What follows belongs to an exercise in optimizing a design on an open flow for small area and a short achievable clock period; a production flow would make more cautious choices. Some runs may be left out. An edit can pass the tests and still lose a function that they never use. No run shown here included a check of the RTL's function; only the layout flow was run. Power and IR drop assume default switching activity.

run_1/placed.png
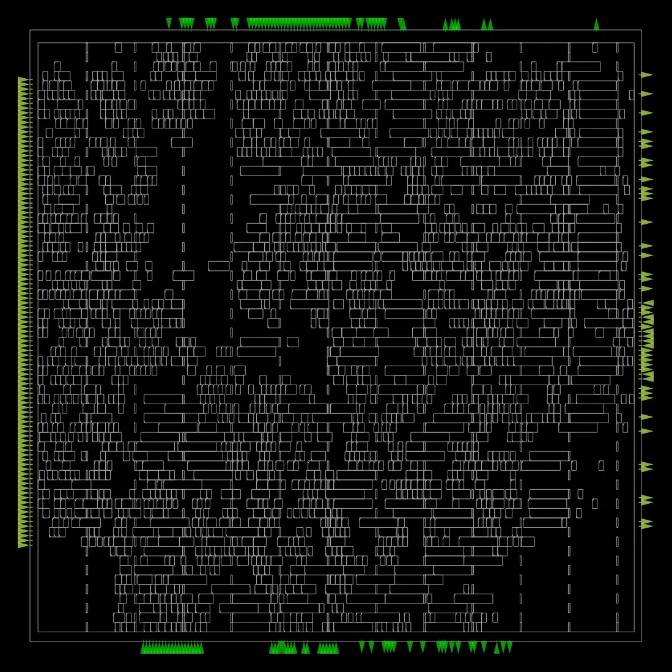
run_1/m3.png
Scale bar: 50 microns.
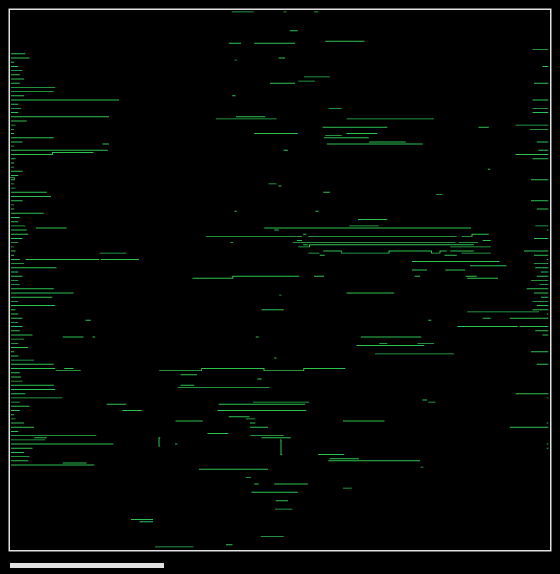
run_1/m1.png
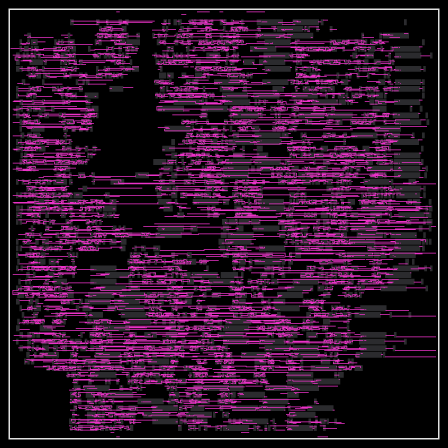
run_1/m4.png
Scale bar: 50 microns.
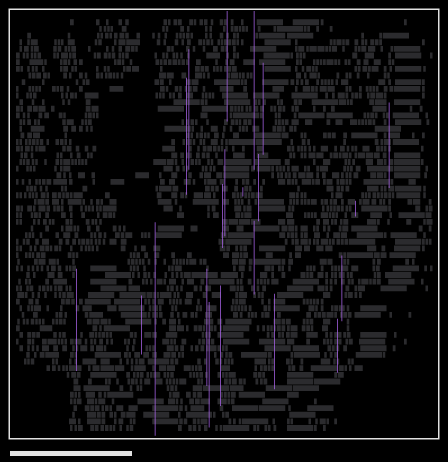
`design.v`:
```
`timescale 1ns / 1ps
module testAdd(a_1,b_1,sum_1);
	input [63:0] a_1;
	input [63:0] b_1;
	output [63:0] sum_1;
	Add #(.WIDTH(64)) Add_1(a_1,b_1,sum_1);
endmodule
module Add #(parameter WIDTH = 64)(a,b,sum);
input [WIDTH-1:0] a;
input [WIDTH-1:0] b;
output [WIDTH-1:0] sum;
assign{sum} = b + a;
endmodule  
`timescale 1ns / 1ps
module testSub(a_1,b_1,diff_1);
	input [31:0] a_1;
	input [31:0] b_1;
	output [31:0] diff_1;
	Sub #(.WIDTH(32)) Sub_1(a_1,b_1,diff_1);
	endmodule
module Sub #(parameter WIDTH = 32) (a,b,diff);
input [WIDTH - 1: 0] a;
input [WIDTH - 1: 0] b;
output [WIDTH - 1: 0] diff;
	assign{diff} = a - b;
endmodule  
`timescale 1ns / 1ps
module testComp(a_1,b_1,eq_1,lt_1,gt_1);
	input [63:0] a_1;
	input [63:0] b_1;
	output    eq_1;
	output    lt_1;
	output    gt_1;
	Comp #(.WIDTH(64)) Comp_1(a_1,b_1,eq_1,lt_1,gt_1);
endmodule
module Comp #(parameter WIDTH = 64) (a, b, eq, lt, gt);
input [WIDTH - 1:0] a;
input [WIDTH - 1:0] b;
output reg   eq;
output reg   lt;
output reg   gt;
    always @* begin
      if (a<b) begin
        eq = 0;
        lt = 1;
        gt = 0;
      end
      else if (a==b) begin
        eq = 1;
        lt = 0;
        gt = 0;
      end
      else begin
        eq = 0;
        lt = 0;
        gt = 1;
      end
    end
endmodule  
`timescale 1ns / 1ps
module testMux2x1(a_1,b_1,sel_1,d_1);
	input [63:0] a_1;
	input [63:0] b_1;
	input [63:0] sel_1;
	output [63:0] d_1;
	Mux2x1 #(.WIDTH(64)) Mux2x1_1(a_1,b_1,sel_1,d_1);
endmodule
 module Mux2x1 #(parameter WIDTH = 64) (a, b, sel, d);
 input [WIDTH - 1: 0] a; 
 input [WIDTH - 1: 0] b;
 input [WIDTH - 1: 0] sel;
 output [WIDTH - 1: 0] d;
 reg [WIDTH - 1: 0] d;
 always @(a or b or sel)
 if (sel == 1'b0)
 d = a;
 else
 d = b;
 endmodule  
`timescale 1ns / 1ps
module testReg(d_1,Clk,Rst,q_1);
	input Clk;
	input Rst;
	input [31:0] d_1;
	output [31:0] q_1;
	Reg #(.WIDTH(32)) Reg_1(d_1,Clk,Rst,q_1);
endmodule
module Reg #(parameter WIDTH = 32)(d,Clk,Rst,q);
input Clk;
input Rst;
input [WIDTH-1:0] d;
output reg [WIDTH-1:0] q;
 always @(posedge Clk) begin
 if(Rst == 0)begin
 q <= d;
end
end
endmodule  
`timescale 1ns / 1ps
module testSHL(a_1,sh_amt_1,d_1);
	input [1:0] a_1;
	input [1:0] sh_amt_1;
	output [1:0] d_1;
	SHL #(.WIDTH(2)) SHL_1(a_1,sh_amt_1,d_1);
endmodule
module SHL #(parameter WIDTH = 2) (a,sh_amt,d);
input [WIDTH-1 : 0] a;
input [WIDTH-1 : 0] sh_amt;
output [WIDTH-1 : 0] d;
    assign d = {a<<sh_amt};
	endmodule  
`timescale 1ns / 1ps
module testSHR(a_1,sh_amt_1,d_1);
	input [1:0] a_1;
	input [1:0] sh_amt_1;
	output [1:0] d_1;
	SHR #(.WIDTH(2)) SHR_1(a_1,sh_amt_1,d_1);
endmodule
module SHR #(parameter WIDTH = 2) (a,sh_amt,d);
input [WIDTH-1 : 0] a;
input [WIDTH-1 : 0] sh_amt;
output [WIDTH-1 : 0] d;
    assign d = {a>>sh_amt};
	endmodule  
`timescale 1ns / 1ps
module CircuitTest (a,b,c,z,x,clk,rst);
input [63:0] a, b, c;
input clk,rst;
output reg [31:0] z, x;
reg [32:0] ar, yr;
reg er;
wire w1, w2, w3, w4, w5, w6, w7, w8, w9, w10, w11, w12, w13, w14, w15, w16, w17, w18, w19, w20, w21, w22, w23, w24, w25, w26, w27, w28, w29, w30, w31, w32, w33, w34, w35, w36, w37, w38, w39, w40, w41, w42, w43, w44, w45, w46, w47, w48, w49, w50, w51, w52, w53, w54, w55, w56, w57, w58, w59, w60, w61, w62, w63, w64, w65, w66, w67, w68, w69, w70, w71, w72, w73, w74, w75, w76, w77, w78, w79, w80, w81, w82, w83, w84, w85, w86, w87, w88, w89, w90, w91, w92, w93, w94, w95, w96, w97, w98, w99, w100, w101, w102, w103, w104, w105, w106, w107, w108, w109, w110, w111, w112, w113, w114, w115, w116, w117, w118, w119, w120, w121, w122, w123, w124, w125, w126, w127, w128, w129, w130, w131, w132, w133, w134, w135, w136, w137, w138, w139, w140, w141, w142, w143, w144, w145, w146, w147, w148, w149, w150, w151, w152, w153, w154, w155, w156, w157, w158, w159, w160, w161, w162, w163, w164, w165, w166, w167, w168, w169, w170, w171, w172, w173, w174, w175, w176, w177, w178, w179, w180, w181, w182, w183, w184, w185, w186, w187, w188, w189, w190, w191, w192, w193, w194, w195, w196, w197, w198, w199, w200, w201, w202, w203, w204, w205, w206, w207, w208, w209, w210, w211, w212, w213, w214, w215, w216, w217, w218, w219, w220, w221, w222, w223, w224, w225, w226, w227, w228, w229, w230, w231, w232, w233, w234, w235, w236, w237, w238, w239, w240, w241, w242, w243, w244, w245, w246, w247, w248, w249, w250, w251, w252, w253, w254, w255, w256, w257, w258, w259, w260, w261, w262, w263, w264, w265, w266, w267, w268, w269, w270, w271, w272, w273, w274, w275, w276, w277, w278, w279, w280, w281, w282, w283, w284, w285, w286, w287, w288, w289, w290, w291, w292, w293, w294, w295, w296, w297, w298, w299, w300, w301, w302, w303, w304, w305, w306, w307, w308, w309, w310, w311, w312, w313, w314, w315, w316, w317, w318, w319, w320, w321, w322, w323, w324, w325, w326, w327, w328, w329, w330, w331, w332, w333, w334, w335, w336, w337, w338, w339, w340, w341, w342, w343, w344, w345, w346, w347, w348, w349, w350, w351, w352, w353, w354, w355, w356, w357, w358, w359, w360, w361, w362, w363, w364, w365, w366, w367, w368, w369, w370, w371, w372, w373, w374, w375, w376, w377, w378, w379, w380, w381, w382, w383, w384, w385, w386, w387, w388, w389, w390, w391, w392, w393, w394, w395, w396, w397, w398, w399, w400, w401, w402, w403, w404, w405, w406, w407, w408, w409, w410, w411, w412, w413, w414, w415, w416, w417, w418, w419, w420, w421, w422, w423, w424, w425, w426, w427, w428, w429, w430, w431, w432, w433, w434, w435, w436, w437, w438, w439, w440, w441, w442, w443, w444, w445, w446, w447, w448, w449, w450, w451, w452, w453, w454, w455, w456, w457, w458, w459, w460, w461, w462, w463, w464, w465, w466, w467, w468, w469, w470, w471, w472, w473, w474, w475, w476, w477, w478, w479, w480, w481, w482, w483, w484, w485, w486, w487, w488, w489, w490, w491, w492, w493, w494, w495, w496, w497, w498, w499, w500, w501, w502, w503, w504, w505, w506, w507, w508, w509, w510, w511, w512, w513, w514, w515, w516, w517, w518, w519, w520, w521, w522, w523, w524, w525, w526, w527, w528, w529, w530, w531, w532, w533, w534, w535, w536, w537, w538, w539, w540, w541, w542, w543, w544, w545, w546, w547, w548, w549, w550, w551, w552, w553, w554, w555, w556, w557, w558, w559, w560, w561, w562, w563, w564, w565, w566, w567, w568, w569, w570, w571, w572, w573, w574, w575, w576, w577, w578, w579, w580, w581, w582, w583, w584, w585, w586, w587, w588, w589, w590, w591, w592, w593, w594, w595, w596, w597, w598, w599, w600, w601, w602, w603, w604, w605, w606, w607, w608, w609, w610, w611, w612, w613, w614, w615, w616, w617, w618, w619, w620, w621, w622, w623, w624, w625, w626, w627, w628, w629, w630, w631, w632, w633, w634, w635, w636, w637, w638, w639, w640, w641, w642, w643, w644, w645, w646, w647, w648, w649, w650, w651, w652, w653, w654, w655, w656, w657, w658, w659, w660, w661, w662, w663, w664, w665, w666, w667, w668, w669, w670, w671, w672, w673, w674, w675, w676, w677, w678, w679, w680, w681, w682, w683, w684, w685, w686, w687, w688, w689, w690, w691, w692, w693, w694, w695, w696, w697, w698, w699, w700, w701, w702, w703, w704, w705, w706, w707, w708, w709, w710, w711, w712, w713, w714, w715, w716, w717, w718, w719, w720, w721, w722, w723, w724, w725, w726, w727, w728, w729, w730, w731, w732, w733, w734, w735, w736, w737, w738, w739, w740, w741, w742, w743, w744, w745, w746, w747, w748, w749, w750, w751, w752, w753, w754;
g_nand2 u1 (.a(a[0]), .b(b[0]), .y(w1));
g_nor2 u2 (.a(a[0]), .b(b[0]), .y(w2));
g_nand2 u3 (.a(a[1]), .b(b[1]), .y(w3));
g_nor2 u4 (.a(a[1]), .b(b[1]), .y(w4));
g_nand2 u5 (.a(a[2]), .b(b[2]), .y(w5));
g_nor2 u6 (.a(a[2]), .b(b[2]), .y(w6));
g_nand2 u7 (.a(a[3]), .b(b[3]), .y(w7));
g_nor2 u8 (.a(a[3]), .b(b[3]), .y(w8));
g_nand2 u9 (.a(a[4]), .b(b[4]), .y(w9));
g_nor2 u10 (.a(a[4]), .b(b[4]), .y(w10));
g_nand2 u11 (.a(a[5]), .b(b[5]), .y(w11));
g_nor2 u12 (.a(a[5]), .b(b[5]), .y(w12));
g_nand2 u13 (.a(a[6]), .b(b[6]), .y(w13));
g_nor2 u14 (.a(a[6]), .b(b[6]), .y(w14));
g_nand2 u15 (.a(a[7]), .b(b[7]), .y(w15));
g_nor2 u16 (.a(a[7]), .b(b[7]), .y(w16));
g_nand2 u17 (.a(a[8]), .b(b[8]), .y(w17));
g_nor2 u18 (.a(a[8]), .b(b[8]), .y(w18));
g_nand2 u19 (.a(a[9]), .b(b[9]), .y(w19));
g_nor2 u20 (.a(a[9]), .b(b[9]), .y(w20));
g_nand2 u21 (.a(a[10]), .b(b[10]), .y(w21));
g_nor2 u22 (.a(a[10]), .b(b[10]), .y(w22));
g_nand2 u23 (.a(a[11]), .b(b[11]), .y(w23));
g_nor2 u24 (.a(a[11]), .b(b[11]), .y(w24));
g_nand2 u25 (.a(a[12]), .b(b[12]), .y(w25));
g_nor2 u26 (.a(a[12]), .b(b[12]), .y(w26));
g_nand2 u27 (.a(a[13]), .b(b[13]), .y(w27));
g_nor2 u28 (.a(a[13]), .b(b[13]), .y(w28));
g_nand2 u29 (.a(a[14]), .b(b[14]), .y(w29));
g_nor2 u30 (.a(a[14]), .b(b[14]), .y(w30));
g_nand2 u31 (.a(a[15]), .b(b[15]), .y(w31));
g_nor2 u32 (.a(a[15]), .b(b[15]), .y(w32));
g_nand2 u33 (.a(a[16]), .b(b[16]), .y(w33));
g_nor2 u34 (.a(a[16]), .b(b[16]), .y(w34));
g_nand2 u35 (.a(a[17]), .b(b[17]), .y(w35));
g_nor2 u36 (.a(a[17]), .b(b[17]), .y(w36));
g_nand2 u37 (.a(a[18]), .b(b[18]), .y(w37));
g_nor2 u38 (.a(a[18]), .b(b[18]), .y(w38));
g_nand2 u39 (.a(a[19]), .b(b[19]), .y(w39));
g_nor2 u40 (.a(a[19]), .b(b[19]), .y(w40));
g_nand2 u41 (.a(a[20]), .b(b[20]), .y(w41));
g_nor2 u42 (.a(a[20]), .b(b[20]), .y(w42));
g_nand2 u43 (.a(a[21]), .b(b[21]), .y(w43));
g_nor2 u44 (.a(a[21]), .b(b[21]), .y(w44));
g_nand2 u45 (.a(a[22]), .b(b[22]), .y(w45));
g_nor2 u46 (.a(a[22]), .b(b[22]), .y(w46));
g_nand2 u47 (.a(a[23]), .b(b[23]), .y(w47));
g_nor2 u48 (.a(a[23]), .b(b[23]), .y(w48));
g_nand2 u49 (.a(a[24]), .b(b[24]), .y(w49));
g_nor2 u50 (.a(a[24]), .b(b[24]), .y(w50));
g_nand2 u51 (.a(a[25]), .b(b[25]), .y(w51));
g_nor2 u52 (.a(a[25]), .b(b[25]), .y(w52));
g_nand2 u53 (.a(a[26]), .b(b[26]), .y(w53));
g_nor2 u54 (.a(a[26]), .b(b[26]), .y(w54));
g_nand2 u55 (.a(a[27]), .b(b[27]), .y(w55));
g_nor2 u56 (.a(a[27]), .b(b[27]), .y(w56));
g_nand2 u57 (.a(a[28]), .b(b[28]), .y(w57));
g_nor2 u58 (.a(a[28]), .b(b[28]), .y(w58));
g_nand2 u59 (.a(a[29]), .b(b[29]), .y(w59));
g_nor2 u60 (.a(a[29]), .b(b[29]), .y(w60));
g_nand2 u61 (.a(a[30]), .b(b[30]), .y(w61));
g_nor2 u62 (.a(a[30]), .b(b[30]), .y(w62));
g_nand2 u63 (.a(a[31]), .b(b[31]), .y(w63));
g_nor2 u64 (.a(a[31]), .b(b[31]), .y(w64));
g_nand2 u65 (.a(a[32]), .b(b[32]), .y(w65));
g_nor2 u66 (.a(a[32]), .b(b[32]), .y(w66));
g_nand2 u67 (.a(a[33]), .b(b[33]), .y(w67));
g_nor2 u68 (.a(a[33]), .b(b[33]), .y(w68));
g_nand2 u69 (.a(a[34]), .b(b[34]), .y(w69));
g_nor2 u70 (.a(a[34]), .b(b[34]), .y(w70));
g_nand2 u71 (.a(a[35]), .b(b[35]), .y(w71));
g_nor2 u72 (.a(a[35]), .b(b[35]), .y(w72));
g_nand2 u73 (.a(a[36]), .b(b[36]), .y(w73));
g_nor2 u74 (.a(a[36]), .b(b[36]), .y(w74));
g_nand2 u75 (.a(a[37]), .b(b[37]), .y(w75));
g_nor2 u76 (.a(a[37]), .b(b[37]), .y(w76));
g_nand2 u77 (.a(a[38]), .b(b[38]), .y(w77));
g_nor2 u78 (.a(a[38]), .b(b[38]), .y(w78));
g_nand2 u79 (.a(a[39]), .b(b[39]), .y(w79));
g_nor2 u80 (.a(a[39]), .b(b[39]), .y(w80));
g_nand2 u81 (.a(a[40]), .b(b[40]), .y(w81));
g_nor2 u82 (.a(a[40]), .b(b[40]), .y(w82));
g_nand2 u83 (.a(a[41]), .b(b[41]), .y(w83));
g_nor2 u84 (.a(a[41]), .b(b[41]), .y(w84));
g_nand2 u85 (.a(a[42]), .b(b[42]), .y(w85));
g_nor2 u86 (.a(a[42]), .b(b[42]), .y(w86));
g_nand2 u87 (.a(a[43]), .b(b[43]), .y(w87));
g_nor2 u88 (.a(a[43]), .b(b[43]), .y(w88));
g_nand2 u89 (.a(a[44]), .b(b[44]), .y(w89));
g_nor2 u90 (.a(a[44]), .b(b[44]), .y(w90));
g_nand2 u91 (.a(a[45]), .b(b[45]), .y(w91));
g_nor2 u92 (.a(a[45]), .b(b[45]), .y(w92));
g_nand2 u93 (.a(a[46]), .b(b[46]), .y(w93));
g_nor2 u94 (.a(a[46]), .b(b[46]), .y(w94));
g_nand2 u95 (.a(a[47]), .b(b[47]), .y(w95));
g_nor2 u96 (.a(a[47]), .b(b[47]), .y(w96));
g_nand2 u97 (.a(a[48]), .b(b[48]), .y(w97));
g_nor2 u98 (.a(a[48]), .b(b[48]), .y(w98));
g_nand2 u99 (.a(a[49]), .b(b[49]), .y(w99));
g_nor2 u100 (.a(a[49]), .b(b[49]), .y(w100));
g_nand2 u101 (.a(a[50]), .b(b[50]), .y(w101));
g_nor2 u102 (.a(a[50]), .b(b[50]), .y(w102));
g_nand2 u103 (.a(a[51]), .b(b[51]), .y(w103));
g_nor2 u104 (.a(a[51]), .b(b[51]), .y(w104));
g_nand2 u105 (.a(a[52]), .b(b[52]), .y(w105));
g_nor2 u106 (.a(a[52]), .b(b[52]), .y(w106));
g_nand2 u107 (.a(a[53]), .b(b[53]), .y(w107));
g_nor2 u108 (.a(a[53]), .b(b[53]), .y(w108));
g_nand2 u109 (.a(a[54]), .b(b[54]), .y(w109));
g_nor2 u110 (.a(a[54]), .b(b[54]), .y(w110));
g_nand2 u111 (.a(a[55]), .b(b[55]), .y(w111));
g_nor2 u112 (.a(a[55]), .b(b[55]), .y(w112));
g_nand2 u113 (.a(a[56]), .b(b[56]), .y(w113));
g_nor2 u114 (.a(a[56]), .b(b[56]), .y(w114));
g_nand2 u115 (.a(a[57]), .b(b[57]), .y(w115));
g_nor2 u116 (.a(a[57]), .b(b[57]), .y(w116));
g_nand2 u117 (.a(a[58]), .b(b[58]), .y(w117));
g_nor2 u118 (.a(a[58]), .b(b[58]), .y(w118));
g_nand2 u119 (.a(a[59]), .b(b[59]), .y(w119));
g_nor2 u120 (.a(a[59]), .b(b[59]), .y(w120));
g_nand2 u121 (.a(a[60]), .b(b[60]), .y(w121));
g_nor2 u122 (.a(a[60]), .b(b[60]), .y(w122));
g_nand2 u123 (.a(a[61]), .b(b[61]), .y(w123));
g_nor2 u124 (.a(a[61]), .b(b[61]), .y(w124));
g_nand2 u125 (.a(a[62]), .b(b[62]), .y(w125));
g_nor2 u126 (.a(a[62]), .b(b[62]), .y(w126));
g_nand2 u127 (.a(a[63]), .b(b[63]), .y(w127));
g_nor2 u128 (.a(a[63]), .b(b[63]), .y(w128));
g_oai21 u129 (.a1(w4), .a2(w1), .b1(w3), .y(w129));
g_oai21 u130 (.a1(w8), .a2(w5), .b1(w7), .y(w130));
g_nor2 u131 (.a(w8), .b(w6), .y(w131));
g_aoi21 u132 (.a1(w131), .a2(w129), .b1(w130), .y(w132));
g_oai21 u133 (.a1(w12), .a2(w9), .b1(w11), .y(w133));
g_nor2 u134 (.a(w12), .b(w10), .y(w134));
g_oai21 u135 (.a1(w16), .a2(w13), .b1(w15), .y(w135));
g_nor2 u136 (.a(w16), .b(w14), .y(w136));
g_aoi21 u137 (.a1(w136), .a2(w133), .b1(w135), .y(w137));
g_nand2 u138 (.a(w136), .b(w134), .y(w138));
g_oai21 u139 (.a1(w138), .a2(w132), .b1(w137), .y(w139));
g_oai21 u140 (.a1(w20), .a2(w17), .b1(w19), .y(w140));
g_nor2 u141 (.a(w20), .b(w18), .y(w141));
g_oai21 u142 (.a1(w24), .a2(w21), .b1(w23), .y(w142));
g_nor2 u143 (.a(w24), .b(w22), .y(w143));
g_aoi21 u144 (.a1(w143), .a2(w140), .b1(w142), .y(w144));
g_nand2 u145 (.a(w143), .b(w141), .y(w145));
g_oai21 u146 (.a1(w28), .a2(w25), .b1(w27), .y(w146));
g_nor2 u147 (.a(w28), .b(w26), .y(w147));
g_oai21 u148 (.a1(w32), .a2(w29), .b1(w31), .y(w148));
g_nor2 u149 (.a(w32), .b(w30), .y(w149));
g_aoi21 u150 (.a1(w149), .a2(w146), .b1(w148), .y(w150));
g_nand2 u151 (.a(w149), .b(w147), .y(w151));
g_oai21 u152 (.a1(w151), .a2(w144), .b1(w150), .y(w152));
g_nor2 u153 (.a(w151), .b(w145), .y(w153));
g_aoi21 u154 (.a1(w153), .a2(w139), .b1(w152), .y(w154));
g_oai21 u155 (.a1(w36), .a2(w33), .b1(w35), .y(w155));
g_nor2 u156 (.a(w36), .b(w34), .y(w156));
g_oai21 u157 (.a1(w40), .a2(w37), .b1(w39), .y(w157));
g_nor2 u158 (.a(w40), .b(w38), .y(w158));
g_aoi21 u159 (.a1(w158), .a2(w155), .b1(w157), .y(w159));
g_nand2 u160 (.a(w158), .b(w156), .y(w160));
g_oai21 u161 (.a1(w44), .a2(w41), .b1(w43), .y(w161));
g_nor2 u162 (.a(w44), .b(w42), .y(w162));
g_oai21 u163 (.a1(w48), .a2(w45), .b1(w47), .y(w163));
g_nor2 u164 (.a(w48), .b(w46), .y(w164));
g_aoi21 u165 (.a1(w164), .a2(w161), .b1(w163), .y(w165));
g_nand2 u166 (.a(w164), .b(w162), .y(w166));
g_oai21 u167 (.a1(w166), .a2(w159), .b1(w165), .y(w167));
g_nor2 u168 (.a(w166), .b(w160), .y(w168));
g_oai21 u169 (.a1(w52), .a2(w49), .b1(w51), .y(w169));
g_nor2 u170 (.a(w52), .b(w50), .y(w170));
g_oai21 u171 (.a1(w56), .a2(w53), .b1(w55), .y(w171));
g_nor2 u172 (.a(w56), .b(w54), .y(w172));
g_aoi21 u173 (.a1(w172), .a2(w169), .b1(w171), .y(w173));
g_nand2 u174 (.a(w172), .b(w170), .y(w174));
g_oai21 u175 (.a1(w60), .a2(w57), .b1(w59), .y(w175));
g_nor2 u176 (.a(w60), .b(w58), .y(w176));
g_oai21 u177 (.a1(w64), .a2(w61), .b1(w63), .y(w177));
g_nor2 u178 (.a(w64), .b(w62), .y(w178));
g_aoi21 u179 (.a1(w178), .a2(w175), .b1(w177), .y(w179));
g_nand2 u180 (.a(w178), .b(w176), .y(w180));
g_oai21 u181 (.a1(w180), .a2(w173), .b1(w179), .y(w181));
g_nor2 u182 (.a(w180), .b(w174), .y(w182));
g_aoi21 u183 (.a1(w182), .a2(w167), .b1(w181), .y(w183));
g_nand2 u184 (.a(w182), .b(w168), .y(w184));
g_oai21 u185 (.a1(w184), .a2(w154), .b1(w183), .y(w185));
g_oai21 u186 (.a1(w68), .a2(w65), .b1(w67), .y(w186));
g_nor2 u187 (.a(w68), .b(w66), .y(w187));
g_oai21 u188 (.a1(w72), .a2(w69), .b1(w71), .y(w188));
g_nor2 u189 (.a(w72), .b(w70), .y(w189));
g_aoi21 u190 (.a1(w189), .a2(w186), .b1(w188), .y(w190));
g_nand2 u191 (.a(w189), .b(w187), .y(w191));
g_oai21 u192 (.a1(w76), .a2(w73), .b1(w75), .y(w192));
g_nor2 u193 (.a(w76), .b(w74), .y(w193));
g_oai21 u194 (.a1(w80), .a2(w77), .b1(w79), .y(w194));
g_nor2 u195 (.a(w80), .b(w78), .y(w195));
g_aoi21 u196 (.a1(w195), .a2(w192), .b1(w194), .y(w196));
g_nand2 u197 (.a(w195), .b(w193), .y(w197));
g_oai21 u198 (.a1(w197), .a2(w190), .b1(w196), .y(w198));
g_nor2 u199 (.a(w197), .b(w191), .y(w199));
g_oai21 u200 (.a1(w84), .a2(w81), .b1(w83), .y(w200));
g_nor2 u201 (.a(w84), .b(w82), .y(w201));
g_oai21 u202 (.a1(w88), .a2(w85), .b1(w87), .y(w202));
g_nor2 u203 (.a(w88), .b(w86), .y(w203));
g_aoi21 u204 (.a1(w203), .a2(w200), .b1(w202), .y(w204));
g_nand2 u205 (.a(w203), .b(w201), .y(w205));
g_oai21 u206 (.a1(w92), .a2(w89), .b1(w91), .y(w206));
g_nor2 u207 (.a(w92), .b(w90), .y(w207));
g_oai21 u208 (.a1(w96), .a2(w93), .b1(w95), .y(w208));
g_nor2 u209 (.a(w96), .b(w94), .y(w209));
g_aoi21 u210 (.a1(w209), .a2(w206), .b1(w208), .y(w210));
g_nand2 u211 (.a(w209), .b(w207), .y(w211));
g_oai21 u212 (.a1(w211), .a2(w204), .b1(w210), .y(w212));
g_nor2 u213 (.a(w211), .b(w205), .y(w213));
g_aoi21 u214 (.a1(w213), .a2(w198), .b1(w212), .y(w214));
g_nand2 u215 (.a(w213), .b(w199), .y(w215));
g_oai21 u216 (.a1(w100), .a2(w97), .b1(w99), .y(w216));
g_nor2 u217 (.a(w100), .b(w98), .y(w217));
g_oai21 u218 (.a1(w104), .a2(w101), .b1(w103), .y(w218));
g_nor2 u219 (.a(w104), .b(w102), .y(w219));
g_aoi21 u220 (.a1(w219), .a2(w216), .b1(w218), .y(w220));
g_nand2 u221 (.a(w219), .b(w217), .y(w221));
g_oai21 u222 (.a1(w108), .a2(w105), .b1(w107), .y(w222));
g_nor2 u223 (.a(w108), .b(w106), .y(w223));
g_oai21 u224 (.a1(w112), .a2(w109), .b1(w111), .y(w224));
g_nor2 u225 (.a(w112), .b(w110), .y(w225));
g_aoi21 u226 (.a1(w225), .a2(w222), .b1(w224), .y(w226));
g_nand2 u227 (.a(w225), .b(w223), .y(w227));
g_oai21 u228 (.a1(w227), .a2(w220), .b1(w226), .y(w228));
g_nor2 u229 (.a(w227), .b(w221), .y(w229));
g_oai21 u230 (.a1(w116), .a2(w113), .b1(w115), .y(w230));
g_nor2 u231 (.a(w116), .b(w114), .y(w231));
g_oai21 u232 (.a1(w120), .a2(w117), .b1(w119), .y(w232));
g_nor2 u233 (.a(w120), .b(w118), .y(w233));
g_aoi21 u234 (.a1(w233), .a2(w230), .b1(w232), .y(w234));
g_nand2 u235 (.a(w233), .b(w231), .y(w235));
g_oai21 u236 (.a1(w124), .a2(w121), .b1(w123), .y(w236));
g_nor2 u237 (.a(w124), .b(w122), .y(w237));
g_oai21 u238 (.a1(w128), .a2(w125), .b1(w127), .y(w238));
g_nor2 u239 (.a(w128), .b(w126), .y(w239));
g_aoi21 u240 (.a1(w239), .a2(w236), .b1(w238), .y(w240));
g_nand2 u241 (.a(w239), .b(w237), .y(w241));
g_oai21 u242 (.a1(w241), .a2(w234), .b1(w240), .y(w242));
g_nor2 u243 (.a(w241), .b(w235), .y(w243));
g_aoi21 u244 (.a1(w243), .a2(w228), .b1(w242), .y(w244));
g_nand2 u245 (.a(w243), .b(w229), .y(w245));
g_oai21 u246 (.a1(w245), .a2(w214), .b1(w244), .y(w246));
g_nor2 u247 (.a(w245), .b(w215), .y(w247));
g_aoi21 u248 (.a1(w247), .a2(w185), .b1(w246), .y(w248));
g_nand2 u249 (.a(a[0]), .b(c[0]), .y(w249));
g_nor2 u250 (.a(a[0]), .b(c[0]), .y(w250));
g_nand2 u251 (.a(a[1]), .b(c[1]), .y(w251));
g_nor2 u252 (.a(a[1]), .b(c[1]), .y(w252));
g_nand2 u253 (.a(a[2]), .b(c[2]), .y(w253));
g_nor2 u254 (.a(a[2]), .b(c[2]), .y(w254));
g_nand2 u255 (.a(a[3]), .b(c[3]), .y(w255));
g_nor2 u256 (.a(a[3]), .b(c[3]), .y(w256));
g_nand2 u257 (.a(a[4]), .b(c[4]), .y(w257));
g_nor2 u258 (.a(a[4]), .b(c[4]), .y(w258));
g_nand2 u259 (.a(a[5]), .b(c[5]), .y(w259));
g_nor2 u260 (.a(a[5]), .b(c[5]), .y(w260));
g_nand2 u261 (.a(a[6]), .b(c[6]), .y(w261));
g_nor2 u262 (.a(a[6]), .b(c[6]), .y(w262));
g_nand2 u263 (.a(a[7]), .b(c[7]), .y(w263));
g_nor2 u264 (.a(a[7]), .b(c[7]), .y(w264));
g_nand2 u265 (.a(a[8]), .b(c[8]), .y(w265));
g_nor2 u266 (.a(a[8]), .b(c[8]), .y(w266));
g_nand2 u267 (.a(a[9]), .b(c[9]), .y(w267));
g_nor2 u268 (.a(a[9]), .b(c[9]), .y(w268));
g_nand2 u269 (.a(a[10]), .b(c[10]), .y(w269));
g_nor2 u270 (.a(a[10]), .b(c[10]), .y(w270));
g_nand2 u271 (.a(a[11]), .b(c[11]), .y(w271));
g_nor2 u272 (.a(a[11]), .b(c[11]), .y(w272));
g_nand2 u273 (.a(a[12]), .b(c[12]), .y(w273));
g_nor2 u274 (.a(a[12]), .b(c[12]), .y(w274));
g_nand2 u275 (.a(a[13]), .b(c[13]), .y(w275));
g_nor2 u276 (.a(a[13]), .b(c[13]), .y(w276));
g_nand2 u277 (.a(a[14]), .b(c[14]), .y(w277));
g_nor2 u278 (.a(a[14]), .b(c[14]), .y(w278));
g_nand2 u279 (.a(a[15]), .b(c[15]), .y(w279));
g_nor2 u280 (.a(a[15]), .b(c[15]), .y(w280));
g_nand2 u281 (.a(a[16]), .b(c[16]), .y(w281));
g_nor2 u282 (.a(a[16]), .b(c[16]), .y(w282));
g_nand2 u283 (.a(a[17]), .b(c[17]), .y(w283));
g_nor2 u284 (.a(a[17]), .b(c[17]), .y(w284));
g_nand2 u285 (.a(a[18]), .b(c[18]), .y(w285));
g_nor2 u286 (.a(a[18]), .b(c[18]), .y(w286));
g_nand2 u287 (.a(a[19]), .b(c[19]), .y(w287));
g_nor2 u288 (.a(a[19]), .b(c[19]), .y(w288));
g_nand2 u289 (.a(a[20]), .b(c[20]), .y(w289));
g_nor2 u290 (.a(a[20]), .b(c[20]), .y(w290));
g_nand2 u291 (.a(a[21]), .b(c[21]), .y(w291));
g_nor2 u292 (.a(a[21]), .b(c[21]), .y(w292));
g_nand2 u293 (.a(a[22]), .b(c[22]), .y(w293));
g_nor2 u294 (.a(a[22]), .b(c[22]), .y(w294));
g_nand2 u295 (.a(a[23]), .b(c[23]), .y(w295));
g_nor2 u296 (.a(a[23]), .b(c[23]), .y(w296));
g_nand2 u297 (.a(a[24]), .b(c[24]), .y(w297));
g_nor2 u298 (.a(a[24]), .b(c[24]), .y(w298));
g_nand2 u299 (.a(a[25]), .b(c[25]), .y(w299));
g_nor2 u300 (.a(a[25]), .b(c[25]), .y(w300));
g_nand2 u301 (.a(a[26]), .b(c[26]), .y(w301));
g_nor2 u302 (.a(a[26]), .b(c[26]), .y(w302));
g_nand2 u303 (.a(a[27]), .b(c[27]), .y(w303));
g_nor2 u304 (.a(a[27]), .b(c[27]), .y(w304));
g_nand2 u305 (.a(a[28]), .b(c[28]), .y(w305));
g_nor2 u306 (.a(a[28]), .b(c[28]), .y(w306));
g_nand2 u307 (.a(a[29]), .b(c[29]), .y(w307));
g_nor2 u308 (.a(a[29]), .b(c[29]), .y(w308));
g_nand2 u309 (.a(a[30]), .b(c[30]), .y(w309));
g_nor2 u310 (.a(a[30]), .b(c[30]), .y(w310));
g_nand2 u311 (.a(a[31]), .b(c[31]), .y(w311));
g_nor2 u312 (.a(a[31]), .b(c[31]), .y(w312));
g_nand2 u313 (.a(a[32]), .b(c[32]), .y(w313));
g_nor2 u314 (.a(a[32]), .b(c[32]), .y(w314));
g_nand2 u315 (.a(a[33]), .b(c[33]), .y(w315));
g_nor2 u316 (.a(a[33]), .b(c[33]), .y(w316));
g_nand2 u317 (.a(a[34]), .b(c[34]), .y(w317));
g_nor2 u318 (.a(a[34]), .b(c[34]), .y(w318));
g_nand2 u319 (.a(a[35]), .b(c[35]), .y(w319));
g_nor2 u320 (.a(a[35]), .b(c[35]), .y(w320));
g_nand2 u321 (.a(a[36]), .b(c[36]), .y(w321));
g_nor2 u322 (.a(a[36]), .b(c[36]), .y(w322));
g_nand2 u323 (.a(a[37]), .b(c[37]), .y(w323));
g_nor2 u324 (.a(a[37]), .b(c[37]), .y(w324));
g_nand2 u325 (.a(a[38]), .b(c[38]), .y(w325));
g_nor2 u326 (.a(a[38]), .b(c[38]), .y(w326));
g_nand2 u327 (.a(a[39]), .b(c[39]), .y(w327));
g_nor2 u328 (.a(a[39]), .b(c[39]), .y(w328));
g_nand2 u329 (.a(a[40]), .b(c[40]), .y(w329));
g_nor2 u330 (.a(a[40]), .b(c[40]), .y(w330));
g_nand2 u331 (.a(a[41]), .b(c[41]), .y(w331));
g_nor2 u332 (.a(a[41]), .b(c[41]), .y(w332));
g_nand2 u333 (.a(a[42]), .b(c[42]), .y(w333));
g_nor2 u334 (.a(a[42]), .b(c[42]), .y(w334));
g_nand2 u335 (.a(a[43]), .b(c[43]), .y(w335));
g_nor2 u336 (.a(a[43]), .b(c[43]), .y(w336));
g_nand2 u337 (.a(a[44]), .b(c[44]), .y(w337));
g_nor2 u338 (.a(a[44]), .b(c[44]), .y(w338));
g_nand2 u339 (.a(a[45]), .b(c[45]), .y(w339));
g_nor2 u340 (.a(a[45]), .b(c[45]), .y(w340));
g_nand2 u341 (.a(a[46]), .b(c[46]), .y(w341));
g_nor2 u342 (.a(a[46]), .b(c[46]), .y(w342));
g_nand2 u343 (.a(a[47]), .b(c[47]), .y(w343));
g_nor2 u344 (.a(a[47]), .b(c[47]), .y(w344));
g_nand2 u345 (.a(a[48]), .b(c[48]), .y(w345));
g_nor2 u346 (.a(a[48]), .b(c[48]), .y(w346));
g_nand2 u347 (.a(a[49]), .b(c[49]), .y(w347));
g_nor2 u348 (.a(a[49]), .b(c[49]), .y(w348));
g_nand2 u349 (.a(a[50]), .b(c[50]), .y(w349));
g_nor2 u350 (.a(a[50]), .b(c[50]), .y(w350));
g_nand2 u351 (.a(a[51]), .b(c[51]), .y(w351));
g_nor2 u352 (.a(a[51]), .b(c[51]), .y(w352));
g_nand2 u353 (.a(a[52]), .b(c[52]), .y(w353));
g_nor2 u354 (.a(a[52]), .b(c[52]), .y(w354));
g_nand2 u355 (.a(a[53]), .b(c[53]), .y(w355));
g_nor2 u356 (.a(a[53]), .b(c[53]), .y(w356));
g_nand2 u357 (.a(a[54]), .b(c[54]), .y(w357));
g_nor2 u358 (.a(a[54]), .b(c[54]), .y(w358));
g_nand2 u359 (.a(a[55]), .b(c[55]), .y(w359));
g_nor2 u360 (.a(a[55]), .b(c[55]), .y(w360));
g_nand2 u361 (.a(a[56]), .b(c[56]), .y(w361));
g_nor2 u362 (.a(a[56]), .b(c[56]), .y(w362));
g_nand2 u363 (.a(a[57]), .b(c[57]), .y(w363));
g_nor2 u364 (.a(a[57]), .b(c[57]), .y(w364));
g_nand2 u365 (.a(a[58]), .b(c[58]), .y(w365));
g_nor2 u366 (.a(a[58]), .b(c[58]), .y(w366));
g_nand2 u367 (.a(a[59]), .b(c[59]), .y(w367));
g_nor2 u368 (.a(a[59]), .b(c[59]), .y(w368));
g_nand2 u369 (.a(a[60]), .b(c[60]), .y(w369));
g_nor2 u370 (.a(a[60]), .b(c[60]), .y(w370));
g_nand2 u371 (.a(a[61]), .b(c[61]), .y(w371));
g_nor2 u372 (.a(a[61]), .b(c[61]), .y(w372));
g_nand2 u373 (.a(a[62]), .b(c[62]), .y(w373));
g_nor2 u374 (.a(a[62]), .b(c[62]), .y(w374));
g_nand2 u375 (.a(a[63]), .b(c[63]), .y(w375));
g_nor2 u376 (.a(a[63]), .b(c[63]), .y(w376));
g_oai21 u377 (.a1(w252), .a2(w249), .b1(w251), .y(w377));
g_oai21 u378 (.a1(w256), .a2(w253), .b1(w255), .y(w378));
g_nor2 u379 (.a(w256), .b(w254), .y(w379));
g_aoi21 u380 (.a1(w379), .a2(w377), .b1(w378), .y(w380));
g_oai21 u381 (.a1(w260), .a2(w257), .b1(w259), .y(w381));
g_nor2 u382 (.a(w260), .b(w258), .y(w382));
g_oai21 u383 (.a1(w264), .a2(w261), .b1(w263), .y(w383));
g_nor2 u384 (.a(w264), .b(w262), .y(w384));
g_aoi21 u385 (.a1(w384), .a2(w381), .b1(w383), .y(w385));
g_nand2 u386 (.a(w384), .b(w382), .y(w386));
g_oai21 u387 (.a1(w386), .a2(w380), .b1(w385), .y(w387));
g_oai21 u388 (.a1(w268), .a2(w265), .b1(w267), .y(w388));
g_nor2 u389 (.a(w268), .b(w266), .y(w389));
g_oai21 u390 (.a1(w272), .a2(w269), .b1(w271), .y(w390));
g_nor2 u391 (.a(w272), .b(w270), .y(w391));
g_aoi21 u392 (.a1(w391), .a2(w388), .b1(w390), .y(w392));
g_nand2 u393 (.a(w391), .b(w389), .y(w393));
g_oai21 u394 (.a1(w276), .a2(w273), .b1(w275), .y(w394));
g_nor2 u395 (.a(w276), .b(w274), .y(w395));
g_oai21 u396 (.a1(w280), .a2(w277), .b1(w279), .y(w396));
g_nor2 u397 (.a(w280), .b(w278), .y(w397));
g_aoi21 u398 (.a1(w397), .a2(w394), .b1(w396), .y(w398));
g_nand2 u399 (.a(w397), .b(w395), .y(w399));
g_oai21 u400 (.a1(w399), .a2(w392), .b1(w398), .y(w400));
g_nor2 u401 (.a(w399), .b(w393), .y(w401));
g_aoi21 u402 (.a1(w401), .a2(w387), .b1(w400), .y(w402));
g_oai21 u403 (.a1(w284), .a2(w281), .b1(w283), .y(w403));
g_nor2 u404 (.a(w284), .b(w282), .y(w404));
g_oai21 u405 (.a1(w288), .a2(w285), .b1(w287), .y(w405));
g_nor2 u406 (.a(w288), .b(w286), .y(w406));
g_aoi21 u407 (.a1(w406), .a2(w403), .b1(w405), .y(w407));
g_nand2 u408 (.a(w406), .b(w404), .y(w408));
g_oai21 u409 (.a1(w292), .a2(w289), .b1(w291), .y(w409));
g_nor2 u410 (.a(w292), .b(w290), .y(w410));
g_oai21 u411 (.a1(w296), .a2(w293), .b1(w295), .y(w411));
g_nor2 u412 (.a(w296), .b(w294), .y(w412));
g_aoi21 u413 (.a1(w412), .a2(w409), .b1(w411), .y(w413));
g_nand2 u414 (.a(w412), .b(w410), .y(w414));
g_oai21 u415 (.a1(w414), .a2(w407), .b1(w413), .y(w415));
g_nor2 u416 (.a(w414), .b(w408), .y(w416));
g_oai21 u417 (.a1(w300), .a2(w297), .b1(w299), .y(w417));
g_nor2 u418 (.a(w300), .b(w298), .y(w418));
g_oai21 u419 (.a1(w304), .a2(w301), .b1(w303), .y(w419));
g_nor2 u420 (.a(w304), .b(w302), .y(w420));
g_aoi21 u421 (.a1(w420), .a2(w417), .b1(w419), .y(w421));
g_nand2 u422 (.a(w420), .b(w418), .y(w422));
g_oai21 u423 (.a1(w308), .a2(w305), .b1(w307), .y(w423));
g_nor2 u424 (.a(w308), .b(w306), .y(w424));
g_oai21 u425 (.a1(w312), .a2(w309), .b1(w311), .y(w425));
g_nor2 u426 (.a(w312), .b(w310), .y(w426));
g_aoi21 u427 (.a1(w426), .a2(w423), .b1(w425), .y(w427));
g_nand2 u428 (.a(w426), .b(w424), .y(w428));
g_oai21 u429 (.a1(w428), .a2(w421), .b1(w427), .y(w429));
g_nor2 u430 (.a(w428), .b(w422), .y(w430));
g_aoi21 u431 (.a1(w430), .a2(w415), .b1(w429), .y(w431));
g_nand2 u432 (.a(w430), .b(w416), .y(w432));
g_oai21 u433 (.a1(w432), .a2(w402), .b1(w431), .y(w433));
g_oai21 u434 (.a1(w316), .a2(w313), .b1(w315), .y(w434));
g_nor2 u435 (.a(w316), .b(w314), .y(w435));
g_oai21 u436 (.a1(w320), .a2(w317), .b1(w319), .y(w436));
g_nor2 u437 (.a(w320), .b(w318), .y(w437));
g_aoi21 u438 (.a1(w437), .a2(w434), .b1(w436), .y(w438));
g_nand2 u439 (.a(w437), .b(w435), .y(w439));
g_oai21 u440 (.a1(w324), .a2(w321), .b1(w323), .y(w440));
g_nor2 u441 (.a(w324), .b(w322), .y(w441));
g_oai21 u442 (.a1(w328), .a2(w325), .b1(w327), .y(w442));
g_nor2 u443 (.a(w328), .b(w326), .y(w443));
g_aoi21 u444 (.a1(w443), .a2(w440), .b1(w442), .y(w444));
g_nand2 u445 (.a(w443), .b(w441), .y(w445));
g_oai21 u446 (.a1(w445), .a2(w438), .b1(w444), .y(w446));
g_nor2 u447 (.a(w445), .b(w439), .y(w447));
g_oai21 u448 (.a1(w332), .a2(w329), .b1(w331), .y(w448));
g_nor2 u449 (.a(w332), .b(w330), .y(w449));
g_oai21 u450 (.a1(w336), .a2(w333), .b1(w335), .y(w450));
g_nor2 u451 (.a(w336), .b(w334), .y(w451));
g_aoi21 u452 (.a1(w451), .a2(w448), .b1(w450), .y(w452));
g_nand2 u453 (.a(w451), .b(w449), .y(w453));
g_oai21 u454 (.a1(w340), .a2(w337), .b1(w339), .y(w454));
g_nor2 u455 (.a(w340), .b(w338), .y(w455));
g_oai21 u456 (.a1(w344), .a2(w341), .b1(w343), .y(w456));
g_nor2 u457 (.a(w344), .b(w342), .y(w457));
g_aoi21 u458 (.a1(w457), .a2(w454), .b1(w456), .y(w458));
g_nand2 u459 (.a(w457), .b(w455), .y(w459));
g_oai21 u460 (.a1(w459), .a2(w452), .b1(w458), .y(w460));
g_nor2 u461 (.a(w459), .b(w453), .y(w461));
g_aoi21 u462 (.a1(w461), .a2(w446), .b1(w460), .y(w462));
g_nand2 u463 (.a(w461), .b(w447), .y(w463));
g_oai21 u464 (.a1(w348), .a2(w345), .b1(w347), .y(w464));
g_nor2 u465 (.a(w348), .b(w346), .y(w465));
g_oai21 u466 (.a1(w352), .a2(w349), .b1(w351), .y(w466));
g_nor2 u467 (.a(w352), .b(w350), .y(w467));
g_aoi21 u468 (.a1(w467), .a2(w464), .b1(w466), .y(w468));
g_nand2 u469 (.a(w467), .b(w465), .y(w469));
g_oai21 u470 (.a1(w356), .a2(w353), .b1(w355), .y(w470));
g_nor2 u471 (.a(w356), .b(w354), .y(w471));
g_oai21 u472 (.a1(w360), .a2(w357), .b1(w359), .y(w472));
g_nor2 u473 (.a(w360), .b(w358), .y(w473));
g_aoi21 u474 (.a1(w473), .a2(w470), .b1(w472), .y(w474));
g_nand2 u475 (.a(w473), .b(w471), .y(w475));
g_oai21 u476 (.a1(w475), .a2(w468), .b1(w474), .y(w476));
g_nor2 u477 (.a(w475), .b(w469), .y(w477));
g_oai21 u478 (.a1(w364), .a2(w361), .b1(w363), .y(w478));
g_nor2 u479 (.a(w364), .b(w362), .y(w479));
g_oai21 u480 (.a1(w368), .a2(w365), .b1(w367), .y(w480));
g_nor2 u481 (.a(w368), .b(w366), .y(w481));
g_aoi21 u482 (.a1(w481), .a2(w478), .b1(w480), .y(w482));
g_nand2 u483 (.a(w481), .b(w479), .y(w483));
g_oai21 u484 (.a1(w372), .a2(w369), .b1(w371), .y(w484));
g_nor2 u485 (.a(w372), .b(w370), .y(w485));
g_oai21 u486 (.a1(w376), .a2(w373), .b1(w375), .y(w486));
g_nor2 u487 (.a(w376), .b(w374), .y(w487));
g_aoi21 u488 (.a1(w487), .a2(w484), .b1(w486), .y(w488));
g_nand2 u489 (.a(w487), .b(w485), .y(w489));
g_oai21 u490 (.a1(w489), .a2(w482), .b1(w488), .y(w490));
g_nor2 u491 (.a(w489), .b(w483), .y(w491));
g_aoi21 u492 (.a1(w491), .a2(w476), .b1(w490), .y(w492));
g_nand2 u493 (.a(w491), .b(w477), .y(w493));
g_oai21 u494 (.a1(w493), .a2(w462), .b1(w492), .y(w494));
g_nor2 u495 (.a(w493), .b(w463), .y(w495));
g_aoi21 u496 (.a1(w495), .a2(w433), .b1(w494), .y(w496));
g_nand2b u497 (.an(b[0]), .b(c[0]), .y(w497));
g_xor2 u498 (.a(b[0]), .b(c[0]), .y(w498));
g_nand2b u499 (.an(b[1]), .b(c[1]), .y(w499));
g_xor2 u500 (.a(b[1]), .b(c[1]), .y(w500));
g_nand2b u501 (.an(b[2]), .b(c[2]), .y(w501));
g_xor2 u502 (.a(b[2]), .b(c[2]), .y(w502));
g_nand2b u503 (.an(b[3]), .b(c[3]), .y(w503));
g_xor2 u504 (.a(b[3]), .b(c[3]), .y(w504));
g_nand2b u505 (.an(b[4]), .b(c[4]), .y(w505));
g_xor2 u506 (.a(b[4]), .b(c[4]), .y(w506));
g_nand2b u507 (.an(b[5]), .b(c[5]), .y(w507));
g_xor2 u508 (.a(b[5]), .b(c[5]), .y(w508));
g_nand2b u509 (.an(b[6]), .b(c[6]), .y(w509));
g_xor2 u510 (.a(b[6]), .b(c[6]), .y(w510));
g_nand2b u511 (.an(b[7]), .b(c[7]), .y(w511));
g_xor2 u512 (.a(b[7]), .b(c[7]), .y(w512));
g_nand2b u513 (.an(b[8]), .b(c[8]), .y(w513));
g_xor2 u514 (.a(b[8]), .b(c[8]), .y(w514));
g_nand2b u515 (.an(b[9]), .b(c[9]), .y(w515));
g_xor2 u516 (.a(b[9]), .b(c[9]), .y(w516));
g_nand2b u517 (.an(b[10]), .b(c[10]), .y(w517));
g_xor2 u518 (.a(b[10]), .b(c[10]), .y(w518));
g_nand2b u519 (.an(b[11]), .b(c[11]), .y(w519));
g_xor2 u520 (.a(b[11]), .b(c[11]), .y(w520));
g_nand2b u521 (.an(b[12]), .b(c[12]), .y(w521));
g_xor2 u522 (.a(b[12]), .b(c[12]), .y(w522));
g_nand2b u523 (.an(b[13]), .b(c[13]), .y(w523));
g_xor2 u524 (.a(b[13]), .b(c[13]), .y(w524));
g_nand2b u525 (.an(b[14]), .b(c[14]), .y(w525));
g_xor2 u526 (.a(b[14]), .b(c[14]), .y(w526));
g_nand2b u527 (.an(b[15]), .b(c[15]), .y(w527));
g_xor2 u528 (.a(b[15]), .b(c[15]), .y(w528));
g_nand2b u529 (.an(b[16]), .b(c[16]), .y(w529));
g_xor2 u530 (.a(b[16]), .b(c[16]), .y(w530));
g_nand2b u531 (.an(b[17]), .b(c[17]), .y(w531));
g_xor2 u532 (.a(b[17]), .b(c[17]), .y(w532));
g_nand2b u533 (.an(b[18]), .b(c[18]), .y(w533));
g_xor2 u534 (.a(b[18]), .b(c[18]), .y(w534));
g_nand2b u535 (.an(b[19]), .b(c[19]), .y(w535));
g_xor2 u536 (.a(b[19]), .b(c[19]), .y(w536));
g_nand2b u537 (.an(b[20]), .b(c[20]), .y(w537));
g_xor2 u538 (.a(b[20]), .b(c[20]), .y(w538));
g_nand2b u539 (.an(b[21]), .b(c[21]), .y(w539));
g_xor2 u540 (.a(b[21]), .b(c[21]), .y(w540));
g_nand2b u541 (.an(b[22]), .b(c[22]), .y(w541));
g_xor2 u542 (.a(b[22]), .b(c[22]), .y(w542));
g_nand2b u543 (.an(b[23]), .b(c[23]), .y(w543));
g_xor2 u544 (.a(b[23]), .b(c[23]), .y(w544));
g_nand2b u545 (.an(b[24]), .b(c[24]), .y(w545));
g_xor2 u546 (.a(b[24]), .b(c[24]), .y(w546));
g_nand2b u547 (.an(b[25]), .b(c[25]), .y(w547));
g_xor2 u548 (.a(b[25]), .b(c[25]), .y(w548));
g_nand2b u549 (.an(b[26]), .b(c[26]), .y(w549));
g_xor2 u550 (.a(b[26]), .b(c[26]), .y(w550));
g_nand2b u551 (.an(b[27]), .b(c[27]), .y(w551));
g_xor2 u552 (.a(b[27]), .b(c[27]), .y(w552));
g_nand2b u553 (.an(b[28]), .b(c[28]), .y(w553));
g_xor2 u554 (.a(b[28]), .b(c[28]), .y(w554));
g_nand2b u555 (.an(b[29]), .b(c[29]), .y(w555));
g_xor2 u556 (.a(b[29]), .b(c[29]), .y(w556));
g_nand2b u557 (.an(b[30]), .b(c[30]), .y(w557));
g_xor2 u558 (.a(b[30]), .b(c[30]), .y(w558));
g_nand2b u559 (.an(b[31]), .b(c[31]), .y(w559));
g_xor2 u560 (.a(b[31]), .b(c[31]), .y(w560));
g_nand2b u561 (.an(b[32]), .b(c[32]), .y(w561));
g_xor2 u562 (.a(b[32]), .b(c[32]), .y(w562));
g_nand2b u563 (.an(b[33]), .b(c[33]), .y(w563));
g_xor2 u564 (.a(b[33]), .b(c[33]), .y(w564));
g_nand2b u565 (.an(b[34]), .b(c[34]), .y(w565));
g_xor2 u566 (.a(b[34]), .b(c[34]), .y(w566));
g_nand2b u567 (.an(b[35]), .b(c[35]), .y(w567));
g_xor2 u568 (.a(b[35]), .b(c[35]), .y(w568));
g_nand2b u569 (.an(b[36]), .b(c[36]), .y(w569));
g_xor2 u570 (.a(b[36]), .b(c[36]), .y(w570));
g_nand2b u571 (.an(b[37]), .b(c[37]), .y(w571));
g_xor2 u572 (.a(b[37]), .b(c[37]), .y(w572));
g_nand2b u573 (.an(b[38]), .b(c[38]), .y(w573));
g_xor2 u574 (.a(b[38]), .b(c[38]), .y(w574));
g_nand2b u575 (.an(b[39]), .b(c[39]), .y(w575));
g_xor2 u576 (.a(b[39]), .b(c[39]), .y(w576));
g_nand2b u577 (.an(b[40]), .b(c[40]), .y(w577));
g_xor2 u578 (.a(b[40]), .b(c[40]), .y(w578));
g_nand2b u579 (.an(b[41]), .b(c[41]), .y(w579));
g_xor2 u580 (.a(b[41]), .b(c[41]), .y(w580));
g_nand2b u581 (.an(b[42]), .b(c[42]), .y(w581));
g_xor2 u582 (.a(b[42]), .b(c[42]), .y(w582));
g_nand2b u583 (.an(b[43]), .b(c[43]), .y(w583));
g_xor2 u584 (.a(b[43]), .b(c[43]), .y(w584));
g_nand2b u585 (.an(b[44]), .b(c[44]), .y(w585));
g_xor2 u586 (.a(b[44]), .b(c[44]), .y(w586));
g_nand2b u587 (.an(b[45]), .b(c[45]), .y(w587));
g_xor2 u588 (.a(b[45]), .b(c[45]), .y(w588));
g_nand2b u589 (.an(b[46]), .b(c[46]), .y(w589));
g_xor2 u590 (.a(b[46]), .b(c[46]), .y(w590));
g_nand2b u591 (.an(b[47]), .b(c[47]), .y(w591));
g_xor2 u592 (.a(b[47]), .b(c[47]), .y(w592));
g_nand2b u593 (.an(b[48]), .b(c[48]), .y(w593));
g_xor2 u594 (.a(b[48]), .b(c[48]), .y(w594));
g_nand2b u595 (.an(b[49]), .b(c[49]), .y(w595));
g_xor2 u596 (.a(b[49]), .b(c[49]), .y(w596));
g_nand2b u597 (.an(b[50]), .b(c[50]), .y(w597));
g_xor2 u598 (.a(b[50]), .b(c[50]), .y(w598));
g_nand2b u599 (.an(b[51]), .b(c[51]), .y(w599));
g_xor2 u600 (.a(b[51]), .b(c[51]), .y(w600));
g_nand2b u601 (.an(b[52]), .b(c[52]), .y(w601));
g_xor2 u602 (.a(b[52]), .b(c[52]), .y(w602));
g_nand2b u603 (.an(b[53]), .b(c[53]), .y(w603));
g_xor2 u604 (.a(b[53]), .b(c[53]), .y(w604));
g_nand2b u605 (.an(b[54]), .b(c[54]), .y(w605));
g_xor2 u606 (.a(b[54]), .b(c[54]), .y(w606));
g_nand2b u607 (.an(b[55]), .b(c[55]), .y(w607));
g_xor2 u608 (.a(b[55]), .b(c[55]), .y(w608));
g_nand2b u609 (.an(b[56]), .b(c[56]), .y(w609));
g_xor2 u610 (.a(b[56]), .b(c[56]), .y(w610));
g_nand2b u611 (.an(b[57]), .b(c[57]), .y(w611));
g_xor2 u612 (.a(b[57]), .b(c[57]), .y(w612));
g_nand2b u613 (.an(b[58]), .b(c[58]), .y(w613));
g_xor2 u614 (.a(b[58]), .b(c[58]), .y(w614));
g_nand2b u615 (.an(b[59]), .b(c[59]), .y(w615));
g_xor2 u616 (.a(b[59]), .b(c[59]), .y(w616));
g_nand2b u617 (.an(b[60]), .b(c[60]), .y(w617));
g_xor2 u618 (.a(b[60]), .b(c[60]), .y(w618));
g_nand2b u619 (.an(b[61]), .b(c[61]), .y(w619));
g_xor2 u620 (.a(b[61]), .b(c[61]), .y(w620));
g_nand2b u621 (.an(b[62]), .b(c[62]), .y(w621));
g_xor2 u622 (.a(b[62]), .b(c[62]), .y(w622));
g_nand2b u623 (.an(b[63]), .b(c[63]), .y(w623));
g_xor2 u624 (.a(b[63]), .b(c[63]), .y(w624));
g_oai21 u625 (.a1(w500), .a2(w497), .b1(w499), .y(w625));
g_nor2 u626 (.a(w500), .b(w498), .y(w626));
g_oai21 u627 (.a1(w504), .a2(w501), .b1(w503), .y(w627));
g_nor2 u628 (.a(w504), .b(w502), .y(w628));
g_aoi21 u629 (.a1(w628), .a2(w625), .b1(w627), .y(w629));
g_nand2 u630 (.a(w628), .b(w626), .y(w630));
g_oai21 u631 (.a1(w508), .a2(w505), .b1(w507), .y(w631));
g_nor2 u632 (.a(w508), .b(w506), .y(w632));
g_oai21 u633 (.a1(w512), .a2(w509), .b1(w511), .y(w633));
g_nor2 u634 (.a(w512), .b(w510), .y(w634));
g_aoi21 u635 (.a1(w634), .a2(w631), .b1(w633), .y(w635));
g_nand2 u636 (.a(w634), .b(w632), .y(w636));
g_oai21 u637 (.a1(w636), .a2(w629), .b1(w635), .y(w637));
g_nor2 u638 (.a(w636), .b(w630), .y(w638));
g_oai21 u639 (.a1(w516), .a2(w513), .b1(w515), .y(w639));
g_nor2 u640 (.a(w516), .b(w514), .y(w640));
g_oai21 u641 (.a1(w520), .a2(w517), .b1(w519), .y(w641));
g_nor2 u642 (.a(w520), .b(w518), .y(w642));
g_aoi21 u643 (.a1(w642), .a2(w639), .b1(w641), .y(w643));
g_nand2 u644 (.a(w642), .b(w640), .y(w644));
g_oai21 u645 (.a1(w524), .a2(w521), .b1(w523), .y(w645));
g_nor2 u646 (.a(w524), .b(w522), .y(w646));
g_oai21 u647 (.a1(w528), .a2(w525), .b1(w527), .y(w647));
g_nor2 u648 (.a(w528), .b(w526), .y(w648));
g_aoi21 u649 (.a1(w648), .a2(w645), .b1(w647), .y(w649));
g_nand2 u650 (.a(w648), .b(w646), .y(w650));
g_oai21 u651 (.a1(w650), .a2(w643), .b1(w649), .y(w651));
g_nor2 u652 (.a(w650), .b(w644), .y(w652));
g_aoi21 u653 (.a1(w652), .a2(w637), .b1(w651), .y(w653));
g_nand2 u654 (.a(w652), .b(w638), .y(w654));
g_oai21 u655 (.a1(w532), .a2(w529), .b1(w531), .y(w655));
g_nor2 u656 (.a(w532), .b(w530), .y(w656));
g_oai21 u657 (.a1(w536), .a2(w533), .b1(w535), .y(w657));
g_nor2 u658 (.a(w536), .b(w534), .y(w658));
g_aoi21 u659 (.a1(w658), .a2(w655), .b1(w657), .y(w659));
g_nand2 u660 (.a(w658), .b(w656), .y(w660));
g_oai21 u661 (.a1(w540), .a2(w537), .b1(w539), .y(w661));
g_nor2 u662 (.a(w540), .b(w538), .y(w662));
g_oai21 u663 (.a1(w544), .a2(w541), .b1(w543), .y(w663));
g_nor2 u664 (.a(w544), .b(w542), .y(w664));
g_aoi21 u665 (.a1(w664), .a2(w661), .b1(w663), .y(w665));
g_nand2 u666 (.a(w664), .b(w662), .y(w666));
g_oai21 u667 (.a1(w666), .a2(w659), .b1(w665), .y(w667));
g_nor2 u668 (.a(w666), .b(w660), .y(w668));
g_oai21 u669 (.a1(w548), .a2(w545), .b1(w547), .y(w669));
g_nor2 u670 (.a(w548), .b(w546), .y(w670));
g_oai21 u671 (.a1(w552), .a2(w549), .b1(w551), .y(w671));
g_nor2 u672 (.a(w552), .b(w550), .y(w672));
g_aoi21 u673 (.a1(w672), .a2(w669), .b1(w671), .y(w673));
g_nand2 u674 (.a(w672), .b(w670), .y(w674));
g_oai21 u675 (.a1(w556), .a2(w553), .b1(w555), .y(w675));
g_nor2 u676 (.a(w556), .b(w554), .y(w676));
g_oai21 u677 (.a1(w560), .a2(w557), .b1(w559), .y(w677));
g_nor2 u678 (.a(w560), .b(w558), .y(w678));
g_aoi21 u679 (.a1(w678), .a2(w675), .b1(w677), .y(w679));
g_nand2 u680 (.a(w678), .b(w676), .y(w680));
g_oai21 u681 (.a1(w680), .a2(w673), .b1(w679), .y(w681));
g_nor2 u682 (.a(w680), .b(w674), .y(w682));
g_aoi21 u683 (.a1(w682), .a2(w667), .b1(w681), .y(w683));
g_nand2 u684 (.a(w682), .b(w668), .y(w684));
g_oai21 u685 (.a1(w684), .a2(w653), .b1(w683), .y(w685));
g_nor2 u686 (.a(w684), .b(w654), .y(w686));
g_oai21 u687 (.a1(w564), .a2(w561), .b1(w563), .y(w687));
g_nor2 u688 (.a(w564), .b(w562), .y(w688));
g_oai21 u689 (.a1(w568), .a2(w565), .b1(w567), .y(w689));
g_nor2 u690 (.a(w568), .b(w566), .y(w690));
g_aoi21 u691 (.a1(w690), .a2(w687), .b1(w689), .y(w691));
g_nand2 u692 (.a(w690), .b(w688), .y(w692));
g_oai21 u693 (.a1(w572), .a2(w569), .b1(w571), .y(w693));
g_nor2 u694 (.a(w572), .b(w570), .y(w694));
g_oai21 u695 (.a1(w576), .a2(w573), .b1(w575), .y(w695));
g_nor2 u696 (.a(w576), .b(w574), .y(w696));
g_aoi21 u697 (.a1(w696), .a2(w693), .b1(w695), .y(w697));
g_nand2 u698 (.a(w696), .b(w694), .y(w698));
g_oai21 u699 (.a1(w698), .a2(w691), .b1(w697), .y(w699));
g_nor2 u700 (.a(w698), .b(w692), .y(w700));
g_oai21 u701 (.a1(w580), .a2(w577), .b1(w579), .y(w701));
g_nor2 u702 (.a(w580), .b(w578), .y(w702));
g_oai21 u703 (.a1(w584), .a2(w581), .b1(w583), .y(w703));
g_nor2 u704 (.a(w584), .b(w582), .y(w704));
g_aoi21 u705 (.a1(w704), .a2(w701), .b1(w703), .y(w705));
g_nand2 u706 (.a(w704), .b(w702), .y(w706));
g_oai21 u707 (.a1(w588), .a2(w585), .b1(w587), .y(w707));
g_nor2 u708 (.a(w588), .b(w586), .y(w708));
g_oai21 u709 (.a1(w592), .a2(w589), .b1(w591), .y(w709));
g_nor2 u710 (.a(w592), .b(w590), .y(w710));
g_aoi21 u711 (.a1(w710), .a2(w707), .b1(w709), .y(w711));
g_nand2 u712 (.a(w710), .b(w708), .y(w712));
g_oai21 u713 (.a1(w712), .a2(w705), .b1(w711), .y(w713));
g_nor2 u714 (.a(w712), .b(w706), .y(w714));
g_aoi21 u715 (.a1(w714), .a2(w699), .b1(w713), .y(w715));
g_nand2 u716 (.a(w714), .b(w700), .y(w716));
g_oai21 u717 (.a1(w596), .a2(w593), .b1(w595), .y(w717));
g_nor2 u718 (.a(w596), .b(w594), .y(w718));
g_oai21 u719 (.a1(w600), .a2(w597), .b1(w599), .y(w719));
g_nor2 u720 (.a(w600), .b(w598), .y(w720));
g_aoi21 u721 (.a1(w720), .a2(w717), .b1(w719), .y(w721));
g_nand2 u722 (.a(w720), .b(w718), .y(w722));
g_oai21 u723 (.a1(w604), .a2(w601), .b1(w603), .y(w723));
g_nor2 u724 (.a(w604), .b(w602), .y(w724));
g_oai21 u725 (.a1(w608), .a2(w605), .b1(w607), .y(w725));
g_nor2 u726 (.a(w608), .b(w606), .y(w726));
g_aoi21 u727 (.a1(w726), .a2(w723), .b1(w725), .y(w727));
g_nand2 u728 (.a(w726), .b(w724), .y(w728));
g_oai21 u729 (.a1(w728), .a2(w721), .b1(w727), .y(w729));
g_nor2 u730 (.a(w728), .b(w722), .y(w730));
g_oai21 u731 (.a1(w612), .a2(w609), .b1(w611), .y(w731));
g_nor2 u732 (.a(w612), .b(w610), .y(w732));
g_oai21 u733 (.a1(w616), .a2(w613), .b1(w615), .y(w733));
g_nor2 u734 (.a(w616), .b(w614), .y(w734));
g_aoi21 u735 (.a1(w734), .a2(w731), .b1(w733), .y(w735));
g_nand2 u736 (.a(w734), .b(w732), .y(w736));
g_oai21 u737 (.a1(w620), .a2(w617), .b1(w619), .y(w737));
g_nor2 u738 (.a(w620), .b(w618), .y(w738));
g_oai21 u739 (.a1(w624), .a2(w621), .b1(w623), .y(w739));
g_nor2 u740 (.a(w624), .b(w622), .y(w740));
g_aoi21 u741 (.a1(w740), .a2(w737), .b1(w739), .y(w741));
g_nand2 u742 (.a(w740), .b(w738), .y(w742));
g_oai21 u743 (.a1(w742), .a2(w735), .b1(w741), .y(w743));
g_nor2 u744 (.a(w742), .b(w736), .y(w744));
g_aoi21 u745 (.a1(w744), .a2(w729), .b1(w743), .y(w745));
g_nand2 u746 (.a(w744), .b(w730), .y(w746));
g_oai21 u747 (.a1(w746), .a2(w715), .b1(w745), .y(w747));
g_nor2 u748 (.a(w746), .b(w716), .y(w748));
g_aoi21 u749 (.a1(w748), .a2(w685), .b1(w747), .y(w749));
g_nand2 u750 (.a(w748), .b(w686), .y(w750));
g_ltsel u751 (.cdn(w248), .cen(w496), .bltn(w749), .y(w751));
g_ltsel u752 (.cdn(w248), .cen(w496), .bltn(w749), .y(w752));
g_ltsel u753 (.cdn(w248), .cen(w496), .bltn(w749), .y(w753));
g_inv u754 (.a(w750), .y(w754));
wire dLTe = w751;
wire dEQe = w754;
wire y0 = w751 ? c[0] : b[0];
wire y1 = w751 ? c[1] : b[1];
wire y2 = w751 ? c[2] : b[2];
wire y3 = w751 ? c[3] : b[3];
wire y4 = w751 ? c[4] : b[4];
wire y5 = w751 ? c[5] : b[5];
wire y6 = w751 ? c[6] : b[6];
wire y7 = w751 ? c[7] : b[7];
wire y8 = w751 ? c[8] : b[8];
wire y9 = w751 ? c[9] : b[9];
wire y10 = w751 ? c[10] : b[10];
wire y11 = w751 ? c[11] : b[11];
wire y12 = w751 ? c[12] : b[12];
wire y13 = w751 ? c[13] : b[13];
wire y14 = w751 ? c[14] : b[14];
wire y15 = w751 ? c[15] : b[15];
wire y16 = w751 ? c[16] : b[16];
wire y17 = w751 ? c[17] : b[17];
wire y18 = w751 ? c[18] : b[18];
wire y19 = w751 ? c[19] : b[19];
wire y20 = w751 ? c[20] : b[20];
wire y21 = w751 ? c[21] : b[21];
wire y22 = w752 ? c[22] : b[22];
wire y23 = w752 ? c[23] : b[23];
wire y24 = w752 ? c[24] : b[24];
wire y25 = w752 ? c[25] : b[25];
wire y26 = w752 ? c[26] : b[26];
wire y27 = w752 ? c[27] : b[27];
wire y28 = w752 ? c[28] : b[28];
wire y29 = w752 ? c[29] : b[29];
wire y30 = w752 ? c[30] : b[30];
wire y31 = w752 ? c[31] : b[31];
wire y32 = w752 ? c[32] : b[32];
wire [32:0] y = {y32, y31, y30, y29, y28, y27, y26, y25, y24, y23, y22, y21, y20, y19, y18, y17, y16, y15, y14, y13, y12, y11, y10, y9, y8, y7, y6, y5, y4, y3, y2, y1, y0};
wire n755 = ar[0] ^ yr[0];
wire n756 = ar[1] ^ yr[1];
wire n757 = ar[2] ^ yr[2];
wire n758 = ar[3] ^ yr[3];
wire n759 = ar[4] ^ yr[4];
wire n760 = ar[5] ^ yr[5];
wire n761 = ar[6] ^ yr[6];
wire n762 = ar[7] ^ yr[7];
wire n763 = ar[8] ^ yr[8];
wire n764 = ar[9] ^ yr[9];
wire n765 = ar[10] ^ yr[10];
wire n766 = ar[11] ^ yr[11];
wire n767 = ar[12] ^ yr[12];
wire n768 = ar[13] ^ yr[13];
wire n769 = ar[14] ^ yr[14];
wire n770 = ar[15] ^ yr[15];
wire n771 = ar[16] ^ yr[16];
wire n772 = ar[17] ^ yr[17];
wire n773 = ar[18] ^ yr[18];
wire n774 = ar[19] ^ yr[19];
wire n775 = ar[20] ^ yr[20];
wire n776 = ar[21] ^ yr[21];
wire n777 = ar[22] ^ yr[22];
wire n778 = ar[23] ^ yr[23];
wire n779 = ar[24] ^ yr[24];
wire n780 = ar[25] ^ yr[25];
wire n781 = ar[26] ^ yr[26];
wire n782 = ar[27] ^ yr[27];
wire n783 = ar[28] ^ yr[28];
wire n784 = ar[29] ^ yr[29];
wire n785 = ar[30] ^ yr[30];
wire n786 = ar[31] ^ yr[31];
wire n787 = ar[32] ^ yr[32];
wire n788 = ar[0] & yr[0];
wire n789 = ar[1] & yr[1];
wire n790 = ar[2] & yr[2];
wire n791 = ar[3] & yr[3];
wire n792 = ar[4] & yr[4];
wire n793 = ar[5] & yr[5];
wire n794 = ar[6] & yr[6];
wire n795 = ar[7] & yr[7];
wire n796 = ar[8] & yr[8];
wire n797 = ar[9] & yr[9];
wire n798 = ar[10] & yr[10];
wire n799 = ar[11] & yr[11];
wire n800 = ar[12] & yr[12];
wire n801 = ar[13] & yr[13];
wire n802 = ar[14] & yr[14];
wire n803 = ar[15] & yr[15];
wire n804 = ar[16] & yr[16];
wire n805 = ar[17] & yr[17];
wire n806 = ar[18] & yr[18];
wire n807 = ar[19] & yr[19];
wire n808 = ar[20] & yr[20];
wire n809 = ar[21] & yr[21];
wire n810 = ar[22] & yr[22];
wire n811 = ar[23] & yr[23];
wire n812 = ar[24] & yr[24];
wire n813 = ar[25] & yr[25];
wire n814 = ar[26] & yr[26];
wire n815 = ar[27] & yr[27];
wire n816 = ar[28] & yr[28];
wire n817 = ar[29] & yr[29];
wire n818 = ar[30] & yr[30];
wire n819 = ar[31] & yr[31];
wire n820 = ar[32] & yr[32];
wire n821 = n789 | (n756 & n788);
wire n822 = n756 & n755;
wire n823 = n791 | (n758 & n790);
wire n824 = n758 & n757;
wire n825 = n793 | (n760 & n792);
wire n826 = n760 & n759;
wire n827 = n795 | (n762 & n794);
wire n828 = n762 & n761;
wire n829 = n797 | (n764 & n796);
wire n830 = n764 & n763;
wire n831 = n799 | (n766 & n798);
wire n832 = n766 & n765;
wire n833 = n801 | (n768 & n800);
wire n834 = n768 & n767;
wire n835 = n803 | (n770 & n802);
wire n836 = n770 & n769;
wire n837 = n805 | (n772 & n804);
wire n838 = n772 & n771;
wire n839 = n807 | (n774 & n806);
wire n840 = n774 & n773;
wire n841 = n809 | (n776 & n808);
wire n842 = n776 & n775;
wire n843 = n811 | (n778 & n810);
wire n844 = n778 & n777;
wire n845 = n813 | (n780 & n812);
wire n846 = n780 & n779;
wire n847 = n815 | (n782 & n814);
wire n848 = n782 & n781;
wire n849 = n817 | (n784 & n816);
wire n850 = n784 & n783;
wire n851 = n819 | (n786 & n818);
wire n852 = n786 & n785;
wire n853 = n823 | (n824 & n821);
wire n854 = n824 & n822;
wire n855 = n827 | (n828 & n825);
wire n856 = n828 & n826;
wire n857 = n831 | (n832 & n829);
wire n858 = n832 & n830;
wire n859 = n835 | (n836 & n833);
wire n860 = n836 & n834;
wire n861 = n839 | (n840 & n837);
wire n862 = n840 & n838;
wire n863 = n843 | (n844 & n841);
wire n864 = n844 & n842;
wire n865 = n847 | (n848 & n845);
wire n866 = n848 & n846;
wire n867 = n851 | (n852 & n849);
wire n868 = n852 & n850;
wire n869 = n855 | (n856 & n853);
wire n870 = n856 & n854;
wire n871 = n859 | (n860 & n857);
wire n872 = n860 & n858;
wire n873 = n863 | (n864 & n861);
wire n874 = n864 & n862;
wire n875 = n867 | (n868 & n865);
wire n876 = n868 & n866;
wire n877 = n871 | (n872 & n869);
wire n878 = n872 & n870;
wire n879 = n875 | (n876 & n873);
wire n880 = n876 & n874;
wire n881 = n879 | (n880 & n877);
wire n882 = n880 & n878;
wire n883 = n873 | (n874 & n877);
wire n884 = n874 & n878;
wire n885 = n857 | (n858 & n869);
wire n886 = n858 & n870;
wire n887 = n861 | (n862 & n877);
wire n888 = n862 & n878;
wire n889 = n865 | (n866 & n883);
wire n890 = n866 & n884;
wire n891 = n825 | (n826 & n853);
wire n892 = n826 & n854;
wire n893 = n829 | (n830 & n869);
wire n894 = n830 & n870;
wire n895 = n833 | (n834 & n885);
wire n896 = n834 & n886;
wire n897 = n837 | (n838 & n877);
wire n898 = n838 & n878;
wire n899 = n841 | (n842 & n887);
wire n900 = n842 & n888;
wire n901 = n845 | (n846 & n883);
wire n902 = n846 & n884;
wire n903 = n849 | (n850 & n889);
wire n904 = n850 & n890;
wire n905 = n790 | (n757 & n821);
wire n906 = n757 & n822;
wire n907 = n792 | (n759 & n853);
wire n908 = n759 & n854;
wire n909 = n794 | (n761 & n891);
wire n910 = n761 & n892;
wire n911 = n796 | (n763 & n869);
wire n912 = n763 & n870;
wire n913 = n798 | (n765 & n893);
wire n914 = n765 & n894;
wire n915 = n800 | (n767 & n885);
wire n916 = n767 & n886;
wire n917 = n802 | (n769 & n895);
wire n918 = n769 & n896;
wire n919 = n804 | (n771 & n877);
wire n920 = n771 & n878;
wire n921 = n806 | (n773 & n897);
wire n922 = n773 & n898;
wire n923 = n808 | (n775 & n887);
wire n924 = n775 & n888;
wire n925 = n810 | (n777 & n899);
wire n926 = n777 & n900;
wire n927 = n812 | (n779 & n883);
wire n928 = n779 & n884;
wire n929 = n814 | (n781 & n901);
wire n930 = n781 & n902;
wire n931 = n816 | (n783 & n889);
wire n932 = n783 & n890;
wire n933 = n818 | (n785 & n903);
wire n934 = n785 & n904;
wire n935 = n820 | (n787 & n881);
wire n936 = n787 & n882;
wire n937 = n756 ^ n788;
wire n938 = n757 ^ n821;
wire n939 = n758 ^ n905;
wire n940 = n759 ^ n853;
wire n941 = n760 ^ n907;
wire n942 = n761 ^ n891;
wire n943 = n762 ^ n909;
wire n944 = n763 ^ n869;
wire n945 = n764 ^ n911;
wire n946 = n765 ^ n893;
wire n947 = n766 ^ n913;
wire n948 = n767 ^ n885;
wire n949 = n768 ^ n915;
wire n950 = n769 ^ n895;
wire n951 = n770 ^ n917;
wire n952 = n771 ^ n877;
wire n953 = n772 ^ n919;
wire n954 = n773 ^ n897;
wire n955 = n774 ^ n921;
wire n956 = n775 ^ n887;
wire n957 = n776 ^ n923;
wire n958 = n777 ^ n899;
wire n959 = n778 ^ n925;
wire n960 = n779 ^ n883;
wire n961 = n780 ^ n927;
wire n962 = n781 ^ n901;
wire n963 = n782 ^ n929;
wire n964 = n783 ^ n889;
wire n965 = n784 ^ n931;
wire n966 = n785 ^ n903;
wire n967 = n786 ^ n933;
wire n968 = n787 ^ n881;
wire n969 = yr[0] ^ er;
wire n970 = yr[1] ^ er;
wire n971 = yr[2] ^ er;
wire n972 = yr[3] ^ er;
wire n973 = yr[4] ^ er;
wire n974 = yr[5] ^ er;
wire n975 = yr[6] ^ er;
wire n976 = yr[7] ^ er;
wire n977 = yr[8] ^ er;
wire n978 = yr[9] ^ er;
wire n979 = yr[10] ^ er;
wire n980 = yr[11] ^ er;
wire n981 = yr[12] ^ er;
wire n982 = yr[13] ^ er;
wire n983 = yr[14] ^ er;
wire n984 = yr[15] ^ er;
wire n985 = yr[16] ^ er;
wire n986 = yr[17] ^ er;
wire n987 = yr[18] ^ er;
wire n988 = yr[19] ^ er;
wire n989 = yr[20] ^ er;
wire n990 = yr[21] ^ er;
wire n991 = yr[22] ^ er;
wire n992 = yr[23] ^ er;
wire n993 = yr[24] ^ er;
wire n994 = yr[25] ^ er;
wire n995 = yr[26] ^ er;
wire n996 = yr[27] ^ er;
wire n997 = yr[28] ^ er;
wire n998 = yr[29] ^ er;
wire n999 = yr[30] ^ er;
wire n1000 = yr[31] ^ er;
wire n1001 = ar[0] ^ n969;
wire n1002 = ar[1] ^ n970;
wire n1003 = ar[2] ^ n971;
wire n1004 = ar[3] ^ n972;
wire n1005 = ar[4] ^ n973;
wire n1006 = ar[5] ^ n974;
wire n1007 = ar[6] ^ n975;
wire n1008 = ar[7] ^ n976;
wire n1009 = ar[8] ^ n977;
wire n1010 = ar[9] ^ n978;
wire n1011 = ar[10] ^ n979;
wire n1012 = ar[11] ^ n980;
wire n1013 = ar[12] ^ n981;
wire n1014 = ar[13] ^ n982;
wire n1015 = ar[14] ^ n983;
wire n1016 = ar[15] ^ n984;
wire n1017 = ar[16] ^ n985;
wire n1018 = ar[17] ^ n986;
wire n1019 = ar[18] ^ n987;
wire n1020 = ar[19] ^ n988;
wire n1021 = ar[20] ^ n989;
wire n1022 = ar[21] ^ n990;
wire n1023 = ar[22] ^ n991;
wire n1024 = ar[23] ^ n992;
wire n1025 = ar[24] ^ n993;
wire n1026 = ar[25] ^ n994;
wire n1027 = ar[26] ^ n995;
wire n1028 = ar[27] ^ n996;
wire n1029 = ar[28] ^ n997;
wire n1030 = ar[29] ^ n998;
wire n1031 = ar[30] ^ n999;
wire n1032 = ar[31] ^ n1000;
wire n1033 = ar[0] & n969;
wire n1034 = ar[1] & n970;
wire n1035 = ar[2] & n971;
wire n1036 = ar[3] & n972;
wire n1037 = ar[4] & n973;
wire n1038 = ar[5] & n974;
wire n1039 = ar[6] & n975;
wire n1040 = ar[7] & n976;
wire n1041 = ar[8] & n977;
wire n1042 = ar[9] & n978;
wire n1043 = ar[10] & n979;
wire n1044 = ar[11] & n980;
wire n1045 = ar[12] & n981;
wire n1046 = ar[13] & n982;
wire n1047 = ar[14] & n983;
wire n1048 = ar[15] & n984;
wire n1049 = ar[16] & n985;
wire n1050 = ar[17] & n986;
wire n1051 = ar[18] & n987;
wire n1052 = ar[19] & n988;
wire n1053 = ar[20] & n989;
wire n1054 = ar[21] & n990;
wire n1055 = ar[22] & n991;
wire n1056 = ar[23] & n992;
wire n1057 = ar[24] & n993;
wire n1058 = ar[25] & n994;
wire n1059 = ar[26] & n995;
wire n1060 = ar[27] & n996;
wire n1061 = ar[28] & n997;
wire n1062 = ar[29] & n998;
wire n1063 = ar[30] & n999;
wire n1064 = ar[31] & n1000;
wire n1065 = n1033 | (n1001 & er);
wire n1066 = n1034 | (n1002 & n1065);
wire n1067 = n1002 & n1001;
wire n1068 = n1036 | (n1004 & n1035);
wire n1069 = n1004 & n1003;
wire n1070 = n1038 | (n1006 & n1037);
wire n1071 = n1006 & n1005;
wire n1072 = n1040 | (n1008 & n1039);
wire n1073 = n1008 & n1007;
wire n1074 = n1042 | (n1010 & n1041);
wire n1075 = n1010 & n1009;
wire n1076 = n1044 | (n1012 & n1043);
wire n1077 = n1012 & n1011;
wire n1078 = n1046 | (n1014 & n1045);
wire n1079 = n1014 & n1013;
wire n1080 = n1048 | (n1016 & n1047);
wire n1081 = n1016 & n1015;
wire n1082 = n1050 | (n1018 & n1049);
wire n1083 = n1018 & n1017;
wire n1084 = n1052 | (n1020 & n1051);
wire n1085 = n1020 & n1019;
wire n1086 = n1054 | (n1022 & n1053);
wire n1087 = n1022 & n1021;
wire n1088 = n1056 | (n1024 & n1055);
wire n1089 = n1024 & n1023;
wire n1090 = n1058 | (n1026 & n1057);
wire n1091 = n1026 & n1025;
wire n1092 = n1060 | (n1028 & n1059);
wire n1093 = n1028 & n1027;
wire n1094 = n1062 | (n1030 & n1061);
wire n1095 = n1030 & n1029;
wire n1096 = n1064 | (n1032 & n1063);
wire n1097 = n1032 & n1031;
wire n1098 = n1068 | (n1069 & n1066);
wire n1099 = n1069 & n1067;
wire n1100 = n1072 | (n1073 & n1070);
wire n1101 = n1073 & n1071;
wire n1102 = n1076 | (n1077 & n1074);
wire n1103 = n1077 & n1075;
wire n1104 = n1080 | (n1081 & n1078);
wire n1105 = n1081 & n1079;
wire n1106 = n1084 | (n1085 & n1082);
wire n1107 = n1085 & n1083;
wire n1108 = n1088 | (n1089 & n1086);
wire n1109 = n1089 & n1087;
wire n1110 = n1092 | (n1093 & n1090);
wire n1111 = n1093 & n1091;
wire n1112 = n1096 | (n1097 & n1094);
wire n1113 = n1097 & n1095;
wire n1114 = n1100 | (n1101 & n1098);
wire n1115 = n1101 & n1099;
wire n1116 = n1104 | (n1105 & n1102);
wire n1117 = n1105 & n1103;
wire n1118 = n1108 | (n1109 & n1106);
wire n1119 = n1109 & n1107;
wire n1120 = n1112 | (n1113 & n1110);
wire n1121 = n1113 & n1111;
wire n1122 = n1116 | (n1117 & n1114);
wire n1123 = n1117 & n1115;
wire n1124 = n1120 | (n1121 & n1118);
wire n1125 = n1121 & n1119;
wire n1126 = n1124 | (n1125 & n1122);
wire n1127 = n1125 & n1123;
wire n1128 = n1118 | (n1119 & n1122);
wire n1129 = n1119 & n1123;
wire n1130 = n1102 | (n1103 & n1114);
wire n1131 = n1103 & n1115;
wire n1132 = n1106 | (n1107 & n1122);
wire n1133 = n1107 & n1123;
wire n1134 = n1110 | (n1111 & n1128);
wire n1135 = n1111 & n1129;
wire n1136 = n1070 | (n1071 & n1098);
wire n1137 = n1071 & n1099;
wire n1138 = n1074 | (n1075 & n1114);
wire n1139 = n1075 & n1115;
wire n1140 = n1078 | (n1079 & n1130);
wire n1141 = n1079 & n1131;
wire n1142 = n1082 | (n1083 & n1122);
wire n1143 = n1083 & n1123;
wire n1144 = n1086 | (n1087 & n1132);
wire n1145 = n1087 & n1133;
wire n1146 = n1090 | (n1091 & n1128);
wire n1147 = n1091 & n1129;
wire n1148 = n1094 | (n1095 & n1134);
wire n1149 = n1095 & n1135;
wire n1150 = n1035 | (n1003 & n1066);
wire n1151 = n1003 & n1067;
wire n1152 = n1037 | (n1005 & n1098);
wire n1153 = n1005 & n1099;
wire n1154 = n1039 | (n1007 & n1136);
wire n1155 = n1007 & n1137;
wire n1156 = n1041 | (n1009 & n1114);
wire n1157 = n1009 & n1115;
wire n1158 = n1043 | (n1011 & n1138);
wire n1159 = n1011 & n1139;
wire n1160 = n1045 | (n1013 & n1130);
wire n1161 = n1013 & n1131;
wire n1162 = n1047 | (n1015 & n1140);
wire n1163 = n1015 & n1141;
wire n1164 = n1049 | (n1017 & n1122);
wire n1165 = n1017 & n1123;
wire n1166 = n1051 | (n1019 & n1142);
wire n1167 = n1019 & n1143;
wire n1168 = n1053 | (n1021 & n1132);
wire n1169 = n1021 & n1133;
wire n1170 = n1055 | (n1023 & n1144);
wire n1171 = n1023 & n1145;
wire n1172 = n1057 | (n1025 & n1128);
wire n1173 = n1025 & n1129;
wire n1174 = n1059 | (n1027 & n1146);
wire n1175 = n1027 & n1147;
wire n1176 = n1061 | (n1029 & n1134);
wire n1177 = n1029 & n1135;
wire n1178 = n1063 | (n1031 & n1148);
wire n1179 = n1031 & n1149;
wire n1180 = n1001 ^ er;
wire n1181 = n1002 ^ n1065;
wire n1182 = n1003 ^ n1066;
wire n1183 = n1004 ^ n1150;
wire n1184 = n1005 ^ n1098;
wire n1185 = n1006 ^ n1152;
wire n1186 = n1007 ^ n1136;
wire n1187 = n1008 ^ n1154;
wire n1188 = n1009 ^ n1114;
wire n1189 = n1010 ^ n1156;
wire n1190 = n1011 ^ n1138;
wire n1191 = n1012 ^ n1158;
wire n1192 = n1013 ^ n1130;
wire n1193 = n1014 ^ n1160;
wire n1194 = n1015 ^ n1140;
wire n1195 = n1016 ^ n1162;
wire n1196 = n1017 ^ n1122;
wire n1197 = n1018 ^ n1164;
wire n1198 = n1019 ^ n1142;
wire n1199 = n1020 ^ n1166;
wire n1200 = n1021 ^ n1132;
wire n1201 = n1022 ^ n1168;
wire n1202 = n1023 ^ n1144;
wire n1203 = n1024 ^ n1170;
wire n1204 = n1025 ^ n1128;
wire n1205 = n1026 ^ n1172;
wire n1206 = n1027 ^ n1146;
wire n1207 = n1028 ^ n1174;
wire n1208 = n1029 ^ n1134;
wire n1209 = n1030 ^ n1176;
wire n1210 = n1031 ^ n1148;
wire n1211 = n1032 ^ n1178;
wire [32:0] greg = {n968, n967, n966, n965, n964, n963, n962, n961, n960, n959, n958, n957, n956, n955, n954, n953, n952, n951, n950, n949, n948, n947, n946, n945, n944, n943, n942, n941, n940, n939, n938, n937, n755};
wire [31:0] hreg = {n1211, n1210, n1209, n1208, n1207, n1206, n1205, n1204, n1203, n1202, n1201, n1200, n1199, n1198, n1197, n1196, n1195, n1194, n1193, n1192, n1191, n1190, n1189, n1188, n1187, n1186, n1185, n1184, n1183, n1182, n1181, n1180};
always @(posedge clk) begin
  if (!rst) begin
    ar <= a[32:0];
    yr <= y;
    er <= dEQe;
    x <= {(w753 ? hreg[30] : hreg[31]), (w753 ? hreg[29] : hreg[30]), (w753 ? hreg[28] : hreg[29]), (w753 ? hreg[27] : hreg[28]), (w753 ? hreg[26] : hreg[27]), (w753 ? hreg[25] : hreg[26]), (w753 ? hreg[24] : hreg[25]), (w753 ? hreg[23] : hreg[24]), (w753 ? hreg[22] : hreg[23]), (w753 ? hreg[21] : hreg[22]), (w753 ? hreg[20] : hreg[21]), (w753 ? hreg[19] : hreg[20]), (w753 ? hreg[18] : hreg[19]), (w753 ? hreg[17] : hreg[18]), (w753 ? hreg[16] : hreg[17]), (w753 ? hreg[15] : hreg[16]), (w753 ? hreg[14] : hreg[15]), (w753 ? hreg[13] : hreg[14]), (w753 ? hreg[12] : hreg[13]), (w753 ? hreg[11] : hreg[12]), (w753 ? hreg[10] : hreg[11]), (w752 ? hreg[9] : hreg[10]), (w752 ? hreg[8] : hreg[9]), (w752 ? hreg[7] : hreg[8]), (w752 ? hreg[6] : hreg[7]), (w752 ? hreg[5] : hreg[6]), (w752 ? hreg[4] : hreg[5]), (w752 ? hreg[3] : hreg[4]), (w752 ? hreg[2] : hreg[3]), (w752 ? hreg[1] : hreg[2]), (w752 ? hreg[0] : hreg[1]), (~w752 & hreg[0])};
    z <= dEQe ? greg[32:1] : greg[31:0];
  end
end
endmodule
module g_aoi21 (input a1, input a2, input b1, output y);
  assign y = ~((a1 & a2) | b1);
endmodule
module g_inv (input a, output y);
  assign y = ~a;
endmodule
module g_ltsel (input cdn, input cen, input bltn, output y);
  assign y = ~cdn ? (cen | ~bltn) : (cen & ~bltn);
endmodule
module g_nand2 (input a, input b, output y);
  assign y = ~(a & b);
endmodule
module g_nand2b (input an, input b, output y);
  assign y = ~(~an & b);
endmodule
module g_nor2 (input a, input b, output y);
  assign y = ~(a | b);
endmodule
module g_oai21 (input a1, input a2, input b1, output y);
  assign y = ~((a1 | a2) & b1);
endmodule
module g_xor2 (input a, input b, output y);
  assign y = a ^ b;
endmodule
```
`flow/run.sh`:
```
#!/bin/bash
# Own layout flow: the standard ORFS flow (standard.sh) with these changes:
#  - synthesis script flow/mixsynth.tcl: synth_recipe.tcl with ABC run per module,
#    the small gate modules (g_*) with ORFS's speed script and the top module with
#    ORFS's area script (ABC_AREA 1); hierarchy is flattened at the end as before;
#  - no Yosys full/half-adder extraction (ADDER_MAP_FILE empty);
#  - ABC sizes for a 2 fF load (ABC_LOAD_IN_FF), so gate modules get small cells;
#  - the port buffers that buffer_ports puts on every input and output are
#    sky130_fd_sc_hd__buf_1 instead of the default delay buffer.
# Make's full output goes to flow_make.log here; each ORFS step keeps its own log
# under orfs/logs/.
set -uo pipefail
here=$(pwd)
bash standard.sh ADDER_MAP_FILE= ABC_LOAD_IN_FF=2 \
  "SYNTH_SCRIPT=$here/flow/mixsynth.tcl" \
  "BUFFER_PORTS_ARGS=-buffer_cell sky130_fd_sc_hd__buf_1" \
  finish > flow_make.log 2>&1
```
`flow/mixsynth.tcl`:
```
# The standard flow's synthesis script (synth_recipe.tcl) with one change: ABC maps the small
# gate modules (g_*) with ORFS's speed script, which keeps XOR and MUX cells,
# and the rest of the design with ORFS's area script.
proc synth {args} { yosys synth -nofsm -noshare {*}$args }
proc abc {args} {
  set i [lsearch -exact $args -script]
  set speed [lreplace $args $i [expr {$i + 1}] -script $::env(SCRIPTS_DIR)/abc_speed.script]
  set area [lreplace $args $i [expr {$i + 1}] -script $::env(SCRIPTS_DIR)/abc_area.script]
  foreach m [split [string trim [yosys tee -q -s result.string select -list-mod =g_*]] "\n"] {
    if {$m ne ""} { yosys abc {*}$speed =$m }
  }
  yosys abc {*}$area =$::env(DESIGN_NAME)
}
source $::env(SCRIPTS_DIR)/synth.tcl
# left out here: clear keep_hierarchy, flatten, clean up, hide names made inside functions, write 1_2_yosys.v
```
`standard.sh`:
```
#!/bin/bash
# synth_recipe.tcl (not shown) runs the flow's synth.tcl, then flattens the netlist and writes it again
# the make line also repeats each setting of config.mk as NAME=value (left out here)
make -C /OpenROAD-flow-scripts/flow DESIGN_CONFIG=/design/flow/config.mk WORK_HOME=/design/flow/orfs CLKGATE_MAP_FILE= SYNTH_SCRIPT=/design/flow/synth_recipe.tcl "${@:-finish}"
```
`config.mk`:
```
export PLATFORM = sky130hd
export DESIGN_NAME = CircuitTest
export DESIGN_NICKNAME = CircuitTest
export VERILOG_FILES = /design/flow/design.v
export SDC_FILE = /design/flow/constraint.sdc
export NUM_CORES = 4
export LEC_CHECK = 0
export ABC_AREA = 1
export CAP_MARGIN = 20
export CORE_MARGIN = 2
export CORE_UTILIZATION = 40
export CTS_BUF_LIST = sky130_fd_sc_hd__clkbuf_8
export SETUP_SLACK_MARGIN = 4.2
export SLEW_MARGIN = 20
export SYNTH_HIERARCHICAL = 1
export TNS_END_PERCENT = 0
```
`constraint.sdc`:
```
create_clock -name core_clock -period 7.5 [get_ports {clk}]
set_input_delay 1.5000 -clock core_clock [delete_from_list [all_inputs] [get_ports {clk}]]
set_output_delay 1.5000 -clock core_clock [all_outputs]
set_load 0.01 [all_outputs]
```
==> metrics.md, run 1 <==
| Metric | Value |
|---|---|
| Combinational Power Share | `a little over two fifths` |
| Startpoint Class | `primary input` |
| Most common cell in the netlist | `nand2_1` |
| Port Buffers | `257` |
| Commonest cells in the netlist | `521 x nand2_1, 320 x nor2_1, 131 x edfxtp_1` |
| Comb group | `around 1.3 mW` |
| Routed WL per cell | `14.76 microns` |
| Initial DRC Count | `963` |
| Area Overhead vs Synth | `21.06%` |
| GR peak layer | `met2` |
| Fmax | `between 200 and 300 MHz` |
| Cell leakage power | `about 6.2 nW` |
| Detailed Routing Iterations Pass 1 | `5` |
| Tap cells | `384` |
| Core Area | `0.02878 sq mm` |
| P_sw | `1.165 mW` |
| CTS max path bufs | `2` |
| Total die area | `0.03063 sq mm` |
| Post-synthesis mux area share | `2.117%` |
| Clk Latency, worst-skew pair | `roughly 470 ps` |
| Outcome | `complete, no violations` |
| Layout Nets | `2209` |
| Power consumed by sequential cells | `approximately 1.1 mW` |
| Clk sinks | `131` |
| Fraction of area in multi-input gates | `a little over half` |
| Metal-1 WL | `approximately 16000 microns` |
| Most common cell after layout, fill and taps aside | `nand2_1` |
| Largest family of logic cells by synthesized area | `simple AND/OR/NAND/NOR gates` |
| Initial core utilization | `40.65%` |
| Worst Skew | `15.67 ps` |
| Crit. Startpoint | `b[39]` |
| Buffers excl. clock | `282` |
| #MultiIn Comb | `about 1500` |
| # hold bufs at CTS | `0` |
| Register bit total from synthesis | `131` |
| Seq cells | `131` |
| Die Y | `175.0 microns` |
| Hold_sp | `ar[0]` |
| Async set-reset flop share out of synthesis | `0%` |
| Vias per cell | `around 4.9` |
| Multi-input gate area | `0.007577 sq mm` |
| CP Capture Point | `yr[7]` |
| Post-Place Cells | `2350` |
| I/O pin count | `about 260` |
| Worst-case reg-to-reg path depth | `14` |
| Inserted Clock Buffers | `17` |
| Post-Layout Cell Count | `2417` |
| GPL Wtd Cong | `roughly 0.92` |
| Final hold vios | `0` |
| Largest net degree at the start of global routing | `95` |
| Dpl cell area | `0.01303 sq mm` |
| Biggest regs | `ar: 33 flops, yr: 33 flops` |
| Flop2flop setup slack | `4600 ps` |
| Critical path buffers and inverters | `2` |
| H-tree Lvls | `4` |
| Yosys top cell area share | `roughly a third` |
| Yosys cell types | `44` |
| Seq/Total Area, Yosys | `about a third` |
| Post-CTS setup buffer count | `10` |
| RSZ-0062 raised after global routing | `yes` |
| Cell Chain, Critical Path | `buf_1, xor2_1, nor2_1, a21oi_1, o21ai_1, a21oi_2, o21ai_4, a21oi_4, nor2_2, o21a_4, buf_12, mux2_4` |
| CTS tree | `yes` |
| Fin crit share | `45.46%` |
| Xor/xnor share of the synthesized area | `11.21%` |
| Req. time, crit path | `7720 ps` |
| Final instance area | `0.01416 sq mm` |
| Clock Pin Slew Worst Setup and Hold Paths | `80 ps` |
| Hold WS | `772.2 ps` |
| Adder-cell area share of the yosys netlist | `0%` |
| Max-Cap Viols | `0` |
| Synth Warn # | `7` |
| Data arrival, critical path | `around 3600 ps` |
| Logic inverters | `125` |
| Global Route met2 Usage | `36.54%` |
| Final ANT Viol Nets | `0` |
| Syn avg cell area | `slightly below 7 sq um` |
| Pwr top | `combinational cells` |
| Top FF cell, synth | `edfxtp_1` |
Back to the opening pictures, placed.png:
Std-Cell Rows: 62
filler instances: 2998

Back to the opening pictures, m3.png:
- nets with wire on the layer: 241
- share of all routed wire: 6.2%
via count: 11760
Detailed Route WL: 35670 microns
met3 usage: 3.634%

Back to the opening pictures, m1.png:
- nets with wire on the layer: 2021
- longest straight run: 44.2 microns
- wire length on this layer: 16200 microns
- main direction: horizontal
- share of all routed wire: 45%
met1 Resource Use GR: 29.88%

Back to the opening pictures, m4.png:
- main direction: vertical
- longest straight run: 87.0 microns
- share of all routed wire: 2.2%

## Run 2: large edit since run 1, in outline
design.v: 1415 -> 1425 lines; modules unchanged: 21
  CircuitTest: edited, 1266 -> 1270 lines
  g_mux2i: new, 3 lines
  g_nor2b: new, 3 lines
  g_xnor2: new, 3 lines
  removed: g_ltsel
==> module g_nor2b as of run 2 <==
module g_nor2b (input a, input bn, output y);
  assign y = ~(a | ~bn);
endmodule
==> module g_mux2i as of run 2 <==
module g_mux2i (input a0, input a1, input s, output y);
  assign y = ~(s ? a1 : a0);
endmodule
==> module g_xnor2 as of run 2 <==
module g_xnor2 (input a, input b, output y);
  assign y = ~(a ^ b);
endmodule
--- a/config.mk
+++ b/config.mk
@@ -11,5 +11,5 @@
 export CORE_UTILIZATION = 40
 export CTS_BUF_LIST = sky130_fd_sc_hd__clkbuf_8
-export SETUP_SLACK_MARGIN = 4.2
+export SETUP_SLACK_MARGIN = 4.4
 export SLEW_MARGIN = 20
 export SYNTH_HIERARCHICAL = 1
run_2/m3.png
Scale bar: 50 microns.
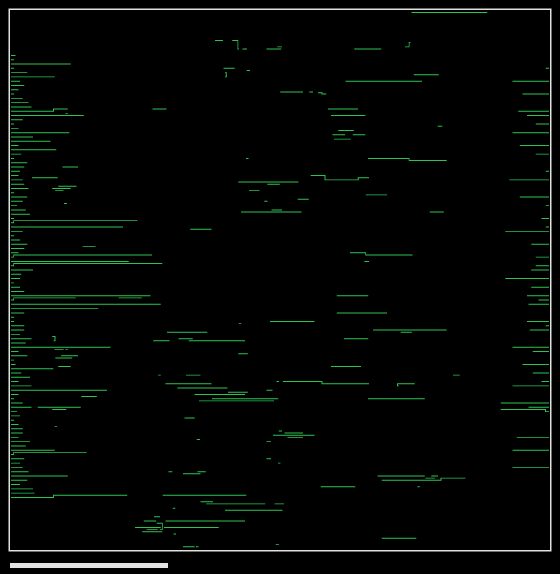
- longest straight run: 47.1 microns
- share of all routed wire: 6.2%
- wire length on this layer: 2050 microns
- main direction: horizontal
- nets with wire on the layer: 234
via count: 11240
met3 usage: 3.909%
Detailed Route WL: 33290 microns

run_2/m2.png
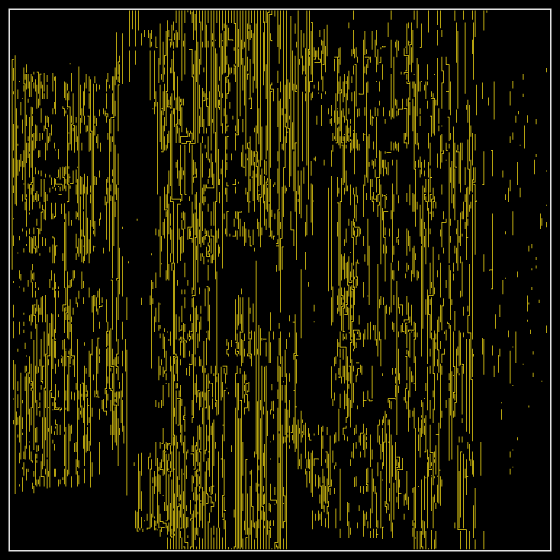
- longest straight run: 66.5 microns
- wire length on this layer: 15700 microns
- main direction: vertical
Global Route met2 Usage: 37.06%

run_2/m4.png
Scale bar: 50 microns.
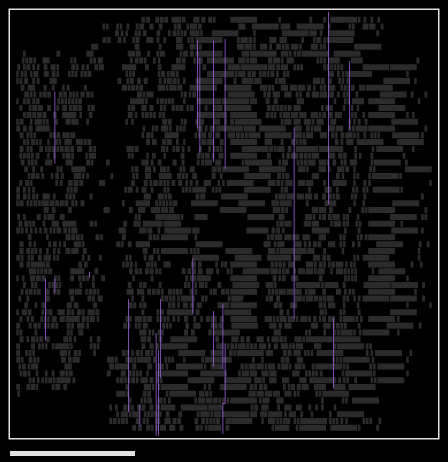
- wire length on this layer: 707 microns
- nets with wire on the layer: 18
- longest straight run: 76.8 microns
- share of all routed wire: 2.1%

==> run 2 against run 1 <==
Net effect:
- cell count fell by 5.8%
- first-iteration DRC count fell by 29%
- sequential share of layout area rose by 0.35 points
==> metrics.md, run 2 <==
| Metric | Value |
|---|---|
| Buffers excl. clock | `285 (+1.1%)` |
| Post-synthesis mux area share | `0.08958% (-2.0 points)` |
| Comb group | `1.47 mW (+18%)` |
| Clk sinks | `131 (unchanged)` |
| CTS tree | `yes` |
| Sequential power share | `34.0%` |
| P_sw | `1.261 mW (+8.3%)` |
| Fin crit share | `43.86% (-1.6 points)` |
| Most common cell after layout, fill and taps aside | `nand2_1` |
| Met1 Resource Use GR | `29.67% (-0.21 points)` |
| Fmax | `304.0 MHz (+3.6%)` |
| Post-CTS setup buffer count | `10 (unchanged)` |
| Cell leakage power | `5.765 nW (-6.9%)` |
| Yosys cell types | `15 (-66%)` |
| Worst setup EP type | `flip-flop` |
| Fraction of area in multi-input gates | `53.24% (-0.26 points)` |
| Final ANT Viol Nets | `0 (unchanged)` |
| Area leader, netlist | `edfxtp_1` |
| # hold bufs at CTS | `0 (unchanged)` |
| Hold_sp | `ar[0]` |
| Area Overhead vs Synth | `25.18%` |
| RSZ-0062 raised after global routing | `yes` |
| Clock Pin Slew Worst Setup and Hold Paths | `80 ps (about the same)` |
| Layout Nets | `2077 (-6.0%)` |
| Post-Place Cells | `2218 (-5.6%)` |
| Dpl cell area | `0.01257 sq mm (-3.6%)` |
| Tap cells | `378 (-1.6%)` |
| Req. time, crit path | `7700 ps (-20 ps)` |
| Metal-1 WL | `14820 microns (-8.3%)` |
| Outcome | `complete, no violations` |
| Cell Chain, Critical Path | `buf_8, xor2_2, o21ai_1, a21oi_1, o21ai_1, a21oi_2, o21ai_2, a21oi_2, mux2i_4, buf_6, buf_8, inv_8, nand2_2, nand2_2` |
| Xor/xnor share of the synthesized area | `17.64% (+6.4 points)` |
| Max-slew violations | `0` |
| Seq/Total Area, Yosys | `35.20% (+1.6 points)` |
| Multi-input gate area | `0.007447 sq mm (-1.7%)` |
| Worst path slowest cell | `mux2i_4` |
| Crit path max-delay family | `compound AO/OA/AOI/OAI gates` |
| Largest net degree at the start of global routing | `67 (-29%)` |
| H-tree Lvls | `4 (unchanged)` |
| Filler instances | `2792 (-6.9%)` |
| Hold WS | `773.5 ps (+1.377 ps)` |
| Register bit total from synthesis | `131 (unchanged)` |
| Hold Path Depth | `4` |
| Syn avg cell area | `6.997 sq um (+3.3%)` |
| Pwr top | `combinational cells` |
| Yosys top cell area share | `35.20% (+1.6 points)` |
| Initial DRC Count | `685 (-29%)` |
| Max-Cap Viols | `0 (unchanged)` |
| Commonest cells in the netlist | `550 x nand2_1, 281 x nor2_1, 201 x o21ai_1` |
| FF/Latch Area | `between 0.003 and 0.004 sq mm` |
| Data arrival, critical path | `3490 ps (-140 ps)` |
| #MultiIn Comb | `1422 (-2.5%)` |
| Clk Latency, worst-skew pair | `450 ps (-20 ps)` |
| Cell-internal power | `2.027 mW` |
| Port Buffers | `257 (unchanged)` |
| Flop2flop setup slack | `4380 ps (-220 ps)` |
| Crit. Startpoint | `b[1]` |
| Async set-reset flop share out of synthesis | `0% (unchanged)` |
| Initial core utilization | `40.44% (-0.21 points)` |
| Final hold vios | `0 (unchanged)` |
| Adder-cell area share of the yosys netlist | `0% (unchanged)` |
| GPL Wtd Cong | `0.9703 (+6.0%)` |
| Logic inverters | `26 (-79%)` |
| Top FF cell, synth | `edfxtp_1` |
| Largest family of logic cells by synthesized area | `simple AND/OR/NAND/NOR gates` |
| Die Y | `171.1 microns (-2.2%)` |
| Final worst path period need | `3290 ps` |
| Worst Max-Slew Pin Slew | `852.3 ps` |
| Core Area | `0.02763 sq mm (-4.0%)` |
| Detailed Routing Iterations Pass 1 | `5 (unchanged)` |
| Post-Layout Cell Count | `2277 (-5.8%)` |
| CTS max path bufs | `2 (unchanged)` |
| Critical path buffers and inverters | `4 (+2)` |
| CP Capture Point | `yr[17]` |
| Hold Path Class | `reg2reg` |
| Most common cell in the netlist | `nand2_1` |
| Reg2reg start | `er` |
| Power consumed by sequential cells | `1.12 mW (+5%)` |
| Startpoint Class | `primary input` |
| Routed WL per cell | `14.62 microns (-0.92%)` |
| CP Class | `in2reg` |
| GR peak layer | `met2` |
| Worst-case reg-to-reg path depth | `17 (+3)` |
| Synth Warn # | `7 (unchanged)` |
| Syn Nets | `1791` |
| Final instance area | `0.01399 sq mm (-1.2%)` |
| Worst Skew | `20.51 ps (+4.840 ps)` |
| Combinational Power Share | `44.7% (+1.3 points)` |
| Total die area | `0.02929 sq mm (-4.4%)` |
| Seq cells | `131 (unchanged)` |
| I/O pin count | `258 (unchanged)` |
| Critical Path Stages | `14` |
| Vias per cell | `4.936 (+1.5%)` |
| Worst slack, placed | `3313 ps` |
| Biggest regs | `ar: 33 flops, yr: 33 flops` |
| Std-Cell Rows | `61 (-1.6%)` |
| Inserted Clock Buffers | `17 (unchanged)` |

[static timing again, ports no longer ideal]
The results above use ideal ports. As a check the final layouts listed here were re-extracted and re-timed, cells and wires unchanged. Step 1 (the two cells are an assumption about what drives the block):
set clk [get_ports {clk}]
set_driving_cell -lib_cell sky130_fd_sc_hd__clkbuf_16 $clk
set_driving_cell -lib_cell sky130_fd_sc_hd__buf_2 [delete_from_list [all_inputs] $clk]
Step 2 adds t to the input delays and takes it off the output delays; t is the mean of the earliest and latest rising clock arrival at the registers after step 1. Input paths then give back, and output paths get back, about the clock's delay inside the block. Slacks: ideal / step 1 / step 2; pairs: ideal / step 1.
run	t (ns)	slack for setup (ns)	worst data-port slew with drivers (ns)
run 1	0.506	4.091 / 4.108 / 3.602	0.09
run 2	0.482	4.210 / 4.210 / 3.728	0.09
After both steps every run listed still meets setup and hold. For run 1, which loses most, drivers alone change the setup slack by +0.017 ns; drivers and shift together by -0.489 ns.
